This is an optimization exercise on Yosys and OpenROAD, whose aim is small area, not a production implementation. Where RTL was checked, it was by simulation tests only, not by an equivalence proof against the original. Some runs may be left out. An edit can pass the tests and still lose a function that they never use. Only the layout flow was run in runs 2 to 5; the RTL was not checked for function there. The clock input has no modelled driver; a real chip could not lean on it and would need a root buffer or a full tree.

$ cat flow/design.v
module ad7606_drive#(
    parameter           P_RANGE = 0     
)(
    input               i_clk           ,
    input               i_rst           ,
    input               i_user_ctrl     ,        
    output [15:0]       o_user_data_1   ,
    output              o_user_valid_1  ,
    output [15:0]       o_user_data_2   ,
    output              o_user_valid_2  ,
    output [15:0]       o_user_data_3   ,
    output              o_user_valid_3  ,
    output [15:0]       o_user_data_4   ,
    output              o_user_valid_4  ,
    output [15:0]       o_user_data_5   ,
    output              o_user_valid_5  ,
    output [15:0]       o_user_data_6   ,
    output              o_user_valid_6  ,
    output [15:0]       o_user_data_7   ,
    output              o_user_valid_7  ,
    output [15:0]       o_user_data_8   ,
    output              o_user_valid_8  ,
    output              o_ad_psb_sel    ,        
    output              o_ad_stby       ,        
    output              o_ad_convstA    ,        
    output              o_ad_convstB    ,        
    output              o_ad_reset      ,        
    output              o_ad_cs         ,        
    output              o_ad_rd         ,        
    output [2:0]        o_ad_osc        ,        
    output              o_ad_range      ,        
    input               i_ad_busy       ,
    input  [15:0]       i_ad_data       
);
reg                     ro_ad_psb_sel                                           ;
reg                     ro_ad_stby                                              ;
reg                     ro_ad_convstA                                           ;
reg                     ro_ad_convstB                                           ;
reg                     ro_ad_reset                                             ;
reg                     ro_ad_cs                                                ;
reg                     ro_ad_rd                                                ;
reg                     ro_ad_osc                                               ;
reg [15:0]              ro_user_data_1                                          ;
reg                     ro_user_valid_1                                         ;
reg [15:0]              ro_user_data_2                                          ;
reg                     ro_user_valid_2                                         ;
reg [15:0]              ro_user_data_3                                          ;
reg                     ro_user_valid_3                                         ;
reg [15:0]              ro_user_data_4                                          ;
reg                     ro_user_valid_4                                         ;
reg [15:0]              ro_user_data_5                                          ;
reg                     ro_user_valid_5                                         ;
reg [15:0]              ro_user_data_6                                          ;
reg                     ro_user_valid_6                                         ;
reg [15:0]              ro_user_data_7                                          ;
reg                     ro_user_valid_7                                         ;
reg [15:0]              ro_user_data_8                                          ;
reg                     ro_user_valid_8                                         ;
assign                  o_ad_range     = P_RANGE                                ;
assign                  o_ad_psb_sel   = ro_ad_psb_sel                          ;
assign                  o_ad_stby      = ro_ad_stby                             ;
assign                  o_ad_convstA   = ro_ad_convstA                          ;
assign                  o_ad_convstB   = ro_ad_convstB                          ;
assign                  o_ad_reset     = ro_ad_reset                            ;
assign                  o_ad_cs        = ro_ad_cs                               ;
assign                  o_ad_rd        = ro_ad_rd                               ;
assign                  o_ad_osc       = ro_ad_osc                              ;
assign                  o_user_data_1  = ro_user_data_1                         ;
assign                  o_user_valid_1 = ro_user_valid_1                        ;
assign                  o_user_data_2  = ro_user_data_2                         ;
assign                  o_user_valid_2 = ro_user_valid_2                        ;
assign                  o_user_data_3  = ro_user_data_3                         ;
assign                  o_user_valid_3 = ro_user_valid_3                        ;
assign                  o_user_data_4  = ro_user_data_4                         ;
assign                  o_user_valid_4 = ro_user_valid_4                        ;
assign                  o_user_data_5  = ro_user_data_5                         ;
assign                  o_user_valid_5 = ro_user_valid_5                        ;
assign                  o_user_data_6  = ro_user_data_6                         ;
assign                  o_user_valid_6 = ro_user_valid_6                        ;
assign                  o_user_data_7  = ro_user_data_7                         ;
assign                  o_user_valid_7 = ro_user_valid_7                        ;
assign                  o_user_data_8  = ro_user_data_8                         ;
assign                  o_user_valid_8 = ro_user_valid_8                        ;
localparam              P_ST_IDLE       =   0                                   ,
                        P_ST_RESET      =   1                                   ,
                        P_ST_CONVST     =   2                                   ,
                        P_ST_BUSY       =   3                                   ,
                        P_ST_READ       =   4                                   ,
                        P_ST_WAIT       =   5                                   ;
reg [7:0]               r_st_current                                            ;
reg [7:0]               r_st_next                                               ;
always@(posedge i_clk or posedge i_rst)
begin
    if (i_rst)
        r_st_current <= P_ST_IDLE;
    else
        r_st_current <= r_st_next;
end
always@(*)
begin
    case(r_st_current)
        P_ST_IDLE   : r_st_next = ri_user_ctrl  ? P_ST_RESET    : P_ST_IDLE     ;
        P_ST_RESET  : r_st_next = r_st_cnt == 2 ? P_ST_CONVST   : P_ST_RESET    ;
        P_ST_CONVST : r_st_next = P_ST_BUSY     ;
        P_ST_BUSY   : r_st_next = r_st_cnt >= 10 & !ri_ad_busy  ? P_ST_READ     : P_ST_BUSY     ;
        P_ST_READ   : r_st_next = r_st_cnt == 16 -1             ? P_ST_WAIT     : P_ST_READ     ;
        P_ST_WAIT   : r_st_next = r_st_cnt == 60                ? P_ST_CONVST   : P_ST_WAIT     ;        
        default     : r_st_next = P_ST_IDLE     ; 
    endcase
end
reg [15:0]              r_st_cnt                                                ;
always@(posedge i_clk or posedge i_rst)
begin
    if (i_rst)
        r_st_cnt <= 'd0;
    else if (r_st_current != r_st_next || r_st_current == P_ST_IDLE)
        r_st_cnt <= 'd0;
    else
        r_st_cnt <= r_st_cnt + 1;
end
reg                     ri_ad_busy                                              ;
reg                     ri_user_ctrl                                            ;
always@(posedge i_clk or posedge i_rst)
begin
    if (i_rst) begin
        ri_ad_busy   <= 'd0;
        ri_user_ctrl <= 'd0;
    end else begin
        ri_ad_busy   <= i_ad_busy;
        ri_user_ctrl <= i_user_ctrl;
    end
end
always@(posedge i_clk or posedge i_rst)
begin
    if (i_rst)
        ro_ad_psb_sel <= 'd0;
    else
        ro_ad_psb_sel <= 'd0;
end
always@(posedge i_clk or posedge i_rst)
begin
    if (i_rst)
        ro_ad_stby <= 'd0;
    else
        ro_ad_stby <= 'd0;
end
always@(posedge i_clk or posedge i_rst)
begin
    if (i_rst)
        ro_ad_convstA <= 'd1;
    else if (r_st_current == P_ST_CONVST)
        ro_ad_convstA <= 'd0;
    else 
        ro_ad_convstA <= 'd1;
end
always@(posedge i_clk or posedge i_rst)
begin
    if (i_rst)
        ro_ad_convstB <= 'd1;
    else if (r_st_current == P_ST_CONVST)
        ro_ad_convstB <= 'd0;
    else 
        ro_ad_convstB <= 'd1;
end
always@(posedge i_clk or posedge i_rst)
begin
    if (i_rst)
        ro_ad_reset <= 'd0;
    else if (r_st_current == P_ST_RESET && r_st_cnt == 2)
        ro_ad_reset <= 'd0;
    else if (ri_user_ctrl && r_st_current == P_ST_IDLE)
        ro_ad_reset <= 'd1;
    else 
        ro_ad_reset <= ro_ad_reset;
end
always@(posedge i_clk or posedge i_rst)
begin
    if (i_rst)
        ro_ad_cs <= 'd1;
    else if (r_st_current != P_ST_READ)
        ro_ad_cs <= 'd1;
    else if (r_st_current == P_ST_READ)
        ro_ad_cs <= 'd0;
    else 
        ro_ad_cs <= ro_ad_cs;
end
always@(posedge i_clk or posedge i_rst)
begin
    if (i_rst)
        ro_ad_rd <= 'd1;
    else if (r_st_current != P_ST_READ)
        ro_ad_rd <= 'd1;
    else if (r_st_current == P_ST_READ)
        ro_ad_rd <= ~ro_ad_rd;
    else 
        ro_ad_rd <= ro_ad_rd;
end
always@(posedge i_clk or posedge i_rst)
begin
    if (i_rst)
        ro_ad_osc <= 'd0;
    else 
        ro_ad_osc <= 'd0;
end
reg [7:0]               r_ad_channel                                            ;
always@(posedge i_clk or posedge i_rst)
begin
    if (i_rst)
        r_ad_channel <= 'd0;
    else if (r_st_cnt == 0 && r_ad_channel == 8)
        r_ad_channel <= 'd0;
    else if (r_st_current == P_ST_READ && ro_ad_rd)
        r_ad_channel <= r_ad_channel + 1;
    else
        r_ad_channel <= r_ad_channel;
end
always@(posedge i_clk or posedge i_rst)
begin
    if (i_rst) begin
        ro_user_data_1  <= 'd0;
        ro_user_valid_1 <= 'd0;
    end else if (r_ad_channel == 1 && ro_ad_rd) begin
        ro_user_data_1  <= i_ad_data;
        ro_user_valid_1 <= 'd1;
    end else begin
        ro_user_data_1  <= 'd0;
        ro_user_valid_1 <= 'd0;
    end
end
always@(posedge i_clk or posedge i_rst)
begin
    if (i_rst) begin
        ro_user_data_2  <= 'd0;
        ro_user_valid_2 <= 'd0;
    end else if (r_ad_channel == 2 && ro_ad_rd) begin
        ro_user_data_2  <= i_ad_data;
        ro_user_valid_2 <= 'd1;
    end else begin
        ro_user_data_2  <= 'd0;
        ro_user_valid_2 <= 'd0;
    end
end
always@(posedge i_clk or posedge i_rst)
begin
    if (i_rst) begin
        ro_user_data_3  <= 'd0;
        ro_user_valid_3 <= 'd0;
    end else if (r_ad_channel == 3 && ro_ad_rd) begin
        ro_user_data_3  <= i_ad_data;
        ro_user_valid_3 <= 'd1;
    end else begin
        ro_user_data_3  <= 'd0;
        ro_user_valid_3 <= 'd0;
    end
end
always@(posedge i_clk or posedge i_rst)
begin
    if (i_rst) begin
        ro_user_data_4  <= 'd0;
        ro_user_valid_4 <= 'd0;
    end else if (r_ad_channel == 4 && ro_ad_rd) begin
        ro_user_data_4  <= i_ad_data;
        ro_user_valid_4 <= 'd1;
    end else begin
        ro_user_data_4  <= 'd0;
        ro_user_valid_4 <= 'd0;
    end
end
always@(posedge i_clk or posedge i_rst)
begin
    if (i_rst) begin
        ro_user_data_5  <= 'd0;
        ro_user_valid_5 <= 'd0;
    end else if (r_ad_channel == 5 && ro_ad_rd) begin
        ro_user_data_5  <= i_ad_data;
        ro_user_valid_5 <= 'd1;
    end else begin
        ro_user_data_5  <= 'd0;
        ro_user_valid_5 <= 'd0;
    end
end
always@(posedge i_clk or posedge i_rst)
begin
    if (i_rst) begin
        ro_user_data_6  <= 'd0;
        ro_user_valid_6 <= 'd0;
    end else if (r_ad_channel == 6 && ro_ad_rd) begin
        ro_user_data_6  <= i_ad_data;
        ro_user_valid_6 <= 'd1;
    end else begin
        ro_user_data_6  <= 'd0;
        ro_user_valid_6 <= 'd0;
    end
end
always@(posedge i_clk or posedge i_rst)
begin
    if (i_rst) begin
        ro_user_data_7  <= 'd0;
        ro_user_valid_7 <= 'd0;
    end else if (r_ad_channel == 7 && ro_ad_rd) begin
        ro_user_data_7  <= i_ad_data;
        ro_user_valid_7 <= 'd1;
    end else begin
        ro_user_data_7  <= 'd0;
        ro_user_valid_7 <= 'd0;
    end
end
always@(posedge i_clk or posedge i_rst)
begin
    if (i_rst) begin
        ro_user_data_8  <= 'd0;
        ro_user_valid_8 <= 'd0;
    end else if (r_ad_channel == 8 && ro_ad_rd) begin
        ro_user_data_8  <= i_ad_data;
        ro_user_valid_8 <= 'd1;
    end else begin
        ro_user_data_8  <= 'd0;
        ro_user_valid_8 <= 'd0;
    end
end
endmodule
$ cat flow/config.mk
export PLATFORM = sky130hd
export DESIGN_NAME = ad7606_drive
export DESIGN_NICKNAME = ad7606_drive
export VERILOG_FILES = /design/flow/design.v
export SDC_FILE = /design/flow/constraint.sdc
export NUM_CORES = 4
export LEC_CHECK = 0
export CAP_MARGIN = 20
export CORE_MARGIN = 2
export CORE_UTILIZATION = 40
export SLEW_MARGIN = 20
$ cat flow/run.sh
#!/bin/bash
# synth_recipe.tcl (not shown) runs the flow's synth.tcl, then flattens the netlist and writes it again
# the make line also repeats each setting of config.mk as NAME=value (left out here)
make -C /OpenROAD-flow-scripts/flow DESIGN_CONFIG=/design/flow/config.mk WORK_HOME=/design/flow/orfs CLKGATE_MAP_FILE= SYNTH_SCRIPT=/design/flow/synth_recipe.tcl finish
$ cat flow/constraint.sdc
create_clock -name core_clock -period 20.0 [get_ports {i_clk}]
set_input_delay 4.0000 -clock core_clock [delete_from_list [all_inputs] [get_ports {i_clk}]]
set_output_delay 4.0000 -clock core_clock [all_outputs]
set_load 0.01 [all_outputs]
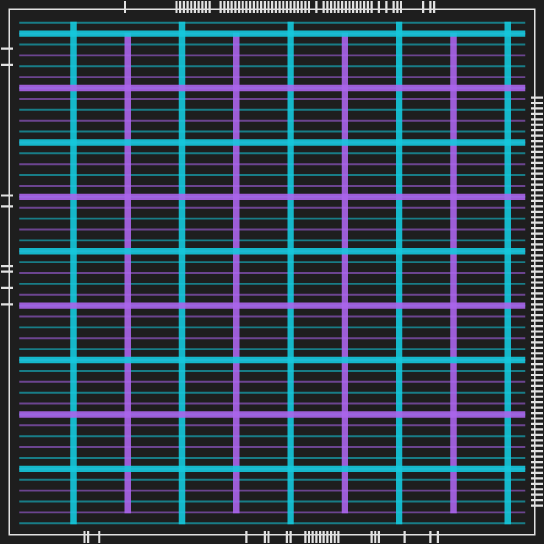
*Supply network, run 1*
Scale: 4 px per um. Pins as bars on the die edge.
Purple marks VDD. Cyan marks VSS.
The core has 46 rows. 167 signal pins sit on the boundary. 9 straps on met4.

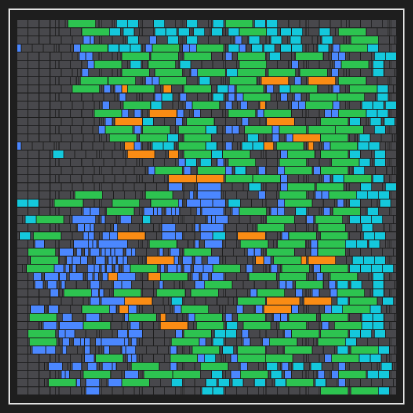
*Placement by cell class, run 1*
Scale: 3 px per um. Fill, decap, tap and diode cells in grey.
Orange marks clock drivers and dummy loads, cells 31, share of their area 6.5%. Blue marks combinational and other logic, cells 285, share of their area 24%. Cyan marks remaining buffers and delay cells, cells 164, share of their area 19%. Green marks sequential cells, cells 169, share of their area 50%.
row cnt: 46
Final Util: 0.551
Design Area, Final: 8720 um^2
fraction of area in registers: 0.485

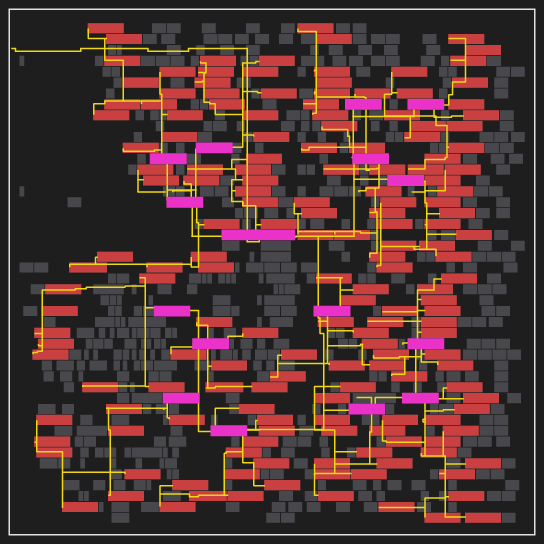
*Clock wires, drivers and flops, run 1*
Scale: 4 px per um.
Red marks flip-flops, count 169. Yellow marks clock wires, length 1770 um. Magenta marks clock drivers, count 17.
There are 18 routed clock nets.
Layout Skew: 0.0113 ns

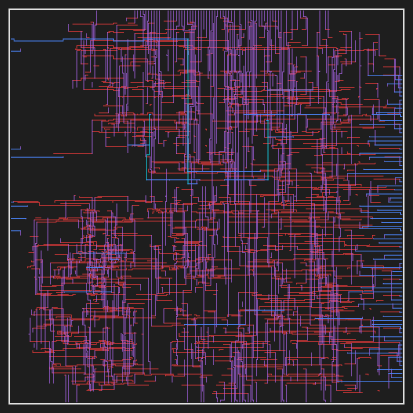
*Metal layers overlaid, run 1*
Scale: 3 px per um.
Cyan marks metal 4, wire length 90.7 um. Blue marks metal 3, wire length 865 um. Red marks metal 1, wire length 6240 um. Purple marks metal 2, wire length 7420 um.
vias post-DR: 4008
Total GRT Usage: 0.176
Post-Route WL: 14600 um
WL per Instance: 16.9 um

==> impl_metrics.py, run 1 <==
metrics = {
    "layout": {
        "nClkBuffers": 17,
        "layout-drive-gt1-share": 0.108,
        "nNetsFinal": 664,
        "nMultiInputCombCells": 277,
        "seqCellArea_um2": 4230,
        "final_cell_mix": "dfrtp_1, clkdlybuf4s50_1, and2_1",
        "multi_input_area_share": 0.228,
        "n_fill_cell": 1304,
        "clk_share": 0.0631,
        "syn2layout_area_growth_pct": 35.1,
        "multi_input_area_um2": 1990,
        "bufAreaShareNonClock": 0.188,
        "inverters": 8,
        "layout_commonest_cell": "dfrtp_1",
        "nNonClkBuffers": 164,
        "seq_cells": 169,
        "antenna_cells": 0,
        "largest_class": "registers",
    },
    "clock_tree": {
        "cts_inserted_buffers": 17,
        "clk_pin_slew_worst_paths_ns": 0.06,
        "cts-resized-gates": 0,
        "cts_setup_buffers": 0,
        "clk_path_buf_depth": 2,
        "htree_levels": 4,
        "clkLatencyLatePin_ns": 0.42,
        "cts_tree": "yes",
        "clockRootBuffer": "clkbuf_16",
        "clock_sinks": 169,
        "hold_buffers": 0,
    },
    "timing": {
        "worst_slew_pin_slew_ns": 1.03,
        "rsz0062_at_grt": "no",
        "maxSlewViolCount": 0,
        "fin_crit_sh": 0.291,
        "setup_violations": 0,
        "final.setup.tns_ns": 0,
        "slew_headroom": 0.308,
        "hold_violations": 0,
        "finalCriticalPeriod_ns": 5.83,
        "max_freq_mhz": 172,
        "timing.hold.ws_ns": 0.474,
    },
    "die": {
        "io_pins": 167,
        "die_h_um": 131,
        "core_region_area_um2": 15800,
        "tap_cells": 216,
        "die_area_um2": 17200,
        "die_x_um": 131,
        "initial_utilization": 0.408,
    },
    "routing": {
        "drcViolationCount": 0,
        "drtIter0Drc": 236,
        "avgViaCountPerCell": 4.63,
        "dr.pass1.iters": 4,
        "antenna_left": 0,
    },
    "critical_path": {
        "critPathKind": "register to primary output",
        "cp.required_ns": 16.00,
        "cp_max_fo": 23,
        "cp_cell_sequence": "clkdlybuf4s50_1",
        "end_kind": "primary output",
        "path_buf_inv": 1,
        "slowest_stage": "dfstp_2",
        "cp_top_family": "flip-flops",
        "critPathArrivalTime_ns": 1.83,
        "startpoint_type": "register",
        "cp_slowest_stage_delay_ns": 0.78,
    },
    "logic_synthesis": {
        "synth_seq_cells": 169,
        "ys_async_sr_fraction": 1.00,
        "netlist_area_um2": 6450,
        "synth-xor-area-share": 0.0285,
        "yosys.cell_types.count": 45,
        "seq_area_frac_synth": 0.656,
        "synth_top_family_by_area": "simple AND/OR/NAND/NOR gates",
        "synth-simple-area-share": 0.218,
        "synth-warning-count": 1,
        "synth_fa_ha_area_frac": 0.0136,
        "syn_area_per_cell_um2": 13.6,
        "synth.area.mux_share": 0,
        "synth_ff_type": "dfrtp_1",
        "netlist_instances": 475,
        "synth-edff-count": 0,
        "synth-compound-area-share": 0.0448,
    },
    "min_path": {
        "hold_class": "register to register",
    },
    "job": {
        "cap_violations": 0,
    },
    "run_status": {
        "status": "no timing/DRC/antenna violations",
    },
    "placed_design": {
        "place_congestion": 0.820,
        "port_buffers": 160,
        "hpwlAfterDp_um": 10200,
    },
    "global_route": {
        "grt_max_degree": 86,
        "overflow": 0,
        "grt_antenna_before_repair": 0,
        "grt_pass1_wl_um": 22400,
        "grt_pass1_vias": 3942,
    },
}
==> run 1: routing by layer <==
layer,up-vias,track usage,share of wire
met4,0,0.0569,0.0062
met2,114,0.289,0.51
met5,-,0,0
met1,2020,0.232,0.43
met3,8,0.0419,0.059
li1,1866,-,-
==> run 1: synth_stat cells (all sizes together), types with 7 or more instances <==
cell,instances,area share
dfrtp,166,0.64
and2,115,0.11
buf,23,0.032
nor2,22,0.020
nand2,21,0.014
and3,19,0.018
a211oi,16,0.026
xor2,11,0.015
nand3,10,0.0078
xnor2,10,0.014
inv,8,0.0047
nand4,8,0.010
ha,7,0.014
==> run 1: path summary, 6_finish.rpt <==
path                       slack, ns  cells after the start                        start                           end
setup reg to reg               17.74                      3  r_ad_channel[5]$_DFFE_PP0P_   ro_user_data_1[1]$_DFF_PP0_
setup / recovery               14.17                      1           ro_ad_rd$_DFF_PP1_                       o_ad_rd
min in group asynchronous       4.07                      2                        i_rst  ro_user_data_5[10]$_DFF_PP0_
max in group asynchronous      14.69                      3                        i_rst   r_ad_channel[7]$_DFFE_PP0P_
hold reg to reg                 0.47                      1  r_ad_channel[7]$_DFFE_PP0P_   r_ad_channel[7]$_DFFE_PP0P_
hold / removal                  0.47                      1  r_ad_channel[7]$_DFFE_PP0P_   r_ad_channel[7]$_DFFE_PP0P_
==> run 1: flip-flops by register name, indices dropped and copies added, names as in the netlist, 8 cells and up <==
register and flops:
r_ad_channel 8, r_st_cnt 16, ro_user_data_1 16, ro_user_data_2 16, ro_user_data_3 16, ro_user_data_4 16
ro_user_data_5 16, ro_user_data_6 16, ro_user_data_7 16, ro_user_data_8 16
==> run 1: through the flow <==
stage | setup slack [ns] | area [um^2] | cells
after floorplan | 11.43 | 6470 | 480
after global placement | 13.88 | 8150 | 832
after detailed placement | 13.82 | 8150 | 832
after CTS | 14.13 | 8700 | 863
after global routing | 14.08 | 8720 | 865
final | 14.17 | 8720 | 865
==> inputs of run 2 (changes only) <==
==> flow/design.v (replaced) <==
module ad7606_drive#(
    parameter           P_RANGE = 0
)(
    input               i_clk           ,
    input               i_rst           ,
    input               i_user_ctrl     ,
    output [15:0]       o_user_data_1   ,
    output              o_user_valid_1  ,
    output [15:0]       o_user_data_2   ,
    output              o_user_valid_2  ,
    output [15:0]       o_user_data_3   ,
    output              o_user_valid_3  ,
    output [15:0]       o_user_data_4   ,
    output              o_user_valid_4  ,
    output [15:0]       o_user_data_5   ,
    output              o_user_valid_5  ,
    output [15:0]       o_user_data_6   ,
    output              o_user_valid_6  ,
    output [15:0]       o_user_data_7   ,
    output              o_user_valid_7  ,
    output [15:0]       o_user_data_8   ,
    output              o_user_valid_8  ,
    output              o_ad_psb_sel    ,
    output              o_ad_stby       ,
    output              o_ad_convstA    ,
    output              o_ad_convstB    ,
    output              o_ad_reset      ,
    output              o_ad_cs         ,
    output              o_ad_rd         ,
    output [2:0]        o_ad_osc        ,
    output              o_ad_range      ,
    input               i_ad_busy       ,
    input  [15:0]       i_ad_data
);
localparam [6:0] S_IDLE0  = 7'd124,   
                 S_IDLE1  = 7'd125,   
                 S_RESET0 = 7'd126,
                 S_CONVST = 7'd1,
                 S_BUSY10 = 7'd12,
                 S_READ0  = 7'd13,
                 S_WAIT60 = 7'd89;
reg  [6:0]  r_st;
reg         ri_ad_busy;
reg  [15:0] r_data;
wire w_hold = (r_st == S_IDLE0 && !i_user_ctrl) || (r_st == S_BUSY10 && ri_ad_busy);
always @(posedge i_clk or posedge i_rst)
begin
    if (i_rst)
        r_st <= S_IDLE0;
    else if (r_st == S_WAIT60)
        r_st <= S_CONVST;
    else if (!w_hold)
        r_st <= r_st + 7'd1;
end
always @(posedge i_clk)
begin
    ri_ad_busy <= i_ad_busy;
    r_data     <= i_ad_data;
end
wire [6:0] w_rd = r_st - S_READ0;    
assign o_ad_reset   = (r_st == S_RESET0) || (r_st == S_RESET0 + 7'd1) || (r_st == S_RESET0 + 7'd2);
assign o_ad_convstA = !(r_st == S_CONVST + 7'd1);
assign o_ad_convstB = o_ad_convstA;
assign o_ad_cs      = !(w_rd >= 7'd1 && w_rd <= 7'd16);
assign o_ad_rd      = !(w_rd >= 7'd1 && w_rd <= 7'd15 && w_rd[0]);
wire [8:1] w_valid;
genvar k;
generate for (k = 1; k <= 8; k = k + 1) begin : g_ch
    assign w_valid[k] = (w_rd == 2*k + 1);
end endgenerate
assign o_user_valid_1 = w_valid[1];
assign o_user_valid_2 = w_valid[2];
assign o_user_valid_3 = w_valid[3];
assign o_user_valid_4 = w_valid[4];
assign o_user_valid_5 = w_valid[5];
assign o_user_valid_6 = w_valid[6];
assign o_user_valid_7 = w_valid[7];
assign o_user_valid_8 = w_valid[8];
assign o_user_data_1  = r_data & {16{w_valid[1]}};
assign o_user_data_2  = r_data & {16{w_valid[2]}};
assign o_user_data_3  = r_data & {16{w_valid[3]}};
assign o_user_data_4  = r_data & {16{w_valid[4]}};
assign o_user_data_5  = r_data & {16{w_valid[5]}};
assign o_user_data_6  = r_data & {16{w_valid[6]}};
assign o_user_data_7  = r_data & {16{w_valid[7]}};
assign o_user_data_8  = r_data & {16{w_valid[8]}};
assign o_ad_psb_sel = 1'b0;
assign o_ad_stby    = 1'b0;
assign o_ad_osc     = 3'd0;
assign o_ad_range   = P_RANGE;
endmodule
--- a/flow/config.mk
+++ b/flow/config.mk
@@ -7,2 +7,3 @@
 export LEC_CHECK = 0
+export ABC_AREA = 1
 export CAP_MARGIN = 20
==> run 2 against run 1 <==
  * First-iteration DRC count shrank 53%
  * Clock skew shrank 0.0052 ns
  * Global-route usage grew 8.5 points
  * Still clean on timing, DRC and antenna
==> impl_metrics.py, run 2 <==
metrics = {
    "run_status": {
        "status": "no timing/DRC/antenna violations",
    },
    "global_route": {
        "overflow": 0,
        "grt_pass1_vias": 2016,
        "gr-usage-met3": 0.0480,
        "met1_usage": 0.312,
        "grt_pass1_wl_um": 10900,
        "grt_max_degree": 18,
        "grt_antenna_before_repair": 0,
        "top_usage_layer": "met2",
        "grt.total_usage": 0.261,
        "gr-usage-met2": 0.470,
    },
    "logic_synthesis": {
        "yosys-top-cells-count": "nor2_1, inv_1, nand2_1, dfxtp_1",
        "synth_ff_type": "dfxtp_1",
        "netlist_area_um2": 1930,
        "yosys.cell_types.count": 27,
        "syn_area_per_cell_um2": 6.16,
        "synth-warning-count": 1,
        "synth_seq_cells": 24,
        "netlist_instances": 313,
        "synthDominantCellAreaShare": 0.279,
        "synth_most_common_cell": "nor2_1",
        "synth_area_leader_cell": "nor2_1",
        "synth-edff-count": 0,
        "ys_async_sr_fraction": 0.292,
        "seq_area_frac_synth": 0.271,
        "yosys-top-cells-area": "nor2_1, dfxtp_1, inv_1",
    },
    "critical_path": {
        "cp_cell_sequence": "inv_2 -> ha_1 -> inv_1 -> nand3_1 -> nand3_1 -> nand2_2 -> nor2_1 -> nand3_2 -> nor2_1 -> clkdlybuf4s50_1",
        "cp.required_ns": 16.00,
        "critPathKind": "register to primary output",
        "startpoint_type": "register",
        "slowest_stage": "clkdlybuf4s50_1",
        "end_kind": "primary output",
        "cp_max_fo": 17,
        "cp_slowest_stage_delay_ns": 0.57,
        "critPathArrivalTime_ns": 2.84,
    },
    "clock_tree": {
        "cts_setup_buffers": 0,
        "cts-resized-gates": 0,
        "hold_buffers": 0,
        "clock_sinks": 24,
        "cts_tree": "yes",
        "clk_pin_slew_worst_paths_ns": 0.08,
        "htree_levels": 1,
        "clkLatencyLatePin_ns": 0.27,
        "clockRootBuffer": "clkbuf_8",
        "cts_inserted_buffers": 3,
        "clk_path_buf_depth": 2,
    },
    "layout": {
        "multi_input_area_um2": 1110,
        "layout_commonest_cell": "clkdlybuf4s50_1",
        "final_cell_mix": "clkdlybuf4s50_1, nor2_1, inv_1",
        "seqCellArea_um2": 522,
        "final_cell_area_um2": 3540,
        "antenna_cells": 0,
        "largest_register_ffs": 16,
        "reg_top3": "r_data (16), r_st (7), ri_ad_busy (1)",
        "nNetsFinal": 492,
        "utilization": 0.754,
        "n_fill_cell": 414,
        "layout-drive-gt1-share": 0.0645,
        "stdcell_count": 519,
        "syn2layout_area_growth_pct": 83.6,
        "largest-register": "r_data",
    },
    "routing": {
        "dr.pass1.iters": 4,
        "avgViaCountPerCell": 4.63,
        "drcViolationCount": 0,
        "drt-wirelength-per-cell_um": 14.3,
        "antenna_left": 0,
        "drtIter0Drc": 111,
        "wl_um": 7430,
    },
    "die": {
        "core_region_area_um2": 4690,
        "rows": 25,
        "die_x_um": 73.4,
        "initial_utilization": 0.411,
        "die_h_um": 73.4,
        "io_pins": 167,
        "die_area_um2": 5390,
    },
    "placed_design": {
        "placed_cells": 515,
        "port_buffers": 160,
        "hpwlAfterDp_um": 5770,
        "placed_cell_area_um2": 3470,
        "place_ws_ns": 13.47,
        "place_congestion": 0.989,
    },
    "timing": {
        "fin_crit_sh": 0.342,
        "timing.hold.ws_ns": 0.614,
        "setup_violations": 0,
        "rsz0062_at_grt": "no",
        "setup_ws_ns": 13.16,
        "max_freq_mhz": 146,
        "finalCriticalPeriod_ns": 6.84,
        "maxSlewViolCount": 0,
        "hold_violations": 0,
        "final.setup.tns_ns": 0,
    },
    "min_path": {
        "hold_class": "register to register",
    },
    "job": {
        "cap_violations": 0,
    },
}
-- run 2: cell count changes after synthesis, moves of 10 or more --
cell      change
dfrtp_1     -164
nor2_1      +127
and2_1      -115
a211oi_2     -10
inv_1        +31
dfxtp_1      +17
and3_1       -19
nand2_1      +10
-- run 2: worst paths after layout --
kind,from,end,slack (ns),cells after the start
hold reg to reg,r_st[1]$_DFFE_PP0P_,r_st[1]$_DFFE_PP0P_,0.61,2
setup reg to reg,r_st[0]$_DFFE_PP0P_,r_st[0]$_DFFE_PP0P_,18.36,7
max in group asynchronous,i_rst,r_st[3]$_DFFE_PP1P_,15.78,2
min in group asynchronous,i_rst,r_st[1]$_DFFE_PP0P_,3.96,2
hold / removal,r_st[1]$_DFFE_PP0P_,r_st[1]$_DFFE_PP0P_,0.61,2
setup / recovery,r_st[0]$_DFFE_PP0P_,o_user_data_8[6],13.16,10
-- run 2: cells by family (layout without fill, tap and decap cells) --
| family | count (synthesis) | after routing | synth area share |
|---|---|---|---|
| flip-flops | 24 | 24 | 0.271 |
| adder cells (fa/ha/maj) | 6 | 6 | 0.0390 |
| AND/OR/NAND/NOR | 210 | 210 | 0.486 |
| other | 1 | 6 | 0.00195 |
| buffers and inverters | 60 | 207 | 0.162 |
| XOR/XNOR | 4 | 4 | 0.0182 |
| AO/OA/AOI/OAI | 8 | 8 | 0.0221 |
-- run 2: layout make-up --
type	instances	share of cell area
inverters	43	0.0463
well taps	54	0.0191
flip-flops and latches	24	0.148
repair buffers	160	0.453
multi-input cells	234	0.314
clock buffers	3	0.0117
clock inverters	1	0.00849
-- run 2: critical path, delay by kind of cell (launching register included) --
kind | cells | cell delay (ns)
AND/OR/NAND/NOR | 6 | 1.10
buffers and inverters | 3 | 0.76
flip-flops | 1 | 0.47
adder cells (fa/ha/maj) | 1 | 0.24
-- run 2: metal layers --
metal  share of wire  routed length (um)
met3           0.062                 464
met5               0                   0
met4           0.022                 163
met1            0.40                3010
met2            0.51                3790
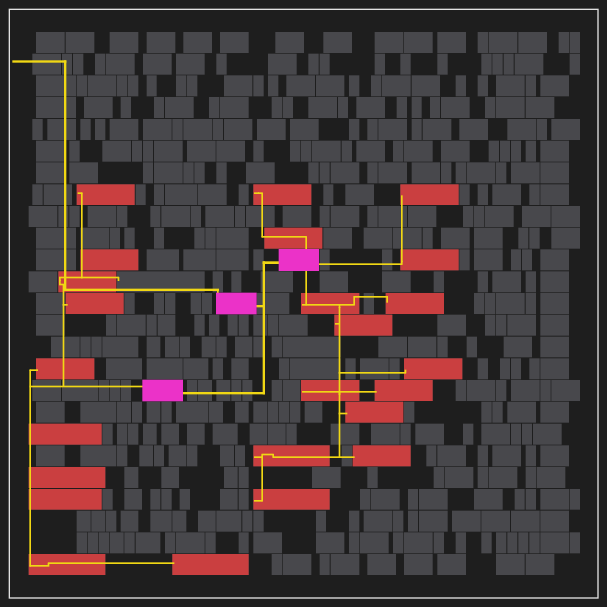
*Clock wires, drivers and flops, run 2*
Scale: 8 px per um.
Magenta marks clock drivers, count 3. Red marks flip-flops, count 24. Yellow marks clock wires, length 302 um.
There are 4 routed clock nets.
Layout Skew: 0.00613 ns

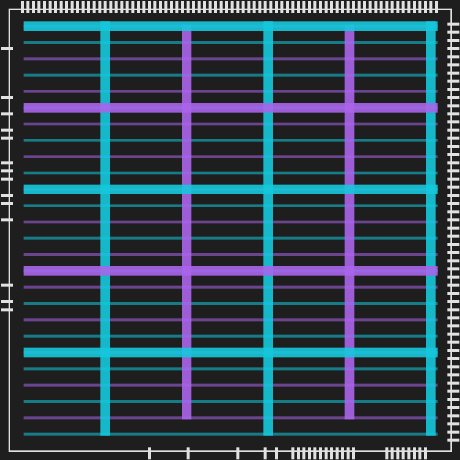
*Supply network, run 2*
Scale: 6 px per um. Pins as bars on the die edge.
Cyan marks VSS. Purple marks VDD.
167 signal pins sit on the boundary. 5 straps on met4. 5 straps on met5. 26 met1 rails follow the rows.

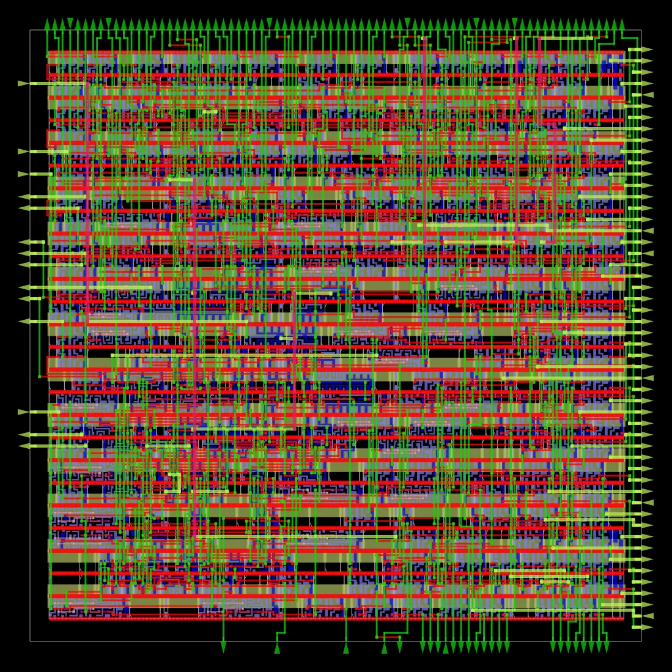
*The routed nets, run 2*
met3 wire length: 464 um
max layer used: met4
met2 WL post-DR: 3790 um
vias post-DR: 2401

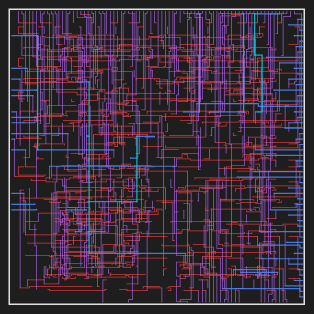
*Metal layers overlaid, run 2*
Scale: 4 px per um.
Red marks metal 1, wire length 3010 um. Cyan marks metal 4, wire length 164 um. Blue marks metal 3, wire length 465 um. Purple marks metal 2, wire length 3790 um.

==> inputs of run 3 (changes only) <==
==> flow/flow/run.sh (new file) <==
#!/bin/bash
# Standard ORFS layout, with minimum-size port buffers and power (size) recovery.
set -euo pipefail
export BUFFER_PORTS_ARGS="-buffer_cell sky130_fd_sc_hd__buf_1"
export RECOVER_POWER=100
bash standard.sh > standard_flow.log 2>&1
==> flow/standard.sh (new file) <==
#!/bin/bash
# synth_recipe.tcl (not shown) runs the flow's synth.tcl, then flattens the netlist and writes it again
# the make line also repeats each setting of config.mk as NAME=value (left out here)
make -C /OpenROAD-flow-scripts/flow DESIGN_CONFIG=/design/flow/config.mk WORK_HOME=/design/flow/orfs CLKGATE_MAP_FILE= SYNTH_SCRIPT=/design/flow/synth_recipe.tcl "${@:-finish}"
removed: flow/run.sh
==> run 3 against run 2 <==
  * Critical endpoint is now o_user_data_6[5]
  * Setup slack got worse by 0.19 ns
  * Cell count unchanged
  * Still clean
  * First-iteration DRC count increased by 3.6%
  * Design area decreased by 31%
  * Worst hold slack about the same
==> impl_metrics.py, run 3 <==
metrics = {
    "timing": {
        "worst_slew_pin_slew_ns": 0.719,
        "rsz0062_at_grt": "no",
        "final.setup.tns_ns": 0,
        "hold_violations": 0,
        "maxSlewViolCount": 0,
        "max_freq_mhz": 142,
        "slew_headroom": 0.519,
        "setup_violations": 0,
        "finalCriticalPeriod_ns": 7.02,
        "fin_skew_ns": 0.00280,
        "timing.hold.ws_ns": 0.615,
        "fin_crit_sh": 0.351,
    },
    "critical_path": {
        "end_kind": "primary output",
        "startpoint_type": "register",
        "critPathKind": "register to primary output",
        "cp.required_ns": 16.00,
        "cp_max_fo": 17,
        "critPathArrivalTime_ns": 3.02,
        "r2r_slack_ns": 18.23,
    },
    "global_route": {
        "overflow": 0,
        "grt_pass1_wl_um": 9190,
        "grt_max_degree": 18,
        "grt_pass1_vias": 1808,
        "grt_antenna_before_repair": 0,
    },
    "die": {
        "die_x_um": 73.4,
        "die_h_um": 73.4,
        "initial_utilization": 0.411,
        "die_area_um2": 5390,
        "io_pins": 167,
    },
    "layout": {
        "n_fill_cell": 534,
        "largest-register": "r_data",
        "seqCellArea_um2": 522,
        "multi_input_area_um2": 1030,
        "antenna_cells": 0,
        "layout-drive-gt1-share": 0.0387,
        "largest_register_ffs": 16,
        "nNetsFinal": 492,
        "reg_top3": "r_data (16), r_st (7), ri_ad_busy (1)",
        "final_cell_mix": "buf_1, nor2_1, inv_1",
        "syn2layout_area_growth_pct": 27.5,
        "layout_commonest_cell": "buf_1",
    },
    "clock_tree": {
        "hold_buffers": 0,
        "clk_pin_slew_worst_paths_ns": 0.08,
        "cts_tree": "yes",
        "cts_inserted_buffers": 3,
        "cts-resized-gates": 0,
        "cts_setup_buffers": 0,
        "clockRootBuffer": "clkbuf_8",
        "htree_levels": 1,
        "clock_sinks": 24,
        "clkLatencyLatePin_ns": 0.27,
        "clk_path_buf_depth": 2,
    },
    "logic_synthesis": {
        "synth_most_common_cell": "nor2_1",
        "syn_area_per_cell_um2": 6.16,
        "ys_async_sr_fraction": 0.292,
        "synth_area_leader_cell": "nor2_1",
        "yosys.cell_types.count": 27,
        "synthDominantCellAreaShare": 0.279,
        "synth-edff-count": 0,
        "netlist_instances": 313,
        "yosys-top-cells-area": "nor2_1, dfxtp_1, inv_1",
        "yosys-top-cells-count": "nor2_1, inv_1, nand2_1, dfxtp_1",
        "netlist_area_um2": 1930,
        "seq_area_frac_synth": 0.271,
        "synth-warning-count": 1,
        "synth_ff_type": "dfxtp_1",
        "synth_seq_cells": 24,
    },
    "routing": {
        "dr.pass1.iters": 5,
        "antenna_left": 0,
        "drcViolationCount": 0,
        "drtIter0Drc": 115,
        "avgViaCountPerCell": 4.66,
    },
    "min_path": {
        "hold_class": "register to register",
    },
    "placed_design": {
        "hpwlAfterDp_um": 4920,
        "place_congestion": 0.977,
        "port_buffers": 160,
        "placed_cell_area_um2": 2460,
    },
    "job": {
        "cap_violations": 0,
    },
    "run_status": {
        "status": "no timing/DRC/antenna violations",
    },
}
## run 3: path summary, 6_finish.rpt
path	cells after the start	endpoint	from
max	11	o_user_data_6[5]	r_st[0]$_DFFE_PP0P_
min	2	r_st[3]$_DFFE_PP1P_	r_st[3]$_DFFE_PP1P_
max reg2reg	7	r_st[0]$_DFFE_PP0P_	r_st[0]$_DFFE_PP0P_
min reg2reg	2	r_st[3]$_DFFE_PP1P_	r_st[3]$_DFFE_PP1P_
max in group asynchronous	2	r_st[3]$_DFFE_PP1P_	i_rst
min in group asynchronous	2	r_st[1]$_DFFE_PP0P_	i_rst
## run 3: cells by family (layout without fill, tap and decap cells)
kind of cell	after synthesis	after routing	share of synthesized area
XOR/XNOR	4	4	0.0182
adder cells (fa/ha/maj)	6	6	0.0390
other	1	6	0.00195
AO/OA/AOI/OAI	8	8	0.0221
AND/OR/NAND/NOR	210	210	0.486
buffers and inverters	60	207	0.162
flip-flops	24	24	0.271
## run 3: final cells by class
type | count | share of cell area
inverter | 43 | 0.0667
sequential | 24 | 0.212
multi-input combinational | 234 | 0.420
tap | 54 | 0.0275
timing repair buffer | 160 | 0.244
clock buffer | 3 | 0.0168
clock inverter | 1 | 0.0122
## run 3: metal layers
layer / part of all wire / up-vias / global-route usage / routed length (um)
li1: - / 1227 / - / -
met1: 0.43 / 1087 / 0.286 / 2750
met2: 0.50 / 98 / 0.375 / 3200
met3: 0.054 / 4 / 0.0288 / 342
met4: 0.0074 / 0 / 0.0667 / 47
met5: 0 / - / 0 / 0
## run 3: worst max-delay path, stage by stage, from the launching register on
cell	delay, ns
dfrtp_1	0.46
inv_1	0.24
ha_1	0.22
inv_1	0.06
nand3_1	0.12
nand2_1	0.07
nand2_1	0.16
nand3_4	0.08
nor2_1	0.38
nand2_1	0.54
nor2_1	0.25
buf_1	0.17
## run 3: stage by stage
stage / std cells / utilization / setup WS [ns]
global placement: 515 / 0.525 / 13.92
floorplan: 318 / - / 14.19
finish: 519 / 0.524 / 12.98
CTS: 519 / 0.541 / 13.57
detailed placement: 515 / 0.525 / 13.88
global route: 519 / 0.524 / 12.66
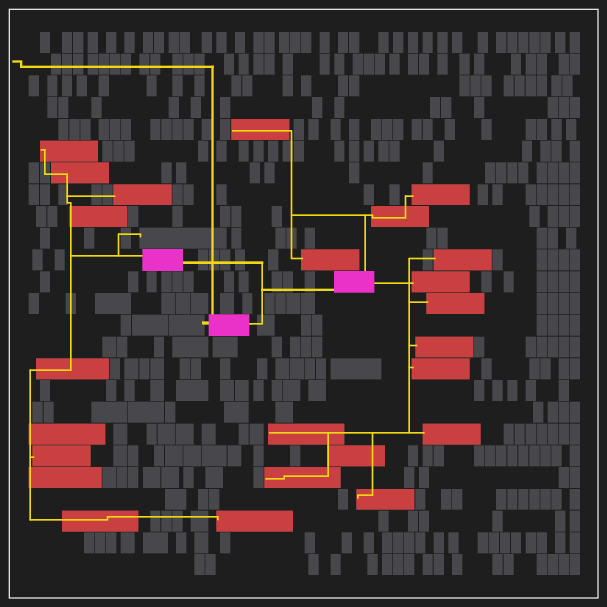
*Clock wires, drivers and flops, run 3*
Scale: 8 px per um.
Red marks flip-flops, count 24. Magenta marks clock drivers, count 3. Yellow marks clock wires, length 327 um.
There are 4 routed clock nets.

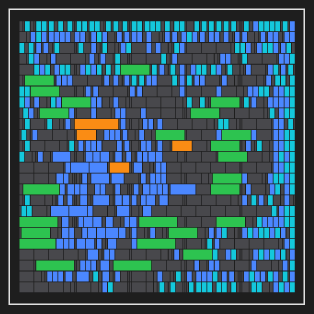
*Placement by cell class, run 3*
Scale: 4 px per um. Fill, decap, tap and diode cells in grey.
Orange marks clock drivers and dummy loads, cells 4, share of their area 3.0%. Green marks sequential cells, cells 24, share of their area 22%. Cyan marks remaining buffers and delay cells, cells 160, share of their area 25%. Blue marks combinational and other logic, cells 277, share of their area 50%.
area of the core: 4690 um^2
Design Area, Final: 2460 um^2
row cnt: 25

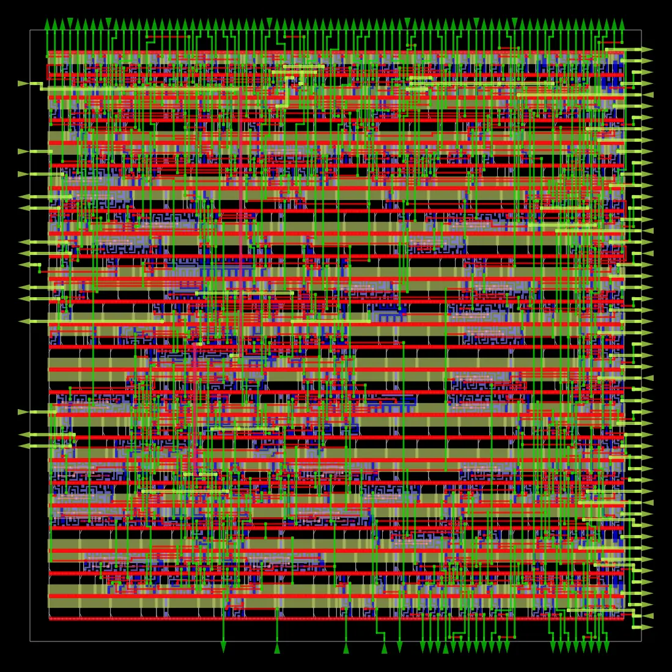
*The routed nets, run 3*
Post-Route WL: 6340 um
routed metal-1 wire length: 2750 um

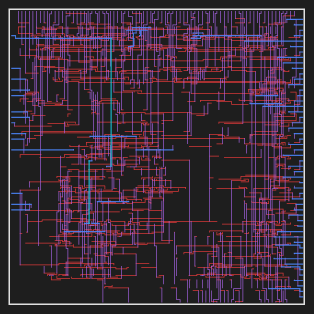
*Metal layers overlaid, run 3*
Scale: 4 px per um.
Cyan marks metal 4, wire length 47.6 um. Purple marks metal 2, wire length 3200 um. Blue marks metal 3, wire length 342 um. Red marks metal 1, wire length 2750 um.
WL per Instance: 12.2 um
vias post-DR: 2416
Total GRT Usage: 0.219

--- run 4 (changed files replaced; the others as in run 3) ---
==> flow/design.v <==
module ad7606_drive#(
    parameter           P_RANGE = 0
)(
    input               i_clk           ,
    input               i_rst           ,
    input               i_user_ctrl     ,
    output [15:0]       o_user_data_1   ,
    output              o_user_valid_1  ,
    output [15:0]       o_user_data_2   ,
    output              o_user_valid_2  ,
    output [15:0]       o_user_data_3   ,
    output              o_user_valid_3  ,
    output [15:0]       o_user_data_4   ,
    output              o_user_valid_4  ,
    output [15:0]       o_user_data_5   ,
    output              o_user_valid_5  ,
    output [15:0]       o_user_data_6   ,
    output              o_user_valid_6  ,
    output [15:0]       o_user_data_7   ,
    output              o_user_valid_7  ,
    output [15:0]       o_user_data_8   ,
    output              o_user_valid_8  ,
    output              o_ad_psb_sel    ,
    output              o_ad_stby       ,
    output              o_ad_convstA    ,
    output              o_ad_convstB    ,
    output              o_ad_reset      ,
    output              o_ad_cs         ,
    output              o_ad_rd         ,
    output [2:0]        o_ad_osc        ,
    output              o_ad_range      ,
    input               i_ad_busy       ,
    input  [15:0]       i_ad_data
);
reg  [6:0]  r_st;
wire [6:0]  w_nst;
reg  [15:0] r_data;
wire        w_convst_n, w_cs_n, w_rd_n;
wire [8:1]  w_valid;
reg ri_ad_busy;
always @(posedge i_clk) ri_ad_busy <= i_ad_busy;
always @(posedge i_clk or posedge i_rst)
begin
    if (i_rst)
        r_st <= 7'd34;
    else
        r_st <= w_nst;
end
always @(posedge i_clk)
    r_data <= i_ad_data;
assign o_ad_reset = ~((~r_st[2]) | (r_st[0] & r_st[1]) | (r_st[3]) | (r_st[4]) | (r_st[6]));
assign w_convst_n = (~r_st[0] & ~r_st[1] & ~r_st[2] & ~r_st[4] & ~r_st[6]);
assign w_cs_n = (~r_st[2] & ~r_st[3] & ~r_st[4] & ~r_st[5]) | (r_st[2] & r_st[4] & ~r_st[6]) | (r_st[3] & r_st[4] & ~r_st[6]);
assign w_rd_n = (~r_st[0] & ~r_st[2] & ~r_st[3] & ~r_st[4] & ~r_st[5]) | (~r_st[0] & r_st[2] & r_st[4] & ~r_st[6]) | (~r_st[0] & r_st[3] & r_st[4] & ~r_st[6]);
assign w_valid[1] = (~r_st[0] & r_st[1] & r_st[2] & ~r_st[3] & r_st[4] & ~r_st[6]);
assign w_valid[2] = (~r_st[0] & ~r_st[1] & ~r_st[2] & r_st[3] & r_st[4] & ~r_st[6]);
assign w_valid[3] = (~r_st[0] & r_st[1] & ~r_st[2] & r_st[3] & r_st[4] & ~r_st[6]);
assign w_valid[4] = (~r_st[0] & ~r_st[1] & r_st[2] & r_st[3] & r_st[4] & ~r_st[6]);
assign w_valid[5] = (~r_st[0] & r_st[1] & r_st[2] & r_st[3] & r_st[4] & ~r_st[6]);
assign w_valid[6] = (~r_st[0] & ~r_st[1] & ~r_st[2] & ~r_st[3] & ~r_st[4] & ~r_st[5]);
assign w_valid[7] = (~r_st[0] & r_st[1] & ~r_st[2] & ~r_st[3] & ~r_st[4] & ~r_st[5]);
assign w_valid[8] = (~r_st[0] & ~r_st[1] & r_st[2] & ~r_st[3] & ~r_st[4] & ~r_st[5]);
assign w_hold_i = (~r_st[0] & ~r_st[2] & ~r_st[3] & ~r_st[4] & ~r_st[6]);
assign w_hold_b = (~r_st[0] & r_st[1] & ~r_st[2] & ~r_st[3] & r_st[4] & ~r_st[6]);
wire       w_en  = ~(w_hold_i & ~i_user_ctrl) & ~(w_hold_b & ri_ad_busy);
wire [7:0] w_inc = {1'b0, r_st} + {7'd0, w_en};
assign w_nst = w_inc[6:0] | {1'b0, w_inc[7], 2'b00, {3{w_inc[7]}}};
wire w_hold_i, w_hold_b;
assign o_ad_convstA   = ~w_convst_n;
assign o_ad_convstB   = ~w_convst_n;
assign o_ad_cs        = ~w_cs_n;
assign o_ad_rd        = ~w_rd_n;
assign o_user_valid_1 = w_valid[1];
assign o_user_valid_2 = w_valid[2];
assign o_user_valid_3 = w_valid[3];
assign o_user_valid_4 = w_valid[4];
assign o_user_valid_5 = w_valid[5];
assign o_user_valid_6 = w_valid[6];
assign o_user_valid_7 = w_valid[7];
assign o_user_valid_8 = w_valid[8];
assign o_user_data_1  = r_data & {16{w_valid[1]}};
assign o_user_data_2  = r_data & {16{w_valid[2]}};
assign o_user_data_3  = r_data & {16{w_valid[3]}};
assign o_user_data_4  = r_data & {16{w_valid[4]}};
assign o_user_data_5  = r_data & {16{w_valid[5]}};
assign o_user_data_6  = r_data & {16{w_valid[6]}};
assign o_user_data_7  = r_data & {16{w_valid[7]}};
assign o_user_data_8  = r_data & {16{w_valid[8]}};
assign o_ad_psb_sel   = 1'b0;
assign o_ad_stby      = 1'b0;
assign o_ad_osc       = 3'd0;
assign o_ad_range     = P_RANGE;
endmodule
==> flow/flow/run.sh <==
#!/bin/bash
# The standard ORFS layout (standard.sh), with three changes that only
# affect cell sizes: ports get the smallest buffer (buf_1), every logic cell
# starts at its smallest size before repair_design, and power recovery
# downsizes cells with slack after global routing.
set -euo pipefail
HERE=$(pwd)
export BUFFER_PORTS_ARGS="-buffer_cell sky130_fd_sc_hd__buf_1"
export PRE_RESIZE_TCL="$HERE/flow/downsize.tcl"
export RECOVER_POWER=100
export SKIP_REPAIR_TIE_FANOUT=1
bash standard.sh > "$HERE/standard_flow.log" 2>&1
==> flow/flow/downsize.tcl <==
# Set every logic cell to the smallest cell of its own family (same function and
# pins, lower drive); repair_design, which runs next, sizes up whatever then needs it.
set db [ord::get_db]
set smallest [dict create]
foreach lib [$db getLibs] {
  foreach m [$lib getMasters] {
    set n [$m getName]
    if { ![regexp {^sky130_fd_sc_hd__(.+)_(\d+)$} $n -> fam drv] } { continue }
    if { [regexp {^(df|sdf|edf|dl|tap|fill|decap|conb|diode|probe|lpflow|clk)} $fam] } { continue }
    set lc [get_lib_cells -quiet */$n]
    if { $lc == "" || [get_property $lc dont_use] } { continue }
    set a [expr { [$m getWidth] * [$m getHeight] }]
    if { ![dict exists $smallest $fam] || $a < [lindex [dict get $smallest $fam] 1] } {
      dict set smallest $fam [list $n $a]
    }
  }
}
set count 0
foreach inst [[ord::get_db_block] getInsts] {
  set n [[$inst getMaster] getName]
  if { ![regexp {^sky130_fd_sc_hd__(.+)_(\d+)$} $n -> fam drv] } { continue }
  if { ![dict exists $smallest $fam] } { continue }
  set target [lindex [dict get $smallest $fam] 0]
  if { $target == $n } { continue }
  if { [$inst isFixed] || [$inst getPlacementStatus] == "FIRM" } { continue }
  replace_cell [get_cells [$inst getName]] [get_lib_cells */$target]
  incr count
}
puts "downsize: resized $count instances"
==> flow/config.mk <==
export PLATFORM = sky130hd
export DESIGN_NAME = ad7606_drive
export DESIGN_NICKNAME = ad7606_drive
export VERILOG_FILES = /design/flow/design.v
export SDC_FILE = /design/flow/constraint.sdc
export NUM_CORES = 4
export LEC_CHECK = 0
export ABC_AREA = 1
export CAP_MARGIN = 20
export CORE_MARGIN = 2
export CORE_UTILIZATION = 60
export CTS_BUF_LIST = sky130_fd_sc_hd__clkbuf_8
export SLEW_MARGIN = 20
==> run 4 against run 3 <==
  * Critical path depth down 6
  * Register-to-register slack worse by 0.18 ns
  * Cell count decreased by 15%
  * Design area fell by 14%
  * Worst hold slack lost 0.14 ns
  * Utilization rose by 26 points
  * Via count down 13%
  * Fmax rose by 13%
  * Largest cell class unchanged
==> impl_metrics.py, run 4 <==
metrics = {
    "routing": {
        "drcViolationCount": 0,
        "drtIter0Drc": 166,
        "drt-wirelength-per-cell_um": 12.3,
        "antenna_left": 0,
        "avgViaCountPerCell": 4.77,
        "wl_um": 5450,
        "dr.pass1.iters": 5,
        "dr_total_vias": 2114,
    },
    "layout": {
        "final_cell_mix": "buf_1, nor2_1, inv_1",
        "multi_input_area_um2": 753,
        "layout_commonest_cell": "buf_1",
        "largest-register": "r_data",
        "antenna_cells": 0,
        "layout-drive-gt1-share": 0.0146,
        "reg_top3": "r_data (16), r_st (7), ri_ad_busy (1)",
        "seqCellArea_um2": 518,
    },
    "clock_tree": {
        "cts_inserted_buffers": 3,
        "hold_buffers": 0,
        "clockRootBuffer": "clkbuf_8",
        "htree_levels": 1,
        "cts_setup_buffers": 0,
        "clk_pin_slew_worst_paths_ns": 0.08,
        "clkLatencyLatePin_ns": 0.26,
        "cts-resized-gates": 0,
        "clock_sinks": 24,
    },
    "timing": {
        "setup_violations": 0,
        "slew_headroom": 0.492,
        "fin_skew_ns": 0.00222,
        "finalCriticalPeriod_ns": 6.22,
        "fin_crit_sh": 0.311,
        "hold_violations": 0,
        "max_freq_mhz": 161,
    },
    "critical_path": {
        "worstReg2RegEnd": "r_st[4]$_DFF_PP0_",
        "cp.depth": 5,
        "r2r_slack_ns": 18.05,
        "end_kind": "primary output",
        "cp_top_family": "simple AND/OR/NAND/NOR gates",
        "crit_path_start": "r_st[1]$_DFF_PP1_",
        "crit_top_cell": "nor2_1",
        "cp_max_fo": 17,
        "critPathKind": "register to primary output",
        "path_buf_inv": 2,
        "r2r-start": "r_st[1]$_DFF_PP1_",
    },
    "global_route": {
        "grt.total_usage": 0.313,
        "overflow": 0,
        "grt_pass1_wl_um": 7880,
    },
    "logic_synthesis": {
        "yosys-top-cells-count": "nor2_1, inv_1, dfxtp_1, nand2_1, nor3_1",
        "synth-warning-count": 1,
        "syn_area_per_cell_um2": 6.30,
        "yosys-top-cells-area": "nor2_1, dfxtp_1, inv_1",
        "synthDominantCellAreaShare": 0.265,
        "yosys.cell_types.count": 23,
        "synth_most_common_cell": "nor2_1",
        "synth-edff-count": 0,
    },
    "placed_design": {
        "hpwlAfterDp_um": 4000,
        "place_congestion": 0.995,
    },
    "run_status": {
        "status": "no timing/DRC/antenna violations",
    },
    "die": {
        "io_pins": 167,
        "initial_utilization": 0.616,
        "die_area_um2": 3220,
    },
    "job": {
        "cap_violations": 0,
    },
    "min_path": {
        "hold_class": "register to register",
    },
}
-- run 4: worst min-delay path, stage by stage, from the launching register on --
cell and delay, ns:
dfstp_2 0.38, nand2_1 0.06, nand2_1 0.04
-- run 4: worst min-delay path by stage --
stage / slack (ns) / cells past startpoint / startpoint / endpoint
after detailed placement: 0.47 / 2 / r_st[5]$_DFF_PP1_ / r_st[5]$_DFF_PP1_
final: 0.48 / 2 / r_st[5]$_DFF_PP1_ / r_st[5]$_DFF_PP1_
after floorplan: 0.46 / 2 / r_st[5]$_DFF_PP1_ / r_st[5]$_DFF_PP1_
after CTS: 0.48 / 2 / r_st[5]$_DFF_PP1_ / r_st[5]$_DFF_PP1_
after global placement: 0.47 / 2 / r_st[5]$_DFF_PP1_ / r_st[5]$_DFF_PP1_
after global routing: 0.53 / 2 / r_st[5]$_DFF_PP1_ / r_st[5]$_DFF_PP1_
-- run 4: area by class of cell --
cell class / instances / area share
repair buffers: 160 / 0.283
inverters: 41 / 0.0732
clock buffers: 4 / 0.0260
multi-input cells: 183 / 0.355
flip-flops and latches: 24 / 0.244
well taps: 31 / 0.0183
-- run 4: logic make-up (layout without fill, tap and decap cells) --
family | after synthesis | in the layout | synth area share
simple gates | 176 | 176 | 0.469
buf+inv | 58 | 205 | 0.187
flops | 24 | 24 | 0.310
fa+ha+maj | 2 | 2 | 0.0150
compound gates | 2 | 2 | 0.00599
xor+xnor | 2 | 2 | 0.0105
other cells | 1 | 1 | 0.00225
-- run 4: per-stage QoR --
step	hold slack, ns	instances	setup slack (ns)
2_1_floorplan	0.456	265	14.66
3_3_place_gp	0.465	439	14.51
3_5_place_dp	0.470	439	14.18
4_1_cts	0.479	443	13.85
5_1_grt	0.526	443	13.62
6_report	0.475	443	13.78
-- run 4: per-layer routing --
layer  vias to the layer above  part of all wire  global-route usage
met1                       938              0.39               0.396
met4                         0            0.0094               0.106
met2                       108              0.49               0.520
li1                       1063                 -                   -
met5                         -                 0                   0
met3                         5              0.11              0.0783
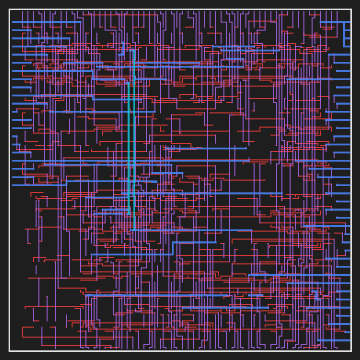
*Metal layers overlaid, run 4*
Scale: 6 px per um.
Purple marks metal 2, wire length 2670 um. Red marks metal 1, wire length 2140 um. Cyan marks metal 4, wire length 51.7 um. Blue marks metal 3, wire length 590 um.

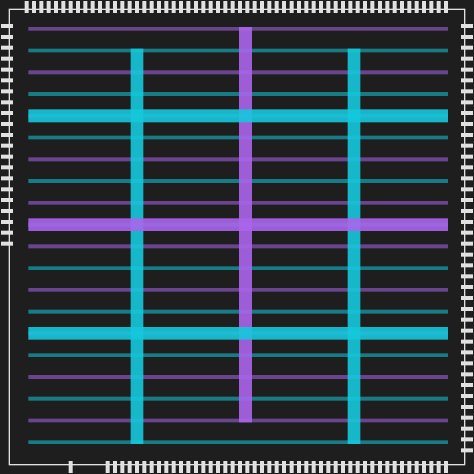
*Supply network, run 4*
Scale: 8 px per um. Pins as bars on the die edge.
Purple marks VDD. Cyan marks VSS.
The core has 19 rows. 167 signal pins sit on the boundary. 3 straps on met4. 20 met1 rails follow the rows.
die height: 56.7 um
chip width: 56.7 um
area of the core: 2710 um^2

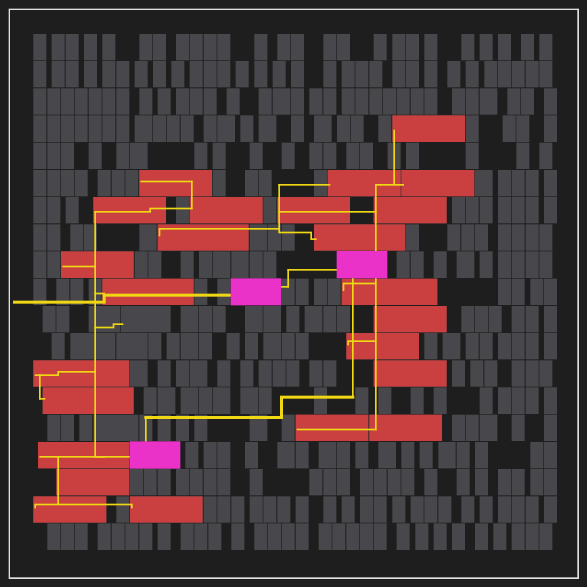
*Clock wires, drivers and flops, run 4*
Scale: 10 px per um.
Magenta marks clock drivers, count 3. Yellow marks clock wires, length 250 um. Red marks flip-flops, count 24.
There are 4 routed clock nets.

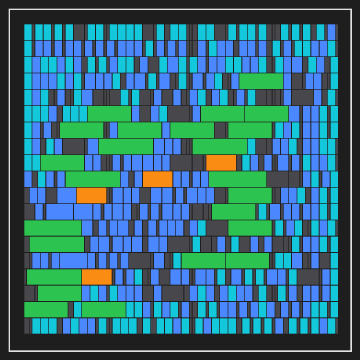
*Placement by cell class, run 4*
Scale: 6 px per um. Fill, decap, tap and diode cells in grey.
Green marks sequential cells, cells 24, share of their area 25%. Orange marks clock drivers and dummy loads, cells 4, share of their area 2.6%. Cyan marks remaining buffers and delay cells, cells 160, share of their area 29%. Blue marks combinational and other logic, cells 224, share of their area 44%.
row cnt: 19
Final Util: 0.783
Design Area, Final: 2120 um^2
fraction of area in registers: 0.244

==> inputs of run 5 (changes only) <==
--- a/flow/config.mk
+++ b/flow/config.mk
@@ -11,3 +11,4 @@
 export CORE_UTILIZATION = 60
-export CTS_BUF_LIST = sky130_fd_sc_hd__clkbuf_8
+export CTS_BUF_LIST = sky130_fd_sc_hd__clkbuf_4
+export CTS_CLUSTER_SIZE = 8
 export SLEW_MARGIN = 20
==> run 5 against run 4 <==
  * Fmax down 1.0%
  * Sequential share of layout area up 0.34 points
  * Register-to-register slack about the same
  * Sequential cell count stayed put
  * Synthesized cell count stayed put
  * Cell count unchanged
  * Critical endpoint unchanged
  * Highest routed layer unchanged
==> impl_metrics.py, run 5 <==
metrics = {
    "timing": {
        "max_freq_mhz": 159,
        "setup_violations": 0,
        "final.setup.tns_ns": 0,
        "slew_headroom": 0.486,
        "timing.hold.ws_ns": 0.482,
        "finalCriticalPeriod_ns": 6.28,
        "maxSlewViolCount": 0,
        "worst_slew_pin_slew_ns": 0.770,
        "fin_crit_sh": 0.314,
        "rsz0062_at_grt": "no",
        "hold_violations": 0,
    },
    "logic_synthesis": {
        "synth_most_common_cell": "nor2_1",
        "yosys-top-cells-count": "nor2_1, inv_1, dfxtp_1, nand2_1, nor3_1",
        "netlist_instances": 265,
        "synth_seq_cells": 24,
        "seq_area_frac_synth": 0.310,
        "synthDominantCellAreaShare": 0.265,
        "synth-edff-count": 0,
        "synth-warning-count": 1,
        "synth_ff_type": "dfxtp_1",
        "syn_area_per_cell_um2": 6.30,
        "yosys-top-cells-area": "nor2_1, dfxtp_1, inv_1",
        "netlist_area_um2": 1670,
        "yosys.cell_types.count": 23,
        "synth_area_leader_cell": "nor2_1",
        "ys_async_sr_fraction": 0.292,
    },
    "layout": {
        "largest-register": "r_data",
        "largest_register_ffs": 16,
        "antenna_cells": 0,
        "final_cell_mix": "buf_1, nor2_1, inv_1",
        "reg_top3": "r_data (16), r_st (7), ri_ad_busy (1)",
        "layout_commonest_cell": "buf_1",
        "layout-drive-gt1-share": 0.0121,
        "nNetsFinal": 435,
        "syn2layout_area_growth_pct": 25.3,
    },
    "clock_tree": {
        "hold_buffers": 0,
        "clk_pin_slew_worst_paths_ns": 0.12,
        "cts_inserted_buffers": 3,
        "clock_sinks": 24,
        "cts-resized-gates": 0,
        "clockRootBuffer": "clkbuf_4",
        "htree_levels": 1,
        "clk_path_buf_depth": 2,
        "cts_tree": "yes",
        "cts_setup_buffers": 0,
    },
    "die": {
        "die_area_um2": 3220,
        "io_pins": 167,
        "rows": 19,
        "core_region_area_um2": 2710,
        "die_h_um": 56.7,
        "die_x_um": 56.7,
        "initial_utilization": 0.616,
    },
    "routing": {
        "dr.pass1.iters": 4,
        "antenna_left": 0,
        "drtIter0Drc": 169,
        "avgViaCountPerCell": 4.78,
        "drcViolationCount": 0,
    },
    "global_route": {
        "overflow": 0,
        "grt_pass1_vias": 1581,
        "grt_max_degree": 19,
        "grt_pass1_wl_um": 7890,
        "grt_antenna_before_repair": 0,
    },
    "critical_path": {
        "cp_slowest_stage_delay_ns": 0.62,
        "critPathKind": "register to primary output",
        "cp.required_ns": 16.00,
        "end_kind": "primary output",
        "cp_max_fo": 17,
        "path_buf_inv": 2,
        "cp_top_family": "simple AND/OR/NAND/NOR gates",
        "crit_top_cell": "nor2_1",
        "r2r_slack_ns": 18.04,
        "critPathArrivalTime_ns": 2.28,
        "startpoint_type": "register",
        "cp_cell_sequence": "inv_1 -> nor2_1 -> nand3_1 -> nor2_1 -> buf_1",
        "slowest_stage": "dfstp_1",
    },
    "job": {
        "cap_violations": 0,
    },
    "min_path": {
        "hold_class": "register to register",
    },
    "placed_design": {
        "place_congestion": 0.995,
        "port_buffers": 160,
        "hpwlAfterDp_um": 4000,
    },
    "run_status": {
        "status": "no timing/DRC/antenna violations",
    },
}
-- run 5: cell counts after synthesis --
No cell type changed its count.
-- run 5: cell type report --
type	instances	area, um^2
Sequential cell	24	518
Timing Repair Buffer	160	601
Multi-Input combinational cell	183	753
Clock inverter	1	3.75
Fill cell	254	618
Clock buffer	3	22.5
Inverter	41	155
Tap cell	31	38.8
-- run 5: through the flow --
stage	instances	instance area (um^2)	setup slack, ns
final	443	2090	13.72
after detailed placement	439	2070	14.18
after global routing	443	2090	13.56
after CTS	443	2090	13.79
after floorplan	265	1670	14.66
after global placement	439	2150	14.51
-- run 5: kinds of logic (layout without fill, tap and decap cells) --
logic type	count (synthesis)	after routing	synth area share
compound gates	2	2	0.00599
xor+xnor	2	2	0.0105
fa+ha+maj	2	2	0.0150
buf+inv	58	205	0.187
flops	24	24	0.310
other cells	1	1	0.00225
simple gates	176	176	0.469
-- run 5: worst reg2reg max path, delay by kind of cell, from the launching register on --
family	cells	cell delay, ns
buffers and inverters	2	0.12
DFF	1	0.62
adders and majority gates	2	0.41
and+or+nand+nor	6	0.61
AOI/OAI and AO/OA	1	0.09
-- run 5: worst paths after layout --
kind / start / to / cells after the start
setup / recovery: r_st[1]$_DFF_PP1_ / o_user_data_3[15] / 5
hold / removal: r_st[5]$_DFF_PP1_ / r_st[5]$_DFF_PP1_ / 2
setup reg to reg: r_st[1]$_DFF_PP1_ / r_st[4]$_DFF_PP0_ / 11
hold reg to reg: r_st[5]$_DFF_PP1_ / r_st[5]$_DFF_PP1_ / 2
max in group asynchronous: i_rst / r_st[5]$_DFF_PP1_ / 2
min in group asynchronous: i_rst / r_st[4]$_DFF_PP0_ / 2
-- run 5: routing by layer --
layer | GRT usage | share of wire
met1 | 0.393 | 0.40
met2 | 0.523 | 0.50
met3 | 0.0783 | 0.10
met4 | 0.0963 | 0.00092
met5 | 0 | 0
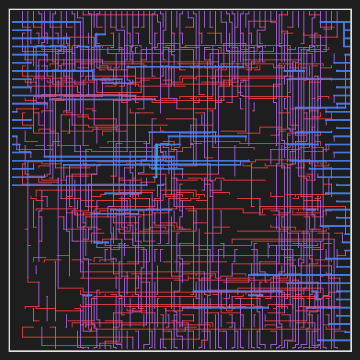
*Metal layers overlaid, run 5*
Scale: 6 px per um.
Purple marks metal 2, wire length 2720 um. Red marks metal 1, wire length 2140 um. Blue marks metal 3, wire length 546 um. Cyan marks metal 4, wire length 5.40 um.

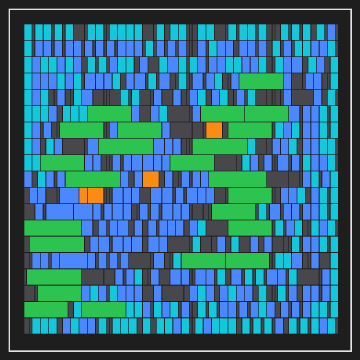
*Placement by cell class, run 5*
Scale: 6 px per um. Fill, decap, tap and diode cells in grey.
Orange marks clock drivers and dummy loads, cells 4, share of their area 1.3%. Green marks sequential cells, cells 24, share of their area 25%. Cyan marks remaining buffers and delay cells, cells 160, share of their area 29%. Blue marks combinational and other logic, cells 224, share of their area 44%.
Design Area, Final: 2090 um^2
fraction of area in registers: 0.248
Final Util: 0.772

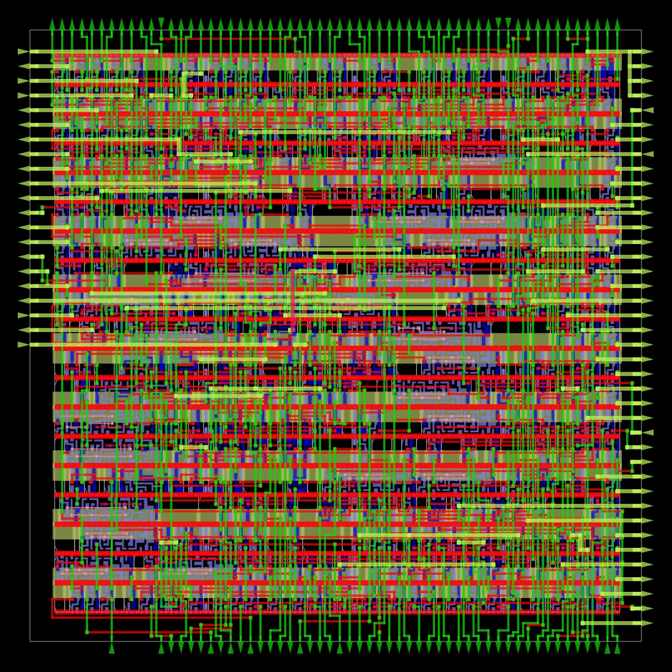
*The routed nets, run 5*
vias post-DR: 2116
Total GRT Usage: 0.312
Post-Route WL: 5420 um
WL per Instance: 12.2 um
met2 WL post-DR: 2720 um

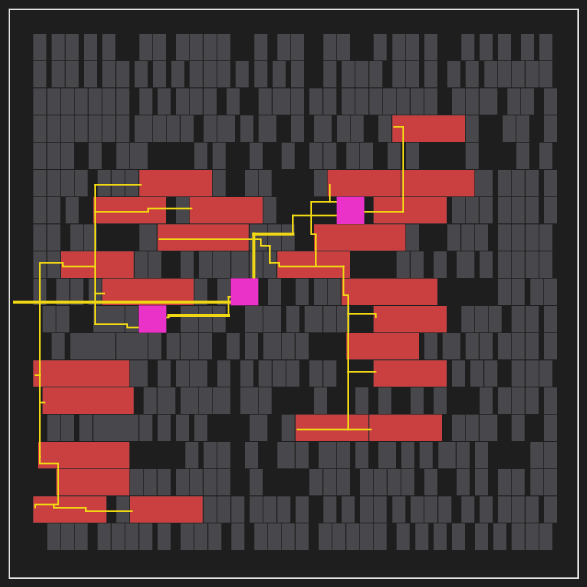
*Clock wires, drivers and flops, run 5*
Scale: 10 px per um.
Magenta marks clock drivers, count 3. Red marks flip-flops, count 24. Yellow marks clock wires, length 210 um.
There are 4 routed clock nets.
Layout Skew: 0.00245 ns
latest clock arrival within the worst-skew pair: 0.30 ns

--- run 6 (changed files replaced; the others as in run 5) ---
==> flow/design.v <==
module ad7606_drive#(
    parameter           P_RANGE = 0
)(
    input               i_clk           ,
    input               i_rst           ,
    input               i_user_ctrl     ,
    output [15:0]       o_user_data_1   ,
    output              o_user_valid_1  ,
    output [15:0]       o_user_data_2   ,
    output              o_user_valid_2  ,
    output [15:0]       o_user_data_3   ,
    output              o_user_valid_3  ,
    output [15:0]       o_user_data_4   ,
    output              o_user_valid_4  ,
    output [15:0]       o_user_data_5   ,
    output              o_user_valid_5  ,
    output [15:0]       o_user_data_6   ,
    output              o_user_valid_6  ,
    output [15:0]       o_user_data_7   ,
    output              o_user_valid_7  ,
    output [15:0]       o_user_data_8   ,
    output              o_user_valid_8  ,
    output              o_ad_psb_sel    ,
    output              o_ad_stby       ,
    output              o_ad_convstA    ,
    output              o_ad_convstB    ,
    output              o_ad_reset      ,
    output              o_ad_cs         ,
    output              o_ad_rd         ,
    output [2:0]        o_ad_osc        ,
    output              o_ad_range      ,
    input               i_ad_busy       ,
    input  [15:0]       i_ad_data
);
reg  [6:0]  r_st;
wire [6:0]  w_nst;
reg  [15:0] r_data;
wire        w_convst_n, w_cs_n, w_rd_n;
wire [8:1]  w_valid;
wire        w_hold_i, w_hold_b, w_jmp, w_skip;
always @(posedge i_clk or posedge i_rst)
begin
    if (i_rst)
        r_st <= 7'd90;
    else
        r_st <= w_nst;
end
always @(posedge i_clk)
    r_data <= i_ad_data;
assign o_ad_reset = ~((~r_st[6]) | (~r_st[2]) | (r_st[0] & r_st[1]) | (r_st[5]));
assign w_convst_n = (~r_st[0] & ~r_st[1] & ~r_st[2] & ~r_st[3] & ~r_st[4] & r_st[6]);
assign w_cs_n = ~((~r_st[6]) | (~r_st[5]) | (~r_st[3] & ~r_st[4]) | (~r_st[2] & ~r_st[4]) | (~r_st[0] & ~r_st[1] & ~r_st[4]) | (r_st[0] & r_st[2] & r_st[3] & r_st[4]) | (r_st[1] & r_st[2] & r_st[3] & r_st[4]));
assign w_rd_n = ~((~r_st[6]) | (~r_st[5]) | (~r_st[3] & ~r_st[4]) | (~r_st[2] & ~r_st[4]) | (~r_st[0]) | (r_st[2] & r_st[3] & r_st[4]));
assign w_valid[1] = (r_st[0] & r_st[1] & r_st[2] & r_st[3] & ~r_st[4] & r_st[6]);
assign w_valid[2] = (r_st[0] & ~r_st[1] & ~r_st[2] & ~r_st[3] & r_st[4] & r_st[6]);
assign w_valid[3] = (r_st[0] & r_st[1] & ~r_st[2] & ~r_st[3] & r_st[4] & r_st[6]);
assign w_valid[4] = (r_st[0] & ~r_st[1] & r_st[2] & ~r_st[3] & r_st[4] & r_st[6]);
assign w_valid[5] = (r_st[0] & r_st[1] & r_st[2] & ~r_st[3] & r_st[4] & r_st[6]);
assign w_valid[6] = (r_st[0] & ~r_st[1] & ~r_st[2] & r_st[3] & r_st[4] & r_st[5]);
assign w_valid[7] = (r_st[0] & r_st[1] & ~r_st[2] & r_st[3] & r_st[4] & r_st[5]);
assign w_valid[8] = (r_st[0] & ~r_st[1] & r_st[2] & r_st[3] & r_st[4] & r_st[5]);
assign w_hold_i = (~r_st[0] & ~r_st[2] & ~r_st[5] & r_st[6]);
assign w_hold_b = (~r_st[0] & r_st[1] & ~r_st[2] & r_st[3] & ~r_st[4] & r_st[6]);
assign w_skip = (r_st[0] & ~r_st[1] & ~r_st[2] & r_st[3] & ~r_st[4] & r_st[6]);
assign w_jmp = (r_st[3] & r_st[4] & r_st[5] & ~r_st[6]);
wire       w_en  = ~(w_hold_i & ~i_user_ctrl) & ~(w_hold_b & i_ad_busy);
wire [6:0] w_inc = (r_st + {6'd0, w_en}) | {6'd0, w_skip & ~i_ad_busy};
assign w_nst = (w_inc & ~({7{w_jmp}} & 7'd32)) | ({7{w_jmp}} & 7'd70);
assign o_ad_convstA   = ~w_convst_n;
assign o_ad_convstB   = ~w_convst_n;
assign o_ad_cs        = ~w_cs_n;
assign o_ad_rd        = ~w_rd_n;
assign o_user_valid_1 = w_valid[1];
assign o_user_valid_2 = w_valid[2];
assign o_user_valid_3 = w_valid[3];
assign o_user_valid_4 = w_valid[4];
assign o_user_valid_5 = w_valid[5];
assign o_user_valid_6 = w_valid[6];
assign o_user_valid_7 = w_valid[7];
assign o_user_valid_8 = w_valid[8];
assign o_user_data_1  = r_data & {16{w_valid[1]}};
assign o_user_data_2  = r_data & {16{w_valid[2]}};
assign o_user_data_3  = r_data & {16{w_valid[3]}};
assign o_user_data_4  = r_data & {16{w_valid[4]}};
assign o_user_data_5  = r_data & {16{w_valid[5]}};
assign o_user_data_6  = r_data & {16{w_valid[6]}};
assign o_user_data_7  = r_data & {16{w_valid[7]}};
assign o_user_data_8  = r_data & {16{w_valid[8]}};
assign o_ad_psb_sel   = 1'b0;
assign o_ad_stby      = 1'b0;
assign o_ad_osc       = 3'd0;
assign o_ad_range     = P_RANGE;
endmodule
==> flow/flow/run.sh <==
#!/bin/bash
# The standard ORFS layout (standard.sh, standard synthesis unchanged), with
# changes that only affect cell choice and sizes:
#  - ports get the smallest buffer (buf_1) instead of clkdlybuf4s50_1,
#  - every logic cell starts at its smallest size before repair_design
#    (downsize.tcl), which then sizes up what it needs,
#  - power recovery downsizes cells with slack after global routing,
#  - the constant outputs share the one tie cell synthesis made,
#  - clock-tree leaf buffers that drive 9+ flip-flops become clkbuf_8
#    (post_cts.tcl), so flip-flop clock pins keep a fast edge.
set -euo pipefail
HERE=$(pwd)
export BUFFER_PORTS_ARGS="-buffer_cell sky130_fd_sc_hd__buf_1"
export PRE_RESIZE_TCL="$HERE/flow/downsize.tcl"
export RECOVER_POWER=100
export SKIP_REPAIR_TIE_FANOUT=1
export POST_CTS_TCL="$HERE/flow/post_cts.tcl"
bash standard.sh > "$HERE/standard_flow.log" 2>&1
==> flow/flow/post_cts.tcl <==
# Clock-tree leaf buffers that drive many flip-flops get a stronger cell, so
# every flip-flop clock pin keeps a sharp edge; the tree's shape is unchanged.
set count 0
foreach inst [[ord::get_db_block] getInsts] {
  if { [[$inst getMaster] getName] != "sky130_fd_sc_hd__clkbuf_4" } { continue }
  set sinks 0
  foreach it [$inst getITerms] {
    if { ![$it isOutputSignal] } { continue }
    set net [$it getNet]
    if { $net == "NULL" } { continue }
    foreach load [$net getITerms] {
      if { [string match "sky130_fd_sc_hd__df*" [[[$load getInst] getMaster] getName]] } { incr sinks }
    }
  }
  if { $sinks >= 9 } {
    replace_cell [get_cells [$inst getName]] [get_lib_cells */sky130_fd_sc_hd__clkbuf_8]
    incr count
  }
}
puts "post_cts: upsized $count clock leaf buffers"
if { $count > 0 } {
  detailed_placement
  check_placement -verbose
  estimate_parasitics -placement
}
==> flow/config.mk <==
export PLATFORM = sky130hd
export DESIGN_NAME = ad7606_drive
export DESIGN_NICKNAME = ad7606_drive
export VERILOG_FILES = /design/flow/design.v
export SDC_FILE = /design/flow/constraint.sdc
export NUM_CORES = 4
export LEC_CHECK = 0
export ABC_AREA = 1
export CAP_MARGIN = 20
export CORE_AREA = 2.3 2.72 63.7 63.28
export CTS_BUF_LIST = sky130_fd_sc_hd__clkbuf_4
export DIE_AREA = 0 0 66 66
export SLEW_MARGIN = 20
==> run 6 against run 5 <==
  * Non-clock buffer count did not move
  * Setup slack improved by 0.23 ns
  * Highest routed layer unchanged
==> impl_metrics.py, run 6 <==
metrics = {
    "logic_synthesis": {
        "synth_ff_type": "dfxtp_1",
        "synth_most_common_cell": "nor2_1",
        "yosys-top-cells-area": "nor2_1, dfxtp_1, inv_1",
        "synth-warning-count": 1,
        "netlist_instances": 258,
        "yosys-top-cells-count": "nor2_1, inv_1, dfxtp_1, nand2_1, buf_4",
        "syn_area_per_cell_um2": 6.07,
        "yosys.cell_types.count": 23,
        "synthDominantCellAreaShare": 0.312,
        "seq_area_frac_synth": 0.320,
        "synth-edff-count": 0,
        "netlist_area_um2": 1570,
        "synth_area_leader_cell": "nor2_1",
        "ys_async_sr_fraction": 0.304,
        "synth_seq_cells": 23,
    },
    "routing": {
        "antenna_left": 0,
        "drcViolationCount": 0,
        "dr.pass1.iters": 5,
        "drtIter0Drc": 109,
        "dr_total_vias": 2081,
        "avgViaCountPerCell": 4.58,
    },
    "die": {
        "die_x_um": 66,
        "die_area_um2": 4360,
        "initial_utilization": 0.428,
        "rows": 22,
        "io_pins": 167,
        "die_h_um": 66,
    },
    "timing": {
        "maxSlewViolCount": 0,
        "max_freq_mhz": 165,
        "setup_violations": 0,
        "hold_violations": 0,
        "rsz0062_at_grt": "no",
        "fin_crit_sh": 0.303,
        "slew_headroom": 0.571,
        "final.setup.tns_ns": 0,
        "worst_slew_pin_slew_ns": 0.642,
    },
    "critical_path": {
        "critPathArrivalTime_ns": 2.05,
        "end_kind": "primary output",
        "cp.required_ns": 16.00,
        "cp_max_fo": 17,
        "critPathKind": "register to primary output",
        "startpoint_type": "register",
    },
    "placed_design": {
        "place_congestion": 0.920,
        "hpwlAfterDp_um": 4310,
        "port_buffers": 160,
    },
    "layout": {
        "antenna_cells": 0,
        "final_cell_mix": "buf_1, nor2_1, inv_1",
        "syn2layout_area_growth_pct": 32.9,
        "n_fill_cell": 403,
        "largest_register_ffs": 16,
        "largest-register": "r_data",
        "reg_top3": "r_data (16), r_st (7)",
        "layout-drive-gt1-share": 0.0148,
        "layout_commonest_cell": "buf_1",
        "nNetsFinal": 429,
    },
    "global_route": {
        "overflow": 0,
        "grt_pass1_wl_um": 8350,
        "grt_pass1_vias": 1650,
        "grt_max_degree": 18,
        "grt_antenna_before_repair": 0,
        "grt.total_usage": 0.247,
    },
    "clock_tree": {
        "clk_pin_slew_worst_paths_ns": 0.08,
        "clock_sinks": 23,
    },
    "job": {
        "cap_violations": 0,
    },
    "run_status": {
        "status": "no timing/DRC/antenna violations",
    },
    "min_path": {
        "hold_class": "register to register",
    },
}
==> run 6: layer usage <==
layer	share of wire	global-route usage
met2	0.51	0.457
met5	0	0
met1	0.40	0.296
met4	0.011	0.0663
met3	0.076	0.0358
==> run 6: cells by family after synthesis <==
group / after synthesis / share of synthesized area
other: 1 / 0.00240
AOI/OAI and AO/OA: 7 / 0.0240
adders and majority gates: 2 / 0.0160
DFF: 23 / 0.320
buffers and inverters: 52 / 0.167
and+or+nand+nor: 171 / 0.460
xor gates and xnor gates: 2 / 0.0112
==> run 6: final timing paths <==
kind | startpoint | end | slack [ns] | cells after the start
hold reg to reg | r_st[6]$_DFF_PP1_ | r_st[6]$_DFF_PP1_ | 0.53 | 2
setup reg to reg | r_st[4]$_DFF_PP1_ | r_st[6]$_DFF_PP1_ | 18.14 | 9
max in group asynchronous | i_rst | r_st[3]$_DFF_PP1_ | 16.10 | 2
setup / recovery | r_st[4]$_DFF_PP1_ | o_user_data_8[13] | 13.95 | 5
min in group asynchronous | i_rst | r_st[0]$_DFF_PP0_ | 3.61 | 2
hold / removal | r_st[6]$_DFF_PP1_ | r_st[6]$_DFF_PP1_ | 0.53 | 2
==> run 6: critical path, stage by stage (launching register included) <==
cell     delay, ns
dfstp_1       0.67
nand3_1       0.19
inv_1         0.13
nand2_1       0.39
nor2_1        0.22
buf_1         0.17
==> run 6: through the flow <==
step,worst slack [ns],cell area (um^2),util,instances,hold WS (ns)
2_1_floorplan,14.67,1570,-,258,0.489
3_3_place_gp,14.54,2100,0.573,450,0.519
3_5_place_dp,14.32,2040,0.557,450,0.517
5_1_grt,13.75,2080,0.568,454,0.556
6_report,13.95,2080,0.568,454,0.526
==> run 6: cell type report <==
cell class	count	area (um^2)	share of cell area
repair buffers	160	601	0.289
clock buffers	3	35.0	0.0168
inverters	36	135	0.0650
multi-input cells	183	743	0.357
well taps	48	60.1	0.0289
flip-flops and latches	23	500	0.241
clock inverters	1	5.00	0.00241
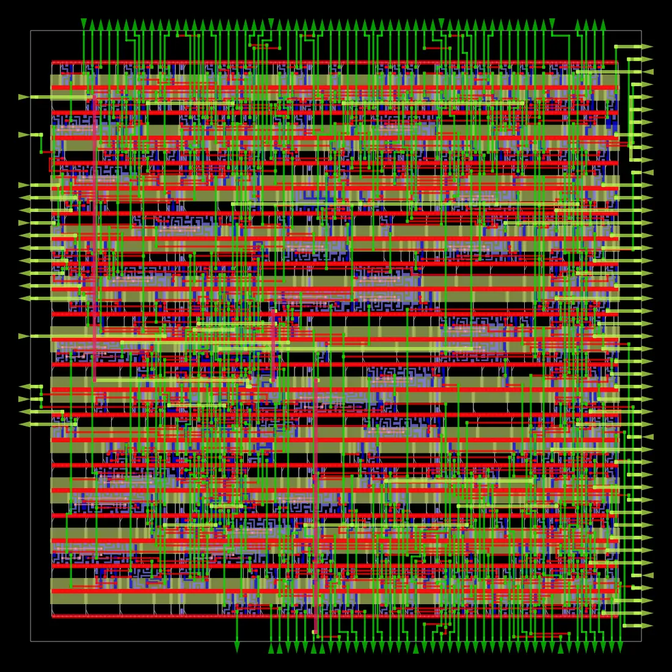
*The routed nets, run 6*
Post-Route WL: 5760 um
met3 wire length: 440 um

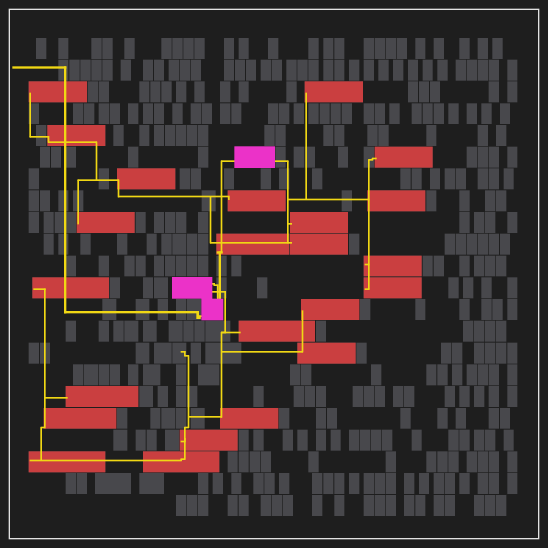
*Clock wires, drivers and flops, run 6*
Scale: 8 px per um.
Red marks flip-flops, count 23. Yellow marks clock wires, length 306 um. Magenta marks clock drivers, count 3.
There are 4 routed clock nets.
Layout Skew: 0.00365 ns
latest clock arrival within the worst-skew pair: 0.28 ns

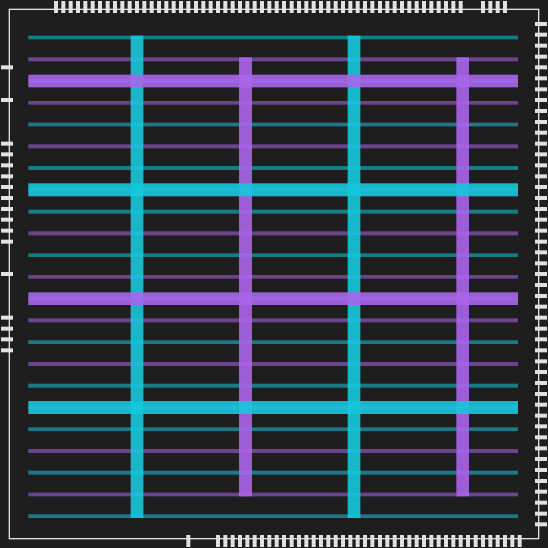
*Supply network, run 6*
Scale: 8 px per um. Pins as bars on the die edge.
Cyan marks VSS. Purple marks VDD.
4 straps on met4. 23 met1 rails follow the rows. 167 signal pins sit on the boundary. 4 straps on met5. The core has 22 rows.

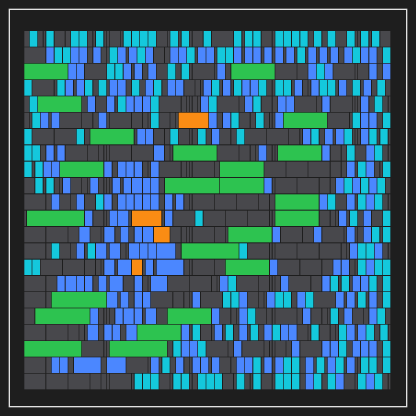
*Placement by cell class, run 6*
Scale: 6 px per um. Fill, decap, tap and diode cells in grey.
Orange marks clock drivers and dummy loads, cells 4, share of their area 2.0%. Blue marks combinational and other logic, cells 219, share of their area 43%. Cyan marks remaining buffers and delay cells, cells 160, share of their area 30%. Green marks sequential cells, cells 23, share of their area 25%.
Final Util: 0.568
Design Area, Final: 2080 um^2
area of the core: 3660 um^2
fraction of area in registers: 0.241

==> inputs of run 7 (changes only) <==
--- a/flow/flow/run.sh
+++ b/flow/flow/run.sh
@@ -16,3 +16,4 @@
 export SKIP_REPAIR_TIE_FANOUT=1
-export POST_CTS_TCL="$HERE/flow/post_cts.tcl"
+export POST_CTS_TCL="$HERE/flow/post_cts2.tcl"
+export CLOCK_ROOT_CELL=sky130_fd_sc_hd__clkbuf_16
 bash standard.sh > "$HERE/standard_flow.log" 2>&1
==> flow/flow/post_cts2.tcl (new file) <==
# One clock buffer: CTS builds a root buffer feeding leaf buffers; with so few
# flip-flops one buffer (ROOT_CELL) can drive them all, so the leaf buffers'
# loads move onto the root's output net and the leaves are removed.
set root_cell $::env(CLOCK_ROOT_CELL)
set block [ord::get_db_block]
set clk_net [$block findNet i_clk]
set drv {}
foreach it [$clk_net getITerms] { lappend drv [$it getInst] }
if { [llength $drv] == 1 } {
  set root [lindex $drv 0]
  set rnet ""
  foreach it [$root getITerms] { if { [$it isOutputSignal] } { set rnet [$it getNet] } }
  set leaves {}
  foreach it [$rnet getITerms] {
    set inst [$it getInst]
    if { $inst != $root && [string match "sky130_fd_sc_hd__clkbuf_*" [[$inst getMaster] getName]] } { lappend leaves $inst }
  }
  set rnet_name [$rnet getName]
  foreach leaf $leaves {
    set lnet ""
    foreach it [$leaf getITerms] { if { [$it isOutputSignal] } { set lnet [$it getNet] } }
    set lname [$leaf getName]
    set lnet_name [$lnet getName]
    set pins {}
    foreach it [$lnet getITerms] {
      if { [$it getInst] != $leaf } { lappend pins "[[$it getInst] getName]/[[$it getMTerm] getName]" }
    }
    foreach p $pins {
      disconnect_pin $lnet_name $p
      connect_pin $rnet_name $p
    }
    delete_instance $lname
    delete_net $lnet_name
  }
  replace_cell [get_cells [$root getName]] [get_lib_cells */$root_cell]
  puts "post_cts2: removed [llength $leaves] leaf buffers, root is $root_cell"
  detailed_placement
  check_placement -verbose
  estimate_parasitics -placement
}
removed: flow/flow/post_cts.tcl
==> run 7 against run 6 <==
  * Via count down 1.2%
  * Cell count down 0.44%
  * First-iteration DRC count up 22%
  * Area after synthesis unchanged
  * Die area unchanged
  * Critical path type unchanged
  * Clock skew down 0.0023 ns
  * Global-route usage up 1.5 points
  * Setup slack better by 0.12 ns
==> impl_metrics.py, run 7 <==
metrics = {
    "global_route": {
        "grt_max_degree": 25,
        "overflow": 0,
        "grt_antenna_before_repair": 0,
        "top_usage_layer": "met2",
        "gr-usage-met2": 0.484,
        "met1_usage": 0.324,
        "grt_pass1_vias": 1634,
        "gr-usage-met3": 0.0256,
        "grt_pass1_wl_um": 8220,
    },
    "timing": {
        "hold_violations": 0,
        "setup_violations": 0,
        "finalCriticalPeriod_ns": 5.93,
        "max_freq_mhz": 169,
        "fin_crit_sh": 0.296,
        "final.setup.tns_ns": 0,
        "worst_slew_pin_slew_ns": 0.648,
        "maxSlewViolCount": 0,
        "rsz0062_at_grt": "no",
        "slew_headroom": 0.567,
    },
    "logic_synthesis": {
        "yosys-top-cells-count": "nor2_1, inv_1, dfxtp_1, nand2_1, buf_4",
        "yosys-top-cells-area": "nor2_1, dfxtp_1, inv_1",
        "seq_area_frac_synth": 0.320,
        "synth_seq_cells": 23,
        "synth_most_common_cell": "nor2_1",
        "netlist_instances": 258,
        "synth_area_leader_cell": "nor2_1",
        "yosys.cell_types.count": 23,
        "synth-warning-count": 1,
        "synthDominantCellAreaShare": 0.312,
        "syn_area_per_cell_um2": 6.07,
        "ys_async_sr_fraction": 0.304,
        "synth_ff_type": "dfxtp_1",
        "synth-edff-count": 0,
        "netlist_area_um2": 1570,
    },
    "routing": {
        "drtIter0Drc": 133,
        "dr.pass1.iters": 5,
        "antenna_left": 0,
        "avgViaCountPerCell": 4.55,
        "dr_total_vias": 2055,
        "wl_um": 5670,
        "drcViolationCount": 0,
    },
    "min_path": {
        "hold_end": "r_st[6]$_DFF_PP1_",
        "hp-start": "r_st[6]$_DFF_PP1_",
        "whs_path_depth": 2,
        "hold_class": "register to register",
    },
    "layout": {
        "utilization": 0.565,
        "seqCellArea_um2": 500,
        "final_cell_mix": "buf_1, nor2_1, inv_1",
        "largest-register": "r_data",
        "reg_top3": "r_data (16), r_st (7)",
        "n_fill_cell": 400,
        "layout-drive-gt1-share": 0.00990,
        "layout_commonest_cell": "buf_1",
        "antenna_cells": 0,
        "syn2layout_area_growth_pct": 32.2,
        "multi_input_area_um2": 743,
        "largest_register_ffs": 16,
        "nNetsFinal": 427,
    },
    "critical_path": {
        "worstReg2RegEnd": "r_st[6]$_DFF_PP1_",
        "startpoint_type": "register",
        "worstRegToRegCells": 9,
        "critPathKind": "register to primary output",
        "r2r-start": "r_st[4]$_DFF_PP1_",
        "critPathArrivalTime_ns": 1.93,
        "cp.required_ns": 16.00,
        "cp_max_fo": 17,
        "end_kind": "primary output",
        "r2r_slack_ns": 18.17,
    },
    "clock_tree": {
        "clk_pin_slew_worst_paths_ns": 0.10,
        "clkLatencyLatePin_ns": 0.16,
        "clock_sinks": 23,
    },
    "placed_design": {
        "hpwlAfterDp_um": 4310,
        "port_buffers": 160,
        "place_congestion": 0.920,
    },
    "die": {
        "initial_utilization": 0.428,
        "rows": 22,
        "die_h_um": 66,
        "core_region_area_um2": 3660,
        "io_pins": 167,
        "die_area_um2": 4360,
        "die_x_um": 66,
    },
    "job": {
        "cap_violations": 0,
    },
    "run_status": {
        "status": "no timing/DRC/antenna violations",
    },
}
run 7: per-stage QoR:
stage | instances | area (um^2) | worst slack (ns) | hold WS [ns]
2_1_floorplan | 258 | 1570 | 14.67 | 0.489
3_3_place_gp | 450 | 2100 | 14.54 | 0.519
3_5_place_dp | 450 | 2040 | 14.32 | 0.517
5_1_grt | 452 | 2070 | 13.88 | 0.559
6_report | 452 | 2070 | 14.07 | 0.532
run 7: worst max-delay path, cell delays in order (launching register included):
cell and delay [ns]:
dfstp_1 0.68, nand2_1 0.14, nor2_1 0.15, nand2_1 0.41, nor2_1 0.21, buf_1 0.19
run 7: how the worst max path moves through the flow:
| stage | startpoint | endpoint | slack (ns) |
|---|---|---|---|
| 3_3_place_gp | r_st[1]$_DFF_PP1_ | o_user_data_7[9] | 14.54 |
| 2_1_floorplan | r_st[4]$_DFF_PP1_ | o_user_data_6[11] | 14.67 |
| 3_5_place_dp | r_st[6]$_DFF_PP1_ | o_user_data_1[14] | 14.32 |
| 5_1_grt | r_st[1]$_DFF_PP1_ | o_user_data_1[15] | 13.88 |
| 6_report | r_st[1]$_DFF_PP1_ | o_user_data_7[1] | 14.07 |
run 7: cell type report:
cell class	count	area share
clock buffers	1	0.0121
multi-input cells	183	0.359
clock inverters	1	0.00242
repair buffers	160	0.290
flip-flops and latches	23	0.242
well taps	48	0.0290
inverters	36	0.0653
run 7: cell families (layout without fill, tap and decap cells):
family | Yosys count | count (layout) | synth area share
simple gates | 171 | 171 | 0.460
buf+inv | 52 | 198 | 0.167
flops | 23 | 23 | 0.320
compound gates | 7 | 7 | 0.0240
fa+ha+maj | 2 | 2 | 0.0160
xor+xnor | 2 | 2 | 0.0112
other cells | 1 | 1 | 0.00240
run 7: per-layer routing:
layer  routed length (um)  part of all wire
met5                    0                 0
met4                   67             0.012
met3                  392             0.069
met2                 2910              0.51
met1                 2300              0.41
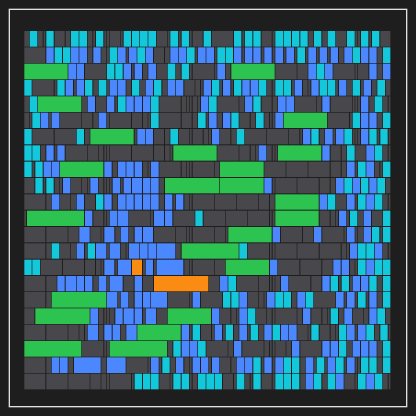
*Placement by cell class, run 7*
Scale: 6 px per um. Fill, decap, tap and diode cells in grey.
Green marks sequential cells, cells 23, share of their area 25%. Blue marks combinational and other logic, cells 219, share of their area 44%. Orange marks clock drivers and dummy loads, cells 2, share of their area 1.5%. Cyan marks remaining buffers and delay cells, cells 160, share of their area 30%.

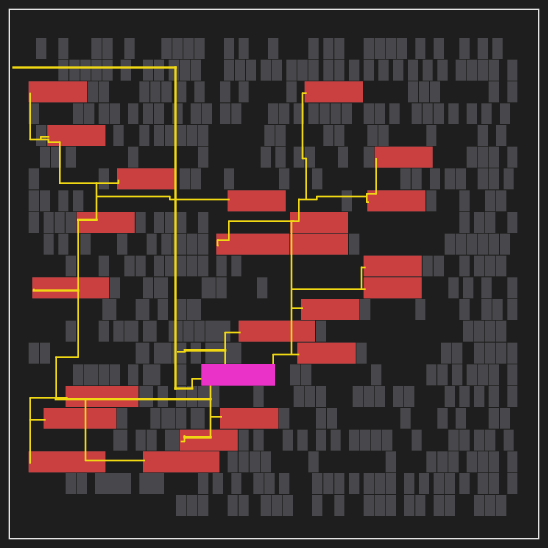
*Clock wires, drivers and flops, run 7*
Scale: 8 px per um.
Yellow marks clock wires, length 307 um. Red marks flip-flops, count 23. Magenta marks clock drivers, count 1.
There are 2 routed clock nets.
Layout Skew: 0.00132 ns

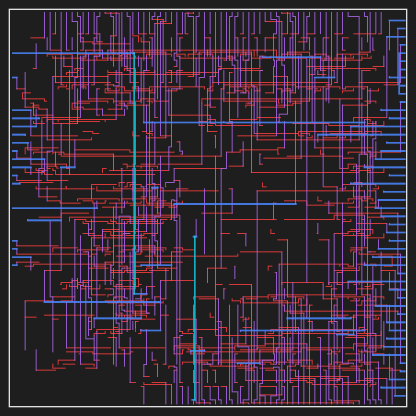
*Metal layers overlaid, run 7*
Scale: 6 px per um.
Red marks metal 1, wire length 2300 um. Blue marks metal 3, wire length 393 um. Purple marks metal 2, wire length 2910 um. Cyan marks metal 4, wire length 67.3 um.

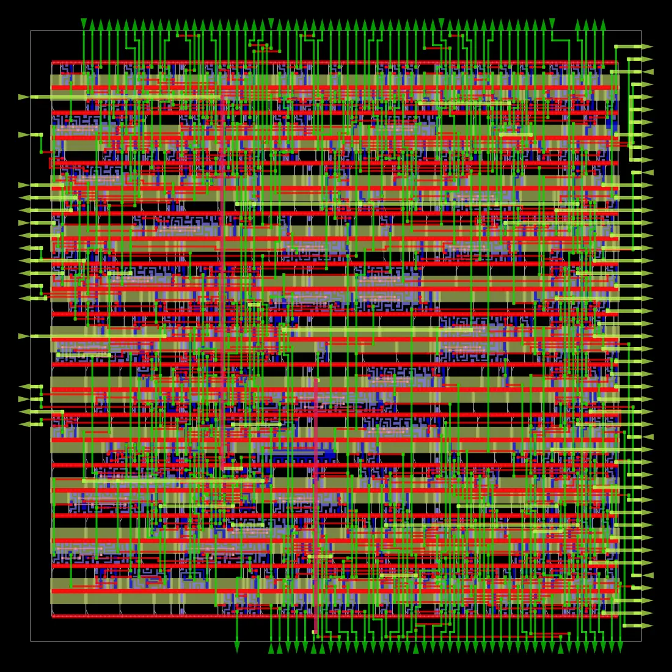
*The routed nets, run 7*
Total GRT Usage: 0.263
WL per Instance: 12.6 um
met2 WL post-DR: 2910 um
met3 wire length: 392 um

==> inputs of run 8 (changes only) <==
--- a/flow/config.mk
+++ b/flow/config.mk
@@ -9,5 +9,5 @@
 export CAP_MARGIN = 20
-export CORE_AREA = 2.3 2.72 63.7 63.28
+export CORE_AREA = 2.3 2.72 58.88 58.48
 export CTS_BUF_LIST = sky130_fd_sc_hd__clkbuf_4
-export DIE_AREA = 0 0 66 66
+export DIE_AREA = 0 0 61 61
 export SLEW_MARGIN = 20
==> run 8 against run 7 <==
  * Still clean on timing, DRC and antenna
  * Register-to-register slack about the same
  * Cell count fell by 0.88%
  * Via count increased by 0.63%
  * Non-clock buffer count unchanged
  * Die area down 15%
  * Utilization grew 11 points
  * Sequential share of layout area increased by 0.059 points
  * Sequential cell count stayed put
  * Critical path type unchanged
==> impl_metrics.py, run 8 <==
metrics = {
    "critical_path": {
        "r2r_slack_ns": 18.17,
        "worstRegToRegCells": 9,
        "cp.required_ns": 16.00,
        "end_kind": "primary output",
        "worstReg2RegEnd": "r_st[6]$_DFF_PP1_",
        "startpoint_type": "register",
        "cp_max_fo": 17,
        "critPathKind": "register to primary output",
        "critPathArrivalTime_ns": 1.93,
        "r2r-start": "r_st[4]$_DFF_PP1_",
    },
    "logic_synthesis": {
        "synth_area_leader_cell": "nor2_1",
        "synth_seq_cells": 23,
        "synth_top_family_by_area": "simple AND/OR/NAND/NOR gates",
        "synth-xor-area-share": 0.0112,
        "yosys.cell_types.count": 23,
        "synth.area.mux_share": 0,
        "seq_area_frac_synth": 0.320,
        "yosys-top-cells-area": "nor2_1, dfxtp_1, inv_1",
        "synth-warning-count": 1,
        "syn_area_per_cell_um2": 6.07,
        "netlist_area_um2": 1570,
        "synth_ff_type": "dfxtp_1",
        "synth-edff-count": 0,
        "synth_fa_ha_area_frac": 0.0160,
        "synth_most_common_cell": "nor2_1",
        "yosys-top-cells-count": "nor2_1, inv_1, dfxtp_1, nand2_1, buf_4",
        "ys_async_sr_fraction": 0.304,
        "synthDominantCellAreaShare": 0.312,
        "netlist_instances": 258,
        "synth-compound-area-share": 0.0240,
        "synth-simple-area-share": 0.460,
    },
    "timing": {
        "fin_crit_sh": 0.297,
        "setup_violations": 0,
        "hold_violations": 0,
        "rsz0062_at_grt": "no",
        "maxSlewViolCount": 0,
        "max_freq_mhz": 168,
        "fin_skew_ns": 0.00423,
        "slew_headroom": 0.546,
        "finalCriticalPeriod_ns": 5.94,
        "worst_slew_pin_slew_ns": 0.679,
        "final.setup.tns_ns": 0,
    },
    "die": {
        "die_area_um2": 3720,
        "die_h_um": 61,
        "io_pins": 167,
        "die_x_um": 61,
        "initial_utilization": 0.509,
    },
    "min_path": {
        "hold_end": "r_st[6]$_DFF_PP1_",
        "hp-start": "r_st[6]$_DFF_PP1_",
        "hold_class": "register to register",
        "whs_path_depth": 2,
    },
    "global_route": {
        "grt_antenna_before_repair": 0,
        "grt_pass1_wl_um": 6920,
        "grt.total_usage": 0.275,
        "grt_max_degree": 25,
        "grt_pass1_vias": 1389,
        "overflow": 0,
    },
    "layout": {
        "n_fill_cell": 314,
        "syn2layout_area_growth_pct": 31.9,
        "layout_commonest_cell": "buf_1",
        "layout-drive-gt1-share": 0.00990,
        "largest_register_ffs": 16,
        "largest-register": "r_data",
        "final_cell_mix": "buf_1, nor2_1, inv_1",
        "reg_top3": "r_data (16), r_st (7)",
        "final_cell_area_um2": 2060,
        "nNetsFinal": 427,
        "antenna_cells": 0,
    },
    "routing": {
        "drt-wirelength-per-cell_um": 12.1,
        "antenna_left": 0,
        "dr.pass1.iters": 5,
        "avgViaCountPerCell": 4.62,
        "wl_um": 5440,
        "drtIter0Drc": 217,
        "drcViolationCount": 0,
    },
    "placed_design": {
        "placed_cell_area_um2": 2030,
        "place_congestion": 0.937,
        "port_buffers": 160,
        "hpwlAfterDp_um": 4030,
    },
    "job": {
        "cap_violations": 0,
    },
    "clock_tree": {
        "clock_sinks": 23,
        "clk_pin_slew_worst_paths_ns": 0.09,
        "clkLatencyLatePin_ns": 0.16,
    },
    "run_status": {
        "status": "no timing/DRC/antenna violations",
    },
}
==> run 8: cell counts after synthesis <==
Identical to the previous run, type by type.
==> run 8: metal layers <==
layer | up-vias | part of all wire | global-route usage | wire length [um]
met2 | 133 | 0.50 | 0.472 | 2720
met4 | 0 | 0.012 | 0.0745 | 68
met5 | - | 0 | 0 | 0
met3 | 9 | 0.088 | 0.0299 | 480
li1 | 1040 | - | - | -
met1 | 886 | 0.40 | 0.368 | 2170
==> run 8: final cells by class <==
type	count	area (um^2)	area share
timing repair buffer	160	601	0.291
tap	44	55.1	0.0267
inverter	36	135	0.0655
clock buffer	1	25.0	0.0121
sequential	23	500	0.242
multi-input combinational	183	743	0.360
clock inverter	1	5.00	0.00242
==> run 8: cells by family after synthesis <==
logic type,Yosys count
AND/OR/NAND/NOR,171
XOR/XNOR,2
adder cells (fa/ha/maj),2
buffers and inverters,52
other,1
flip-flops,23
AO/OA/AOI/OAI,7
==> run 8: worst max path at each step <==
| stage | start | endpoint | slack (ns) | cells past startpoint |
|---|---|---|---|---|
| detailed placement | r_st[6]$_DFF_PP1_ | o_user_data_1[5] | 14.29 | 5 |
| floorplan | r_st[4]$_DFF_PP1_ | o_user_data_6[11] | 14.67 | 5 |
| global placement | r_st[6]$_DFF_PP1_ | o_user_data_1[3] | 14.51 | 5 |
| global route | r_st[1]$_DFF_PP1_ | o_user_data_1[2] | 13.91 | 5 |
| finish | r_st[1]$_DFF_PP1_ | o_user_data_1[5] | 14.07 | 5 |
==> run 8: worst max-delay path: stages, from the launching register on <==
cell	delay (ns)
dfstp_1	0.67
nand2_1	0.14
nor2_1	0.14
nand2_1	0.42
nor2_1	0.23
buf_1	0.17
==> run 8: per-stage QoR <==
stage	hold slack [ns]	setup WS, ns	std cells	utilization
6_report	0.547	14.07	448	0.671
3_5_place_dp	0.533	14.29	446	0.661
5_1_grt	0.579	13.91	448	0.671
2_1_floorplan	0.489	14.67	258	-
3_3_place_gp	0.536	14.51	446	0.680
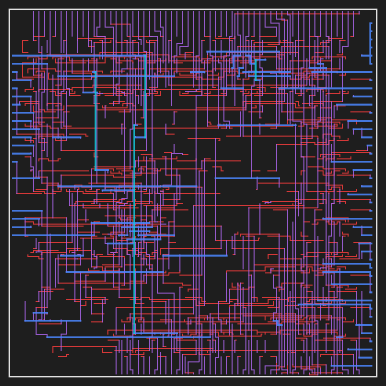
*Metal layers overlaid, run 8*
Scale: 6 px per um.
Purple marks metal 2, wire length 2720 um. Red marks metal 1, wire length 2170 um. Blue marks metal 3, wire length 480 um. Cyan marks metal 4, wire length 68.0 um.

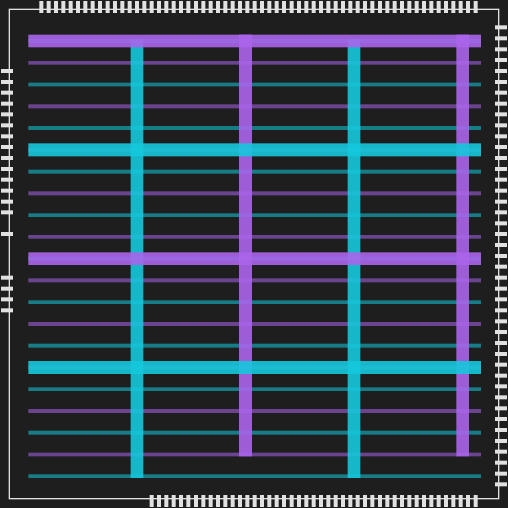
*Supply network, run 8*
Scale: 8 px per um. Pins as bars on the die edge.
Cyan marks VSS. Purple marks VDD.
4 straps on met4. The core has 20 rows. 21 met1 rails follow the rows. 167 signal pins sit on the boundary. 4 straps on met5.

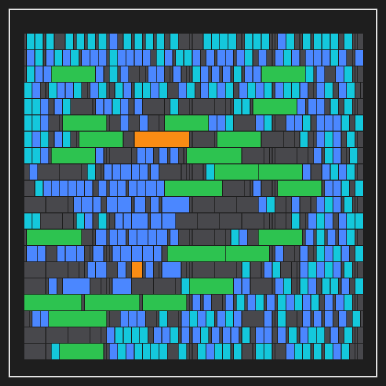
*Placement by cell class, run 8*
Scale: 6 px per um. Fill, decap, tap and diode cells in grey.
Orange marks clock drivers and dummy loads, cells 2, share of their area 1.5%. Cyan marks remaining buffers and delay cells, cells 160, share of their area 30%. Green marks sequential cells, cells 23, share of their area 25%. Blue marks combinational and other logic, cells 219, share of their area 44%.
area of the core: 3080 um^2
row cnt: 20

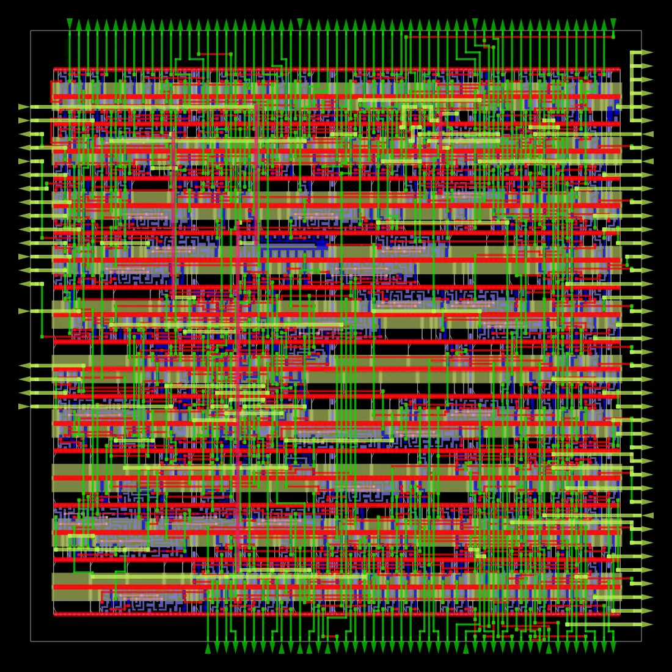
*The routed nets, run 8*
vias post-DR: 2068
met3 wire length: 480 um

==> inputs of run 9 (changes only) <==
--- a/flow/flow/run.sh
+++ b/flow/flow/run.sh
@@ -8,4 +8,4 @@
 #  - the constant outputs share the one tie cell synthesis made,
-#  - clock-tree leaf buffers that drive 9+ flip-flops become clkbuf_8
-#    (post_cts.tcl), so flip-flop clock pins keep a fast edge.
+#  - the clock tree is one clkbuf_16 driving every flip-flop (post_cts2.tcl
+#    moves the CTS leaf buffers' loads onto the root buffer and removes them).
 set -euo pipefail
--- a/flow/config.mk
+++ b/flow/config.mk
@@ -9,5 +9,5 @@
 export CAP_MARGIN = 20
-export CORE_AREA = 2.3 2.72 58.88 58.48
+export CORE_AREA = 2.3 2.72 63.7 63.28
 export CTS_BUF_LIST = sky130_fd_sc_hd__clkbuf_4
-export DIE_AREA = 0 0 61 61
+export DIE_AREA = 0 0 66 66
 export SLEW_MARGIN = 20
==> run 9 against run 8 <==
  * Still clean
  * Worst hold slack worse by 0.015 ns
  * Sequential share of layout area is 0.059 points lower
  * Fmax increased by 0.11%
  * First-iteration DRC count decreased by 39%
  * Clock skew is 0.0029 ns lower
  * Wire length increased by 4.3%
  * Synthesized cell count unchanged
  * Highest routed layer unchanged
==> impl_metrics.py, run 9 <==
metrics = {
    "run_status": {
        "status": "no timing/DRC/antenna violations",
    },
    "layout": {
        "largest-register": "r_data",
        "layout_commonest_cell": "buf_1",
        "n_fill_cell": 400,
        "nNetsFinal": 427,
        "layout-drive-gt1-share": 0.00990,
        "largest_register_ffs": 16,
        "antenna_cells": 0,
        "syn2layout_area_growth_pct": 32.2,
        "reg_top3": "r_data (16), r_st (7)",
        "final_cell_mix": "buf_1, nor2_1, inv_1",
        "seqCellArea_um2": 500,
        "multi_input_area_um2": 743,
    },
    "timing": {
        "final.setup.tns_ns": 0,
        "slew_headroom": 0.567,
        "worst_slew_pin_slew_ns": 0.648,
        "timing.hold.ws_ns": 0.532,
        "hold_violations": 0,
        "max_freq_mhz": 169,
        "finalCriticalPeriod_ns": 5.93,
        "rsz0062_at_grt": "no",
        "fin_crit_sh": 0.296,
        "fin_skew_ns": 0.00132,
        "maxSlewViolCount": 0,
        "setup_violations": 0,
    },
    "routing": {
        "avgViaCountPerCell": 4.55,
        "drtIter0Drc": 133,
        "dr.pass1.iters": 5,
        "drcViolationCount": 0,
        "wl_um": 5670,
        "antenna_left": 0,
        "drt-wirelength-per-cell_um": 12.6,
    },
    "critical_path": {
        "cp.required_ns": 16.00,
        "critPathKind": "register to primary output",
        "worstRegToRegCells": 9,
        "end_kind": "primary output",
        "critPathArrivalTime_ns": 1.93,
        "r2r-start": "r_st[4]$_DFF_PP1_",
        "worstReg2RegEnd": "r_st[6]$_DFF_PP1_",
        "r2r_slack_ns": 18.17,
        "startpoint_type": "register",
        "cp_max_fo": 17,
    },
    "die": {
        "die_area_um2": 4360,
        "die_x_um": 66,
        "die_h_um": 66,
        "core_region_area_um2": 3660,
        "initial_utilization": 0.428,
        "rows": 22,
        "io_pins": 167,
    },
    "logic_synthesis": {
        "netlist_area_um2": 1570,
        "synthDominantCellAreaShare": 0.312,
        "synth_most_common_cell": "nor2_1",
        "yosys-top-cells-area": "nor2_1, dfxtp_1, inv_1",
        "seq_area_frac_synth": 0.320,
        "yosys-top-cells-count": "nor2_1, inv_1, dfxtp_1, nand2_1, buf_4",
        "synth_seq_cells": 23,
        "syn_area_per_cell_um2": 6.07,
        "netlist_instances": 258,
        "synth_ff_type": "dfxtp_1",
        "yosys.cell_types.count": 23,
        "synth_area_leader_cell": "nor2_1",
        "synth-edff-count": 0,
        "synth-warning-count": 1,
        "ys_async_sr_fraction": 0.304,
    },
    "placed_design": {
        "place_congestion": 0.920,
        "port_buffers": 160,
        "hpwlAfterDp_um": 4310,
    },
    "min_path": {
        "hold_end": "r_st[6]$_DFF_PP1_",
        "whs_path_depth": 2,
        "hp-start": "r_st[6]$_DFF_PP1_",
        "hold_class": "register to register",
    },
    "clock_tree": {
        "clkLatencyLatePin_ns": 0.16,
        "clock_sinks": 23,
        "clk_pin_slew_worst_paths_ns": 0.10,
    },
    "global_route": {
        "grt.total_usage": 0.263,
        "grt_pass1_wl_um": 8220,
        "overflow": 0,
        "grt_max_degree": 25,
        "grt_antenna_before_repair": 0,
        "grt_pass1_vias": 1634,
    },
    "job": {
        "cap_violations": 0,
    },
}
==> run 9: worst max path at each step <==
stage,from,end,slack [ns],depth (start not counted)
after floorplan,r_st[4]$_DFF_PP1_,o_user_data_6[11],14.67,5
after global placement,r_st[1]$_DFF_PP1_,o_user_data_7[9],14.54,5
after detailed placement,r_st[6]$_DFF_PP1_,o_user_data_1[14],14.32,5
after global routing,r_st[1]$_DFF_PP1_,o_user_data_1[15],13.88,5
final,r_st[1]$_DFF_PP1_,o_user_data_7[1],14.07,5
==> run 9: routing by layer <==
metal / GRT usage / share of wire / up-vias
li1: - / - / 1045
met1: 0.324 / 0.41 / 909
met2: 0.484 / 0.51 / 97
met3: 0.0256 / 0.069 / 4
met4: 0.0714 / 0.012 / 0
met5: 0 / 0 / -
==> run 9: final cells by class <==
| type | instances | share of cell area |
|---|---|---|
| clock buffers | 1 | 0.0121 |
| inverters | 36 | 0.0653 |
| well taps | 48 | 0.0290 |
| multi-input cells | 183 | 0.359 |
| repair buffers | 160 | 0.290 |
| flip-flops and latches | 23 | 0.242 |
| clock inverters | 1 | 0.00242 |
==> run 9: critical path, stage by stage, from the launching register on <==
cell	delay, ns
dfstp_1	0.68
nand2_1	0.14
nor2_1	0.15
nand2_1	0.41
nor2_1	0.21
buf_1	0.19
==> run 9: cells by family (layout without fill, tap and decap cells) <==
| kind of cell | Yosys count | after routing | synth area share |
|---|---|---|---|
| compound gates | 7 | 7 | 0.0240 |
| xor+xnor | 2 | 2 | 0.0112 |
| fa+ha+maj | 2 | 2 | 0.0160 |
| buf+inv | 52 | 198 | 0.167 |
| flops | 23 | 23 | 0.320 |
| other cells | 1 | 1 | 0.00240 |
| simple gates | 171 | 171 | 0.460 |
==> run 9: per-stage QoR <==
stage,std cells,setup WS [ns],cell area (um^2),util
after floorplan,258,14.67,1570,-
after global placement,450,14.54,2100,0.573
after detailed placement,450,14.32,2040,0.557
after global routing,452,13.88,2070,0.565
final,452,14.07,2070,0.565
==> inputs of run 10 (changes only) <==
--- a/flow/design.v
+++ b/flow/design.v
@@ -43,3 +43,3 @@
     if (i_rst)
-        r_st <= 7'd90;
+        r_st <= 7'd26;
     else
@@ -49,11 +49,11 @@
     r_data <= i_ad_data;
-assign o_ad_reset = ~((~r_st[6]) | (~r_st[2]) | (r_st[0] & r_st[1]) | (r_st[5]));
-assign w_convst_n = (~r_st[0] & ~r_st[1] & ~r_st[2] & ~r_st[3] & ~r_st[4] & r_st[6]);
-assign w_cs_n = ~((~r_st[6]) | (~r_st[5]) | (~r_st[3] & ~r_st[4]) | (~r_st[2] & ~r_st[4]) | (~r_st[0] & ~r_st[1] & ~r_st[4]) | (r_st[0] & r_st[2] & r_st[3] & r_st[4]) | (r_st[1] & r_st[2] & r_st[3] & r_st[4]));
-assign w_rd_n = ~((~r_st[6]) | (~r_st[5]) | (~r_st[3] & ~r_st[4]) | (~r_st[2] & ~r_st[4]) | (~r_st[0]) | (r_st[2] & r_st[3] & r_st[4]));
-assign w_valid[1] = (r_st[0] & r_st[1] & r_st[2] & r_st[3] & ~r_st[4] & r_st[6]);
-assign w_valid[2] = (r_st[0] & ~r_st[1] & ~r_st[2] & ~r_st[3] & r_st[4] & r_st[6]);
-assign w_valid[3] = (r_st[0] & r_st[1] & ~r_st[2] & ~r_st[3] & r_st[4] & r_st[6]);
-assign w_valid[4] = (r_st[0] & ~r_st[1] & r_st[2] & ~r_st[3] & r_st[4] & r_st[6]);
-assign w_valid[5] = (r_st[0] & r_st[1] & r_st[2] & ~r_st[3] & r_st[4] & r_st[6]);
+assign o_ad_reset = ~((~r_st[2]) | (r_st[0] & r_st[1]) | (r_st[5]) | (r_st[6]));
+assign w_convst_n = (~r_st[0] & ~r_st[1] & ~r_st[2] & ~r_st[3] & ~r_st[4] & ~r_st[6]);
+assign w_cs_n = ~((~r_st[5]) | (~r_st[3] & ~r_st[4]) | (~r_st[2] & ~r_st[4]) | (~r_st[0] & ~r_st[1] & ~r_st[4]) | (r_st[0] & r_st[2] & r_st[3] & r_st[4]) | (r_st[1] & r_st[2] & r_st[3] & r_st[4]) | (r_st[6]));
+assign w_rd_n = ~((~r_st[5]) | (~r_st[3] & ~r_st[4]) | (~r_st[2] & ~r_st[4]) | (~r_st[0]) | (r_st[2] & r_st[3] & r_st[4]) | (r_st[6]));
+assign w_valid[1] = (r_st[0] & r_st[1] & r_st[2] & r_st[3] & ~r_st[4] & ~r_st[6]);
+assign w_valid[2] = (r_st[0] & ~r_st[1] & ~r_st[2] & ~r_st[3] & r_st[4] & ~r_st[6]);
+assign w_valid[3] = (r_st[0] & r_st[1] & ~r_st[2] & ~r_st[3] & r_st[4] & ~r_st[6]);
+assign w_valid[4] = (r_st[0] & ~r_st[1] & r_st[2] & ~r_st[3] & r_st[4] & ~r_st[6]);
+assign w_valid[5] = (r_st[0] & r_st[1] & r_st[2] & ~r_st[3] & r_st[4] & ~r_st[6]);
 assign w_valid[6] = (r_st[0] & ~r_st[1] & ~r_st[2] & r_st[3] & r_st[4] & r_st[5]);
@@ -61,9 +61,9 @@
 assign w_valid[8] = (r_st[0] & ~r_st[1] & r_st[2] & r_st[3] & r_st[4] & r_st[5]);
-assign w_hold_i = (~r_st[0] & ~r_st[2] & ~r_st[5] & r_st[6]);
-assign w_hold_b = (~r_st[0] & r_st[1] & ~r_st[2] & r_st[3] & ~r_st[4] & r_st[6]);
-assign w_skip = (r_st[0] & ~r_st[1] & ~r_st[2] & r_st[3] & ~r_st[4] & r_st[6]);
-assign w_jmp = (r_st[3] & r_st[4] & r_st[5] & ~r_st[6]);
+assign w_hold_i = (~r_st[0] & ~r_st[2] & ~r_st[5] & ~r_st[6]);
+assign w_hold_b = (~r_st[0] & r_st[1] & ~r_st[2] & r_st[3] & ~r_st[4] & ~r_st[6]);
+assign w_skip = (r_st[0] & ~r_st[1] & ~r_st[2] & r_st[3] & ~r_st[4] & ~r_st[6]);
+assign w_jmp = (r_st[3] & r_st[4] & r_st[5] & r_st[6]);
 wire       w_en  = ~(w_hold_i & ~i_user_ctrl) & ~(w_hold_b & i_ad_busy);
 wire [6:0] w_inc = (r_st + {6'd0, w_en}) | {6'd0, w_skip & ~i_ad_busy};
-assign w_nst = (w_inc & ~({7{w_jmp}} & 7'd32)) | ({7{w_jmp}} & 7'd70);
+assign w_nst = (w_inc & ~({7{w_jmp}} & 7'd96)) | ({7{w_jmp}} & 7'd6);
 assign o_ad_convstA   = ~w_convst_n;
--- a/flow/flow/run.sh
+++ b/flow/flow/run.sh
@@ -1,4 +1,8 @@
 #!/bin/bash
-# The standard ORFS layout (standard.sh, standard synthesis unchanged), with
-# changes that only affect cell choice and sizes:
+# The standard ORFS layout (standard.sh), with changes that only affect
+# cell choice and sizes:
+#  - synthesis is ORFS's own (synth_recipe.tcl, same passes and registers) except
+#    that ABC maps with flow/abc_area.script (an area-only amap) and adders are
+#    left to ABC instead of being mapped to half/full-adder cells first; the
+#    flow runs with a copy of ORFS's scripts/ that differs only in that file,
 #  - ports get the smallest buffer (buf_1) instead of clkdlybuf4s50_1,
@@ -12,2 +16,7 @@
 HERE=$(pwd)
+rm -rf "$HERE/orfs_scripts"
+cp -r "$FLOW_HOME/scripts" "$HERE/orfs_scripts"
+cp "$HERE/flow/abc_area.script" "$HERE/orfs_scripts/abc_area.script"
+export SCRIPTS_DIR="$HERE/orfs_scripts"
+export ADDER_MAP_FILE=
 export BUFFER_PORTS_ARGS="-buffer_cell sky130_fd_sc_hd__buf_1"
@@ -17,3 +26,3 @@
 export POST_CTS_TCL="$HERE/flow/post_cts2.tcl"
-export CLOCK_ROOT_CELL=sky130_fd_sc_hd__clkbuf_16
+export CLOCK_ROOT_CELL=sky130_fd_sc_hd__buf_8
 bash standard.sh > "$HERE/standard_flow.log" 2>&1
==> flow/flow/abc_area.script (new file) <==
strash
dch -f
amap
topo
==> run 10 against run 9 <==
  * Wire length down 1.6%
  * Utilization down 2.3 points
  * Cell count down 3.5%
  * Sequential cell count unchanged
  * Non-clock buffer count unchanged
  * Still clean
  * Largest cell class unchanged
  * Die area unchanged
  * Area after synthesis down 13%
  * Fmax down 9.5%
  * Global-route usage down 1.2 points
==> impl_metrics.py, run 10 <==
metrics = {
    "logic_synthesis": {
        "synth_most_common_cell": "nor2_1",
        "netlist_instances": 233,
        "synthDominantCellAreaShare": 0.398,
        "synth-warning-count": 1,
    },
    "global_route": {
        "grt_pass1_wl_um": 7870,
        "grt_antenna_before_repair": 0,
        "grt_pass1_vias": 1508,
    },
    "layout": {
        "stdcell_count": 436,
        "antenna_cells": 0,
        "largest-register": "r_data",
    },
    "routing": {
        "drtIter0Drc": 131,
        "dr_total_vias": 2006,
    },
    "timing": {
        "setup_ws_ns": 13.45,
        "worst_slew_pin_slew_ns": 0.558,
        "rsz0062_at_grt": "no",
        "final.setup.tns_ns": 0,
        "fin_skew_ns": 0.00334,
        "max_freq_mhz": 153,
    },
    "critical_path": {
        "critPathKind": "register to primary output",
        "end_kind": "primary output",
        "startpoint_type": "register",
    },
    "placed_design": {
        "placed_cells": 434,
        "place_ws_ns": 13.67,
    },
    "run_status": {
        "status": "no timing/DRC/antenna violations",
    },
}
-- run 10: cell families (layout without fill, tap and decap cells) --
group                  count (synthesis)  after routing  share of synthesized area
other                                  1              1                    0.00276
DFF                                   23             23                      0.368
AOI/OAI and AO/OA                      9              9                     0.0452
buffers and inverters                 40            195                      0.130
and+or+nand+nor                      160            160                      0.454
-- run 10: worst min path at each step --
stage	startpoint	to	cells after the start
final	r_st[3]$_DFF_PP1_	r_st[3]$_DFF_PP1_	2
after global routing	r_st[3]$_DFF_PP1_	r_st[3]$_DFF_PP1_	2
after detailed placement	r_st[3]$_DFF_PP1_	r_st[3]$_DFF_PP1_	2
after global placement	r_st[3]$_DFF_PP1_	r_st[3]$_DFF_PP1_	2
after floorplan	r_st[3]$_DFF_PP1_	r_st[3]$_DFF_PP1_	2
-- run 10: layer usage --
| layer | wire length, um | vias up | global-route usage | part of all wire |
|---|---|---|---|---|
| met3 | 459 | 4 | 0.0358 | 0.082 |
| met2 | 2900 | 100 | 0.472 | 0.52 |
| li1 | - | 1003 | - | - |
| met1 | 2180 | 899 | 0.303 | 0.39 |
| met5 | 0 | - | 0 | 0 |
| met4 | 50 | 0 | 0.0459 | 0.0090 |
-- run 10: area by class of cell --
class                           instances  area [um^2]  area share
Multi-Input combinational cell        170          682       0.343
Timing Repair Buffer                  160          601       0.302
Sequential cell                        23          499       0.251
Inverter                               33          124      0.0624
Tap cell                               48         60.1      0.0302
Clock buffer                            1         15.0     0.00756
Clock inverter                          1         5.00     0.00252
-- run 10: worst max-delay path: cells and delay by family, from the launching register on --
kind	cells	cell delay [ns]
AND/OR/NAND/NOR	6	1.09
buffers and inverters	3	0.75
flip-flops	1	0.55
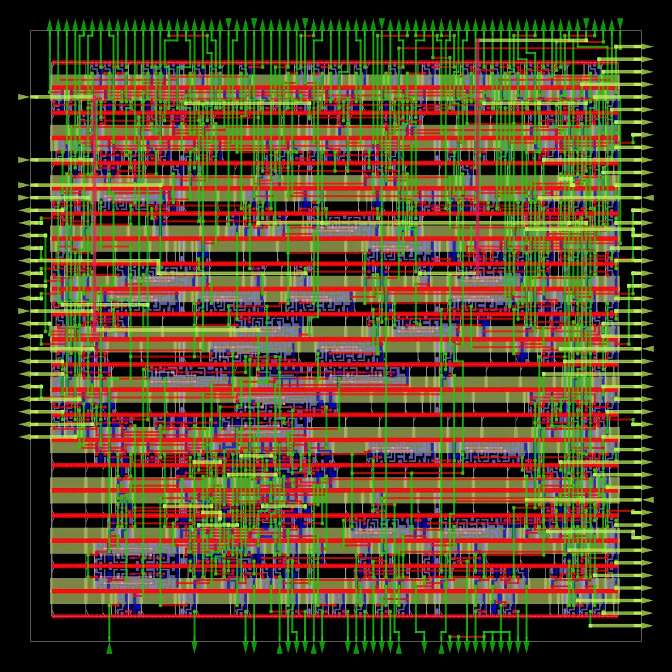
*The routed nets, run 10*
Total GRT Usage: 0.251
WL per Instance: 12.8 um
met3 wire length: 459 um
met2 WL post-DR: 2900 um
Post-Route WL: 5580 um

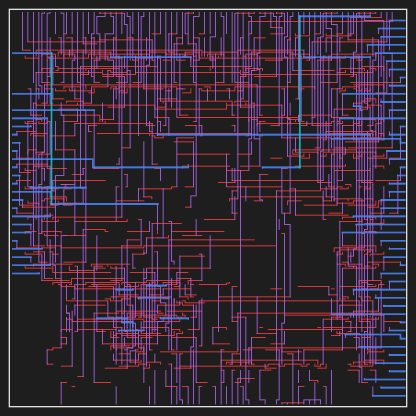
*Metal layers overlaid, run 10*
Scale: 6 px per um.
Blue marks metal 3, wire length 459 um. Red marks metal 1, wire length 2180 um. Cyan marks metal 4, wire length 50.3 um. Purple marks metal 2, wire length 2900 um.

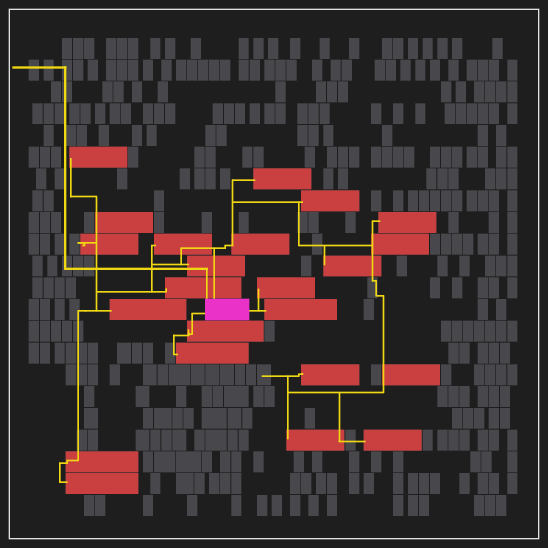
*Clock wires, drivers and flops, run 10*
Scale: 8 px per um.
Yellow marks clock wires, length 259 um. Red marks flip-flops, count 23. Magenta marks clock drivers, count 1.
There are 2 routed clock nets.

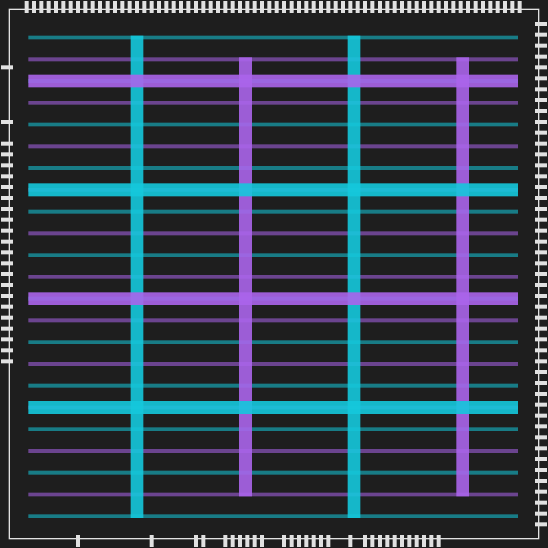
*Supply network, run 10*
Scale: 8 px per um. Pins as bars on the die edge.
Cyan marks VSS. Purple marks VDD.
167 signal pins sit on the boundary. 23 met1 rails follow the rows. 4 straps on met4. 4 straps on met5. The core has 22 rows.

==> static timing again, ports no longer ideal <==
The results above use ideal ports. As a check the final layouts listed here were re-extracted and re-timed, cells and wires unchanged. Step 1 assumes that a clkbuf_16 drives the clock port and a buf_2 every other input. Step 2 moves the port delays by t, midway between the first and last clock arrival at a register: inputs arrive t later, outputs are due t later. That takes back most of the time a late clock gives input paths. Three values: no drivers, after step 1, after step 2; two values: the first two.
run	shift t [ns]	slack for setup (ns)	worst setup path at the end	cell pins on the clock port's net
run 1	0.453	14.171 / 14.128 / 14.258	input, reset recovery	1
run 2	0.294	13.164 / 13.137 / 13.431	register to output	1
run 3	0.292	12.976 / 12.948 / 13.240	register to output	1
run 4	0.284	13.781 / 13.760 / 14.044	register to output	1
run 5	0.321	13.716 / 13.697 / 14.018	register to output	1
run 6	0.307	13.949 / 13.924 / 14.231	register to output	1
run 7	0.192	14.071 / 14.036 / 14.228	register to output	1
run 8	0.182	14.065 / 14.036 / 14.219	register to output	1
run 9	0.192	14.071 / 14.036 / 14.228	register to output	1
run 10	0.174	13.452 / 13.421 / 13.596	register to output	1
After both steps every run listed still meets setup and hold. The worst setup slack also covers recovery checks on asynchronous resets.
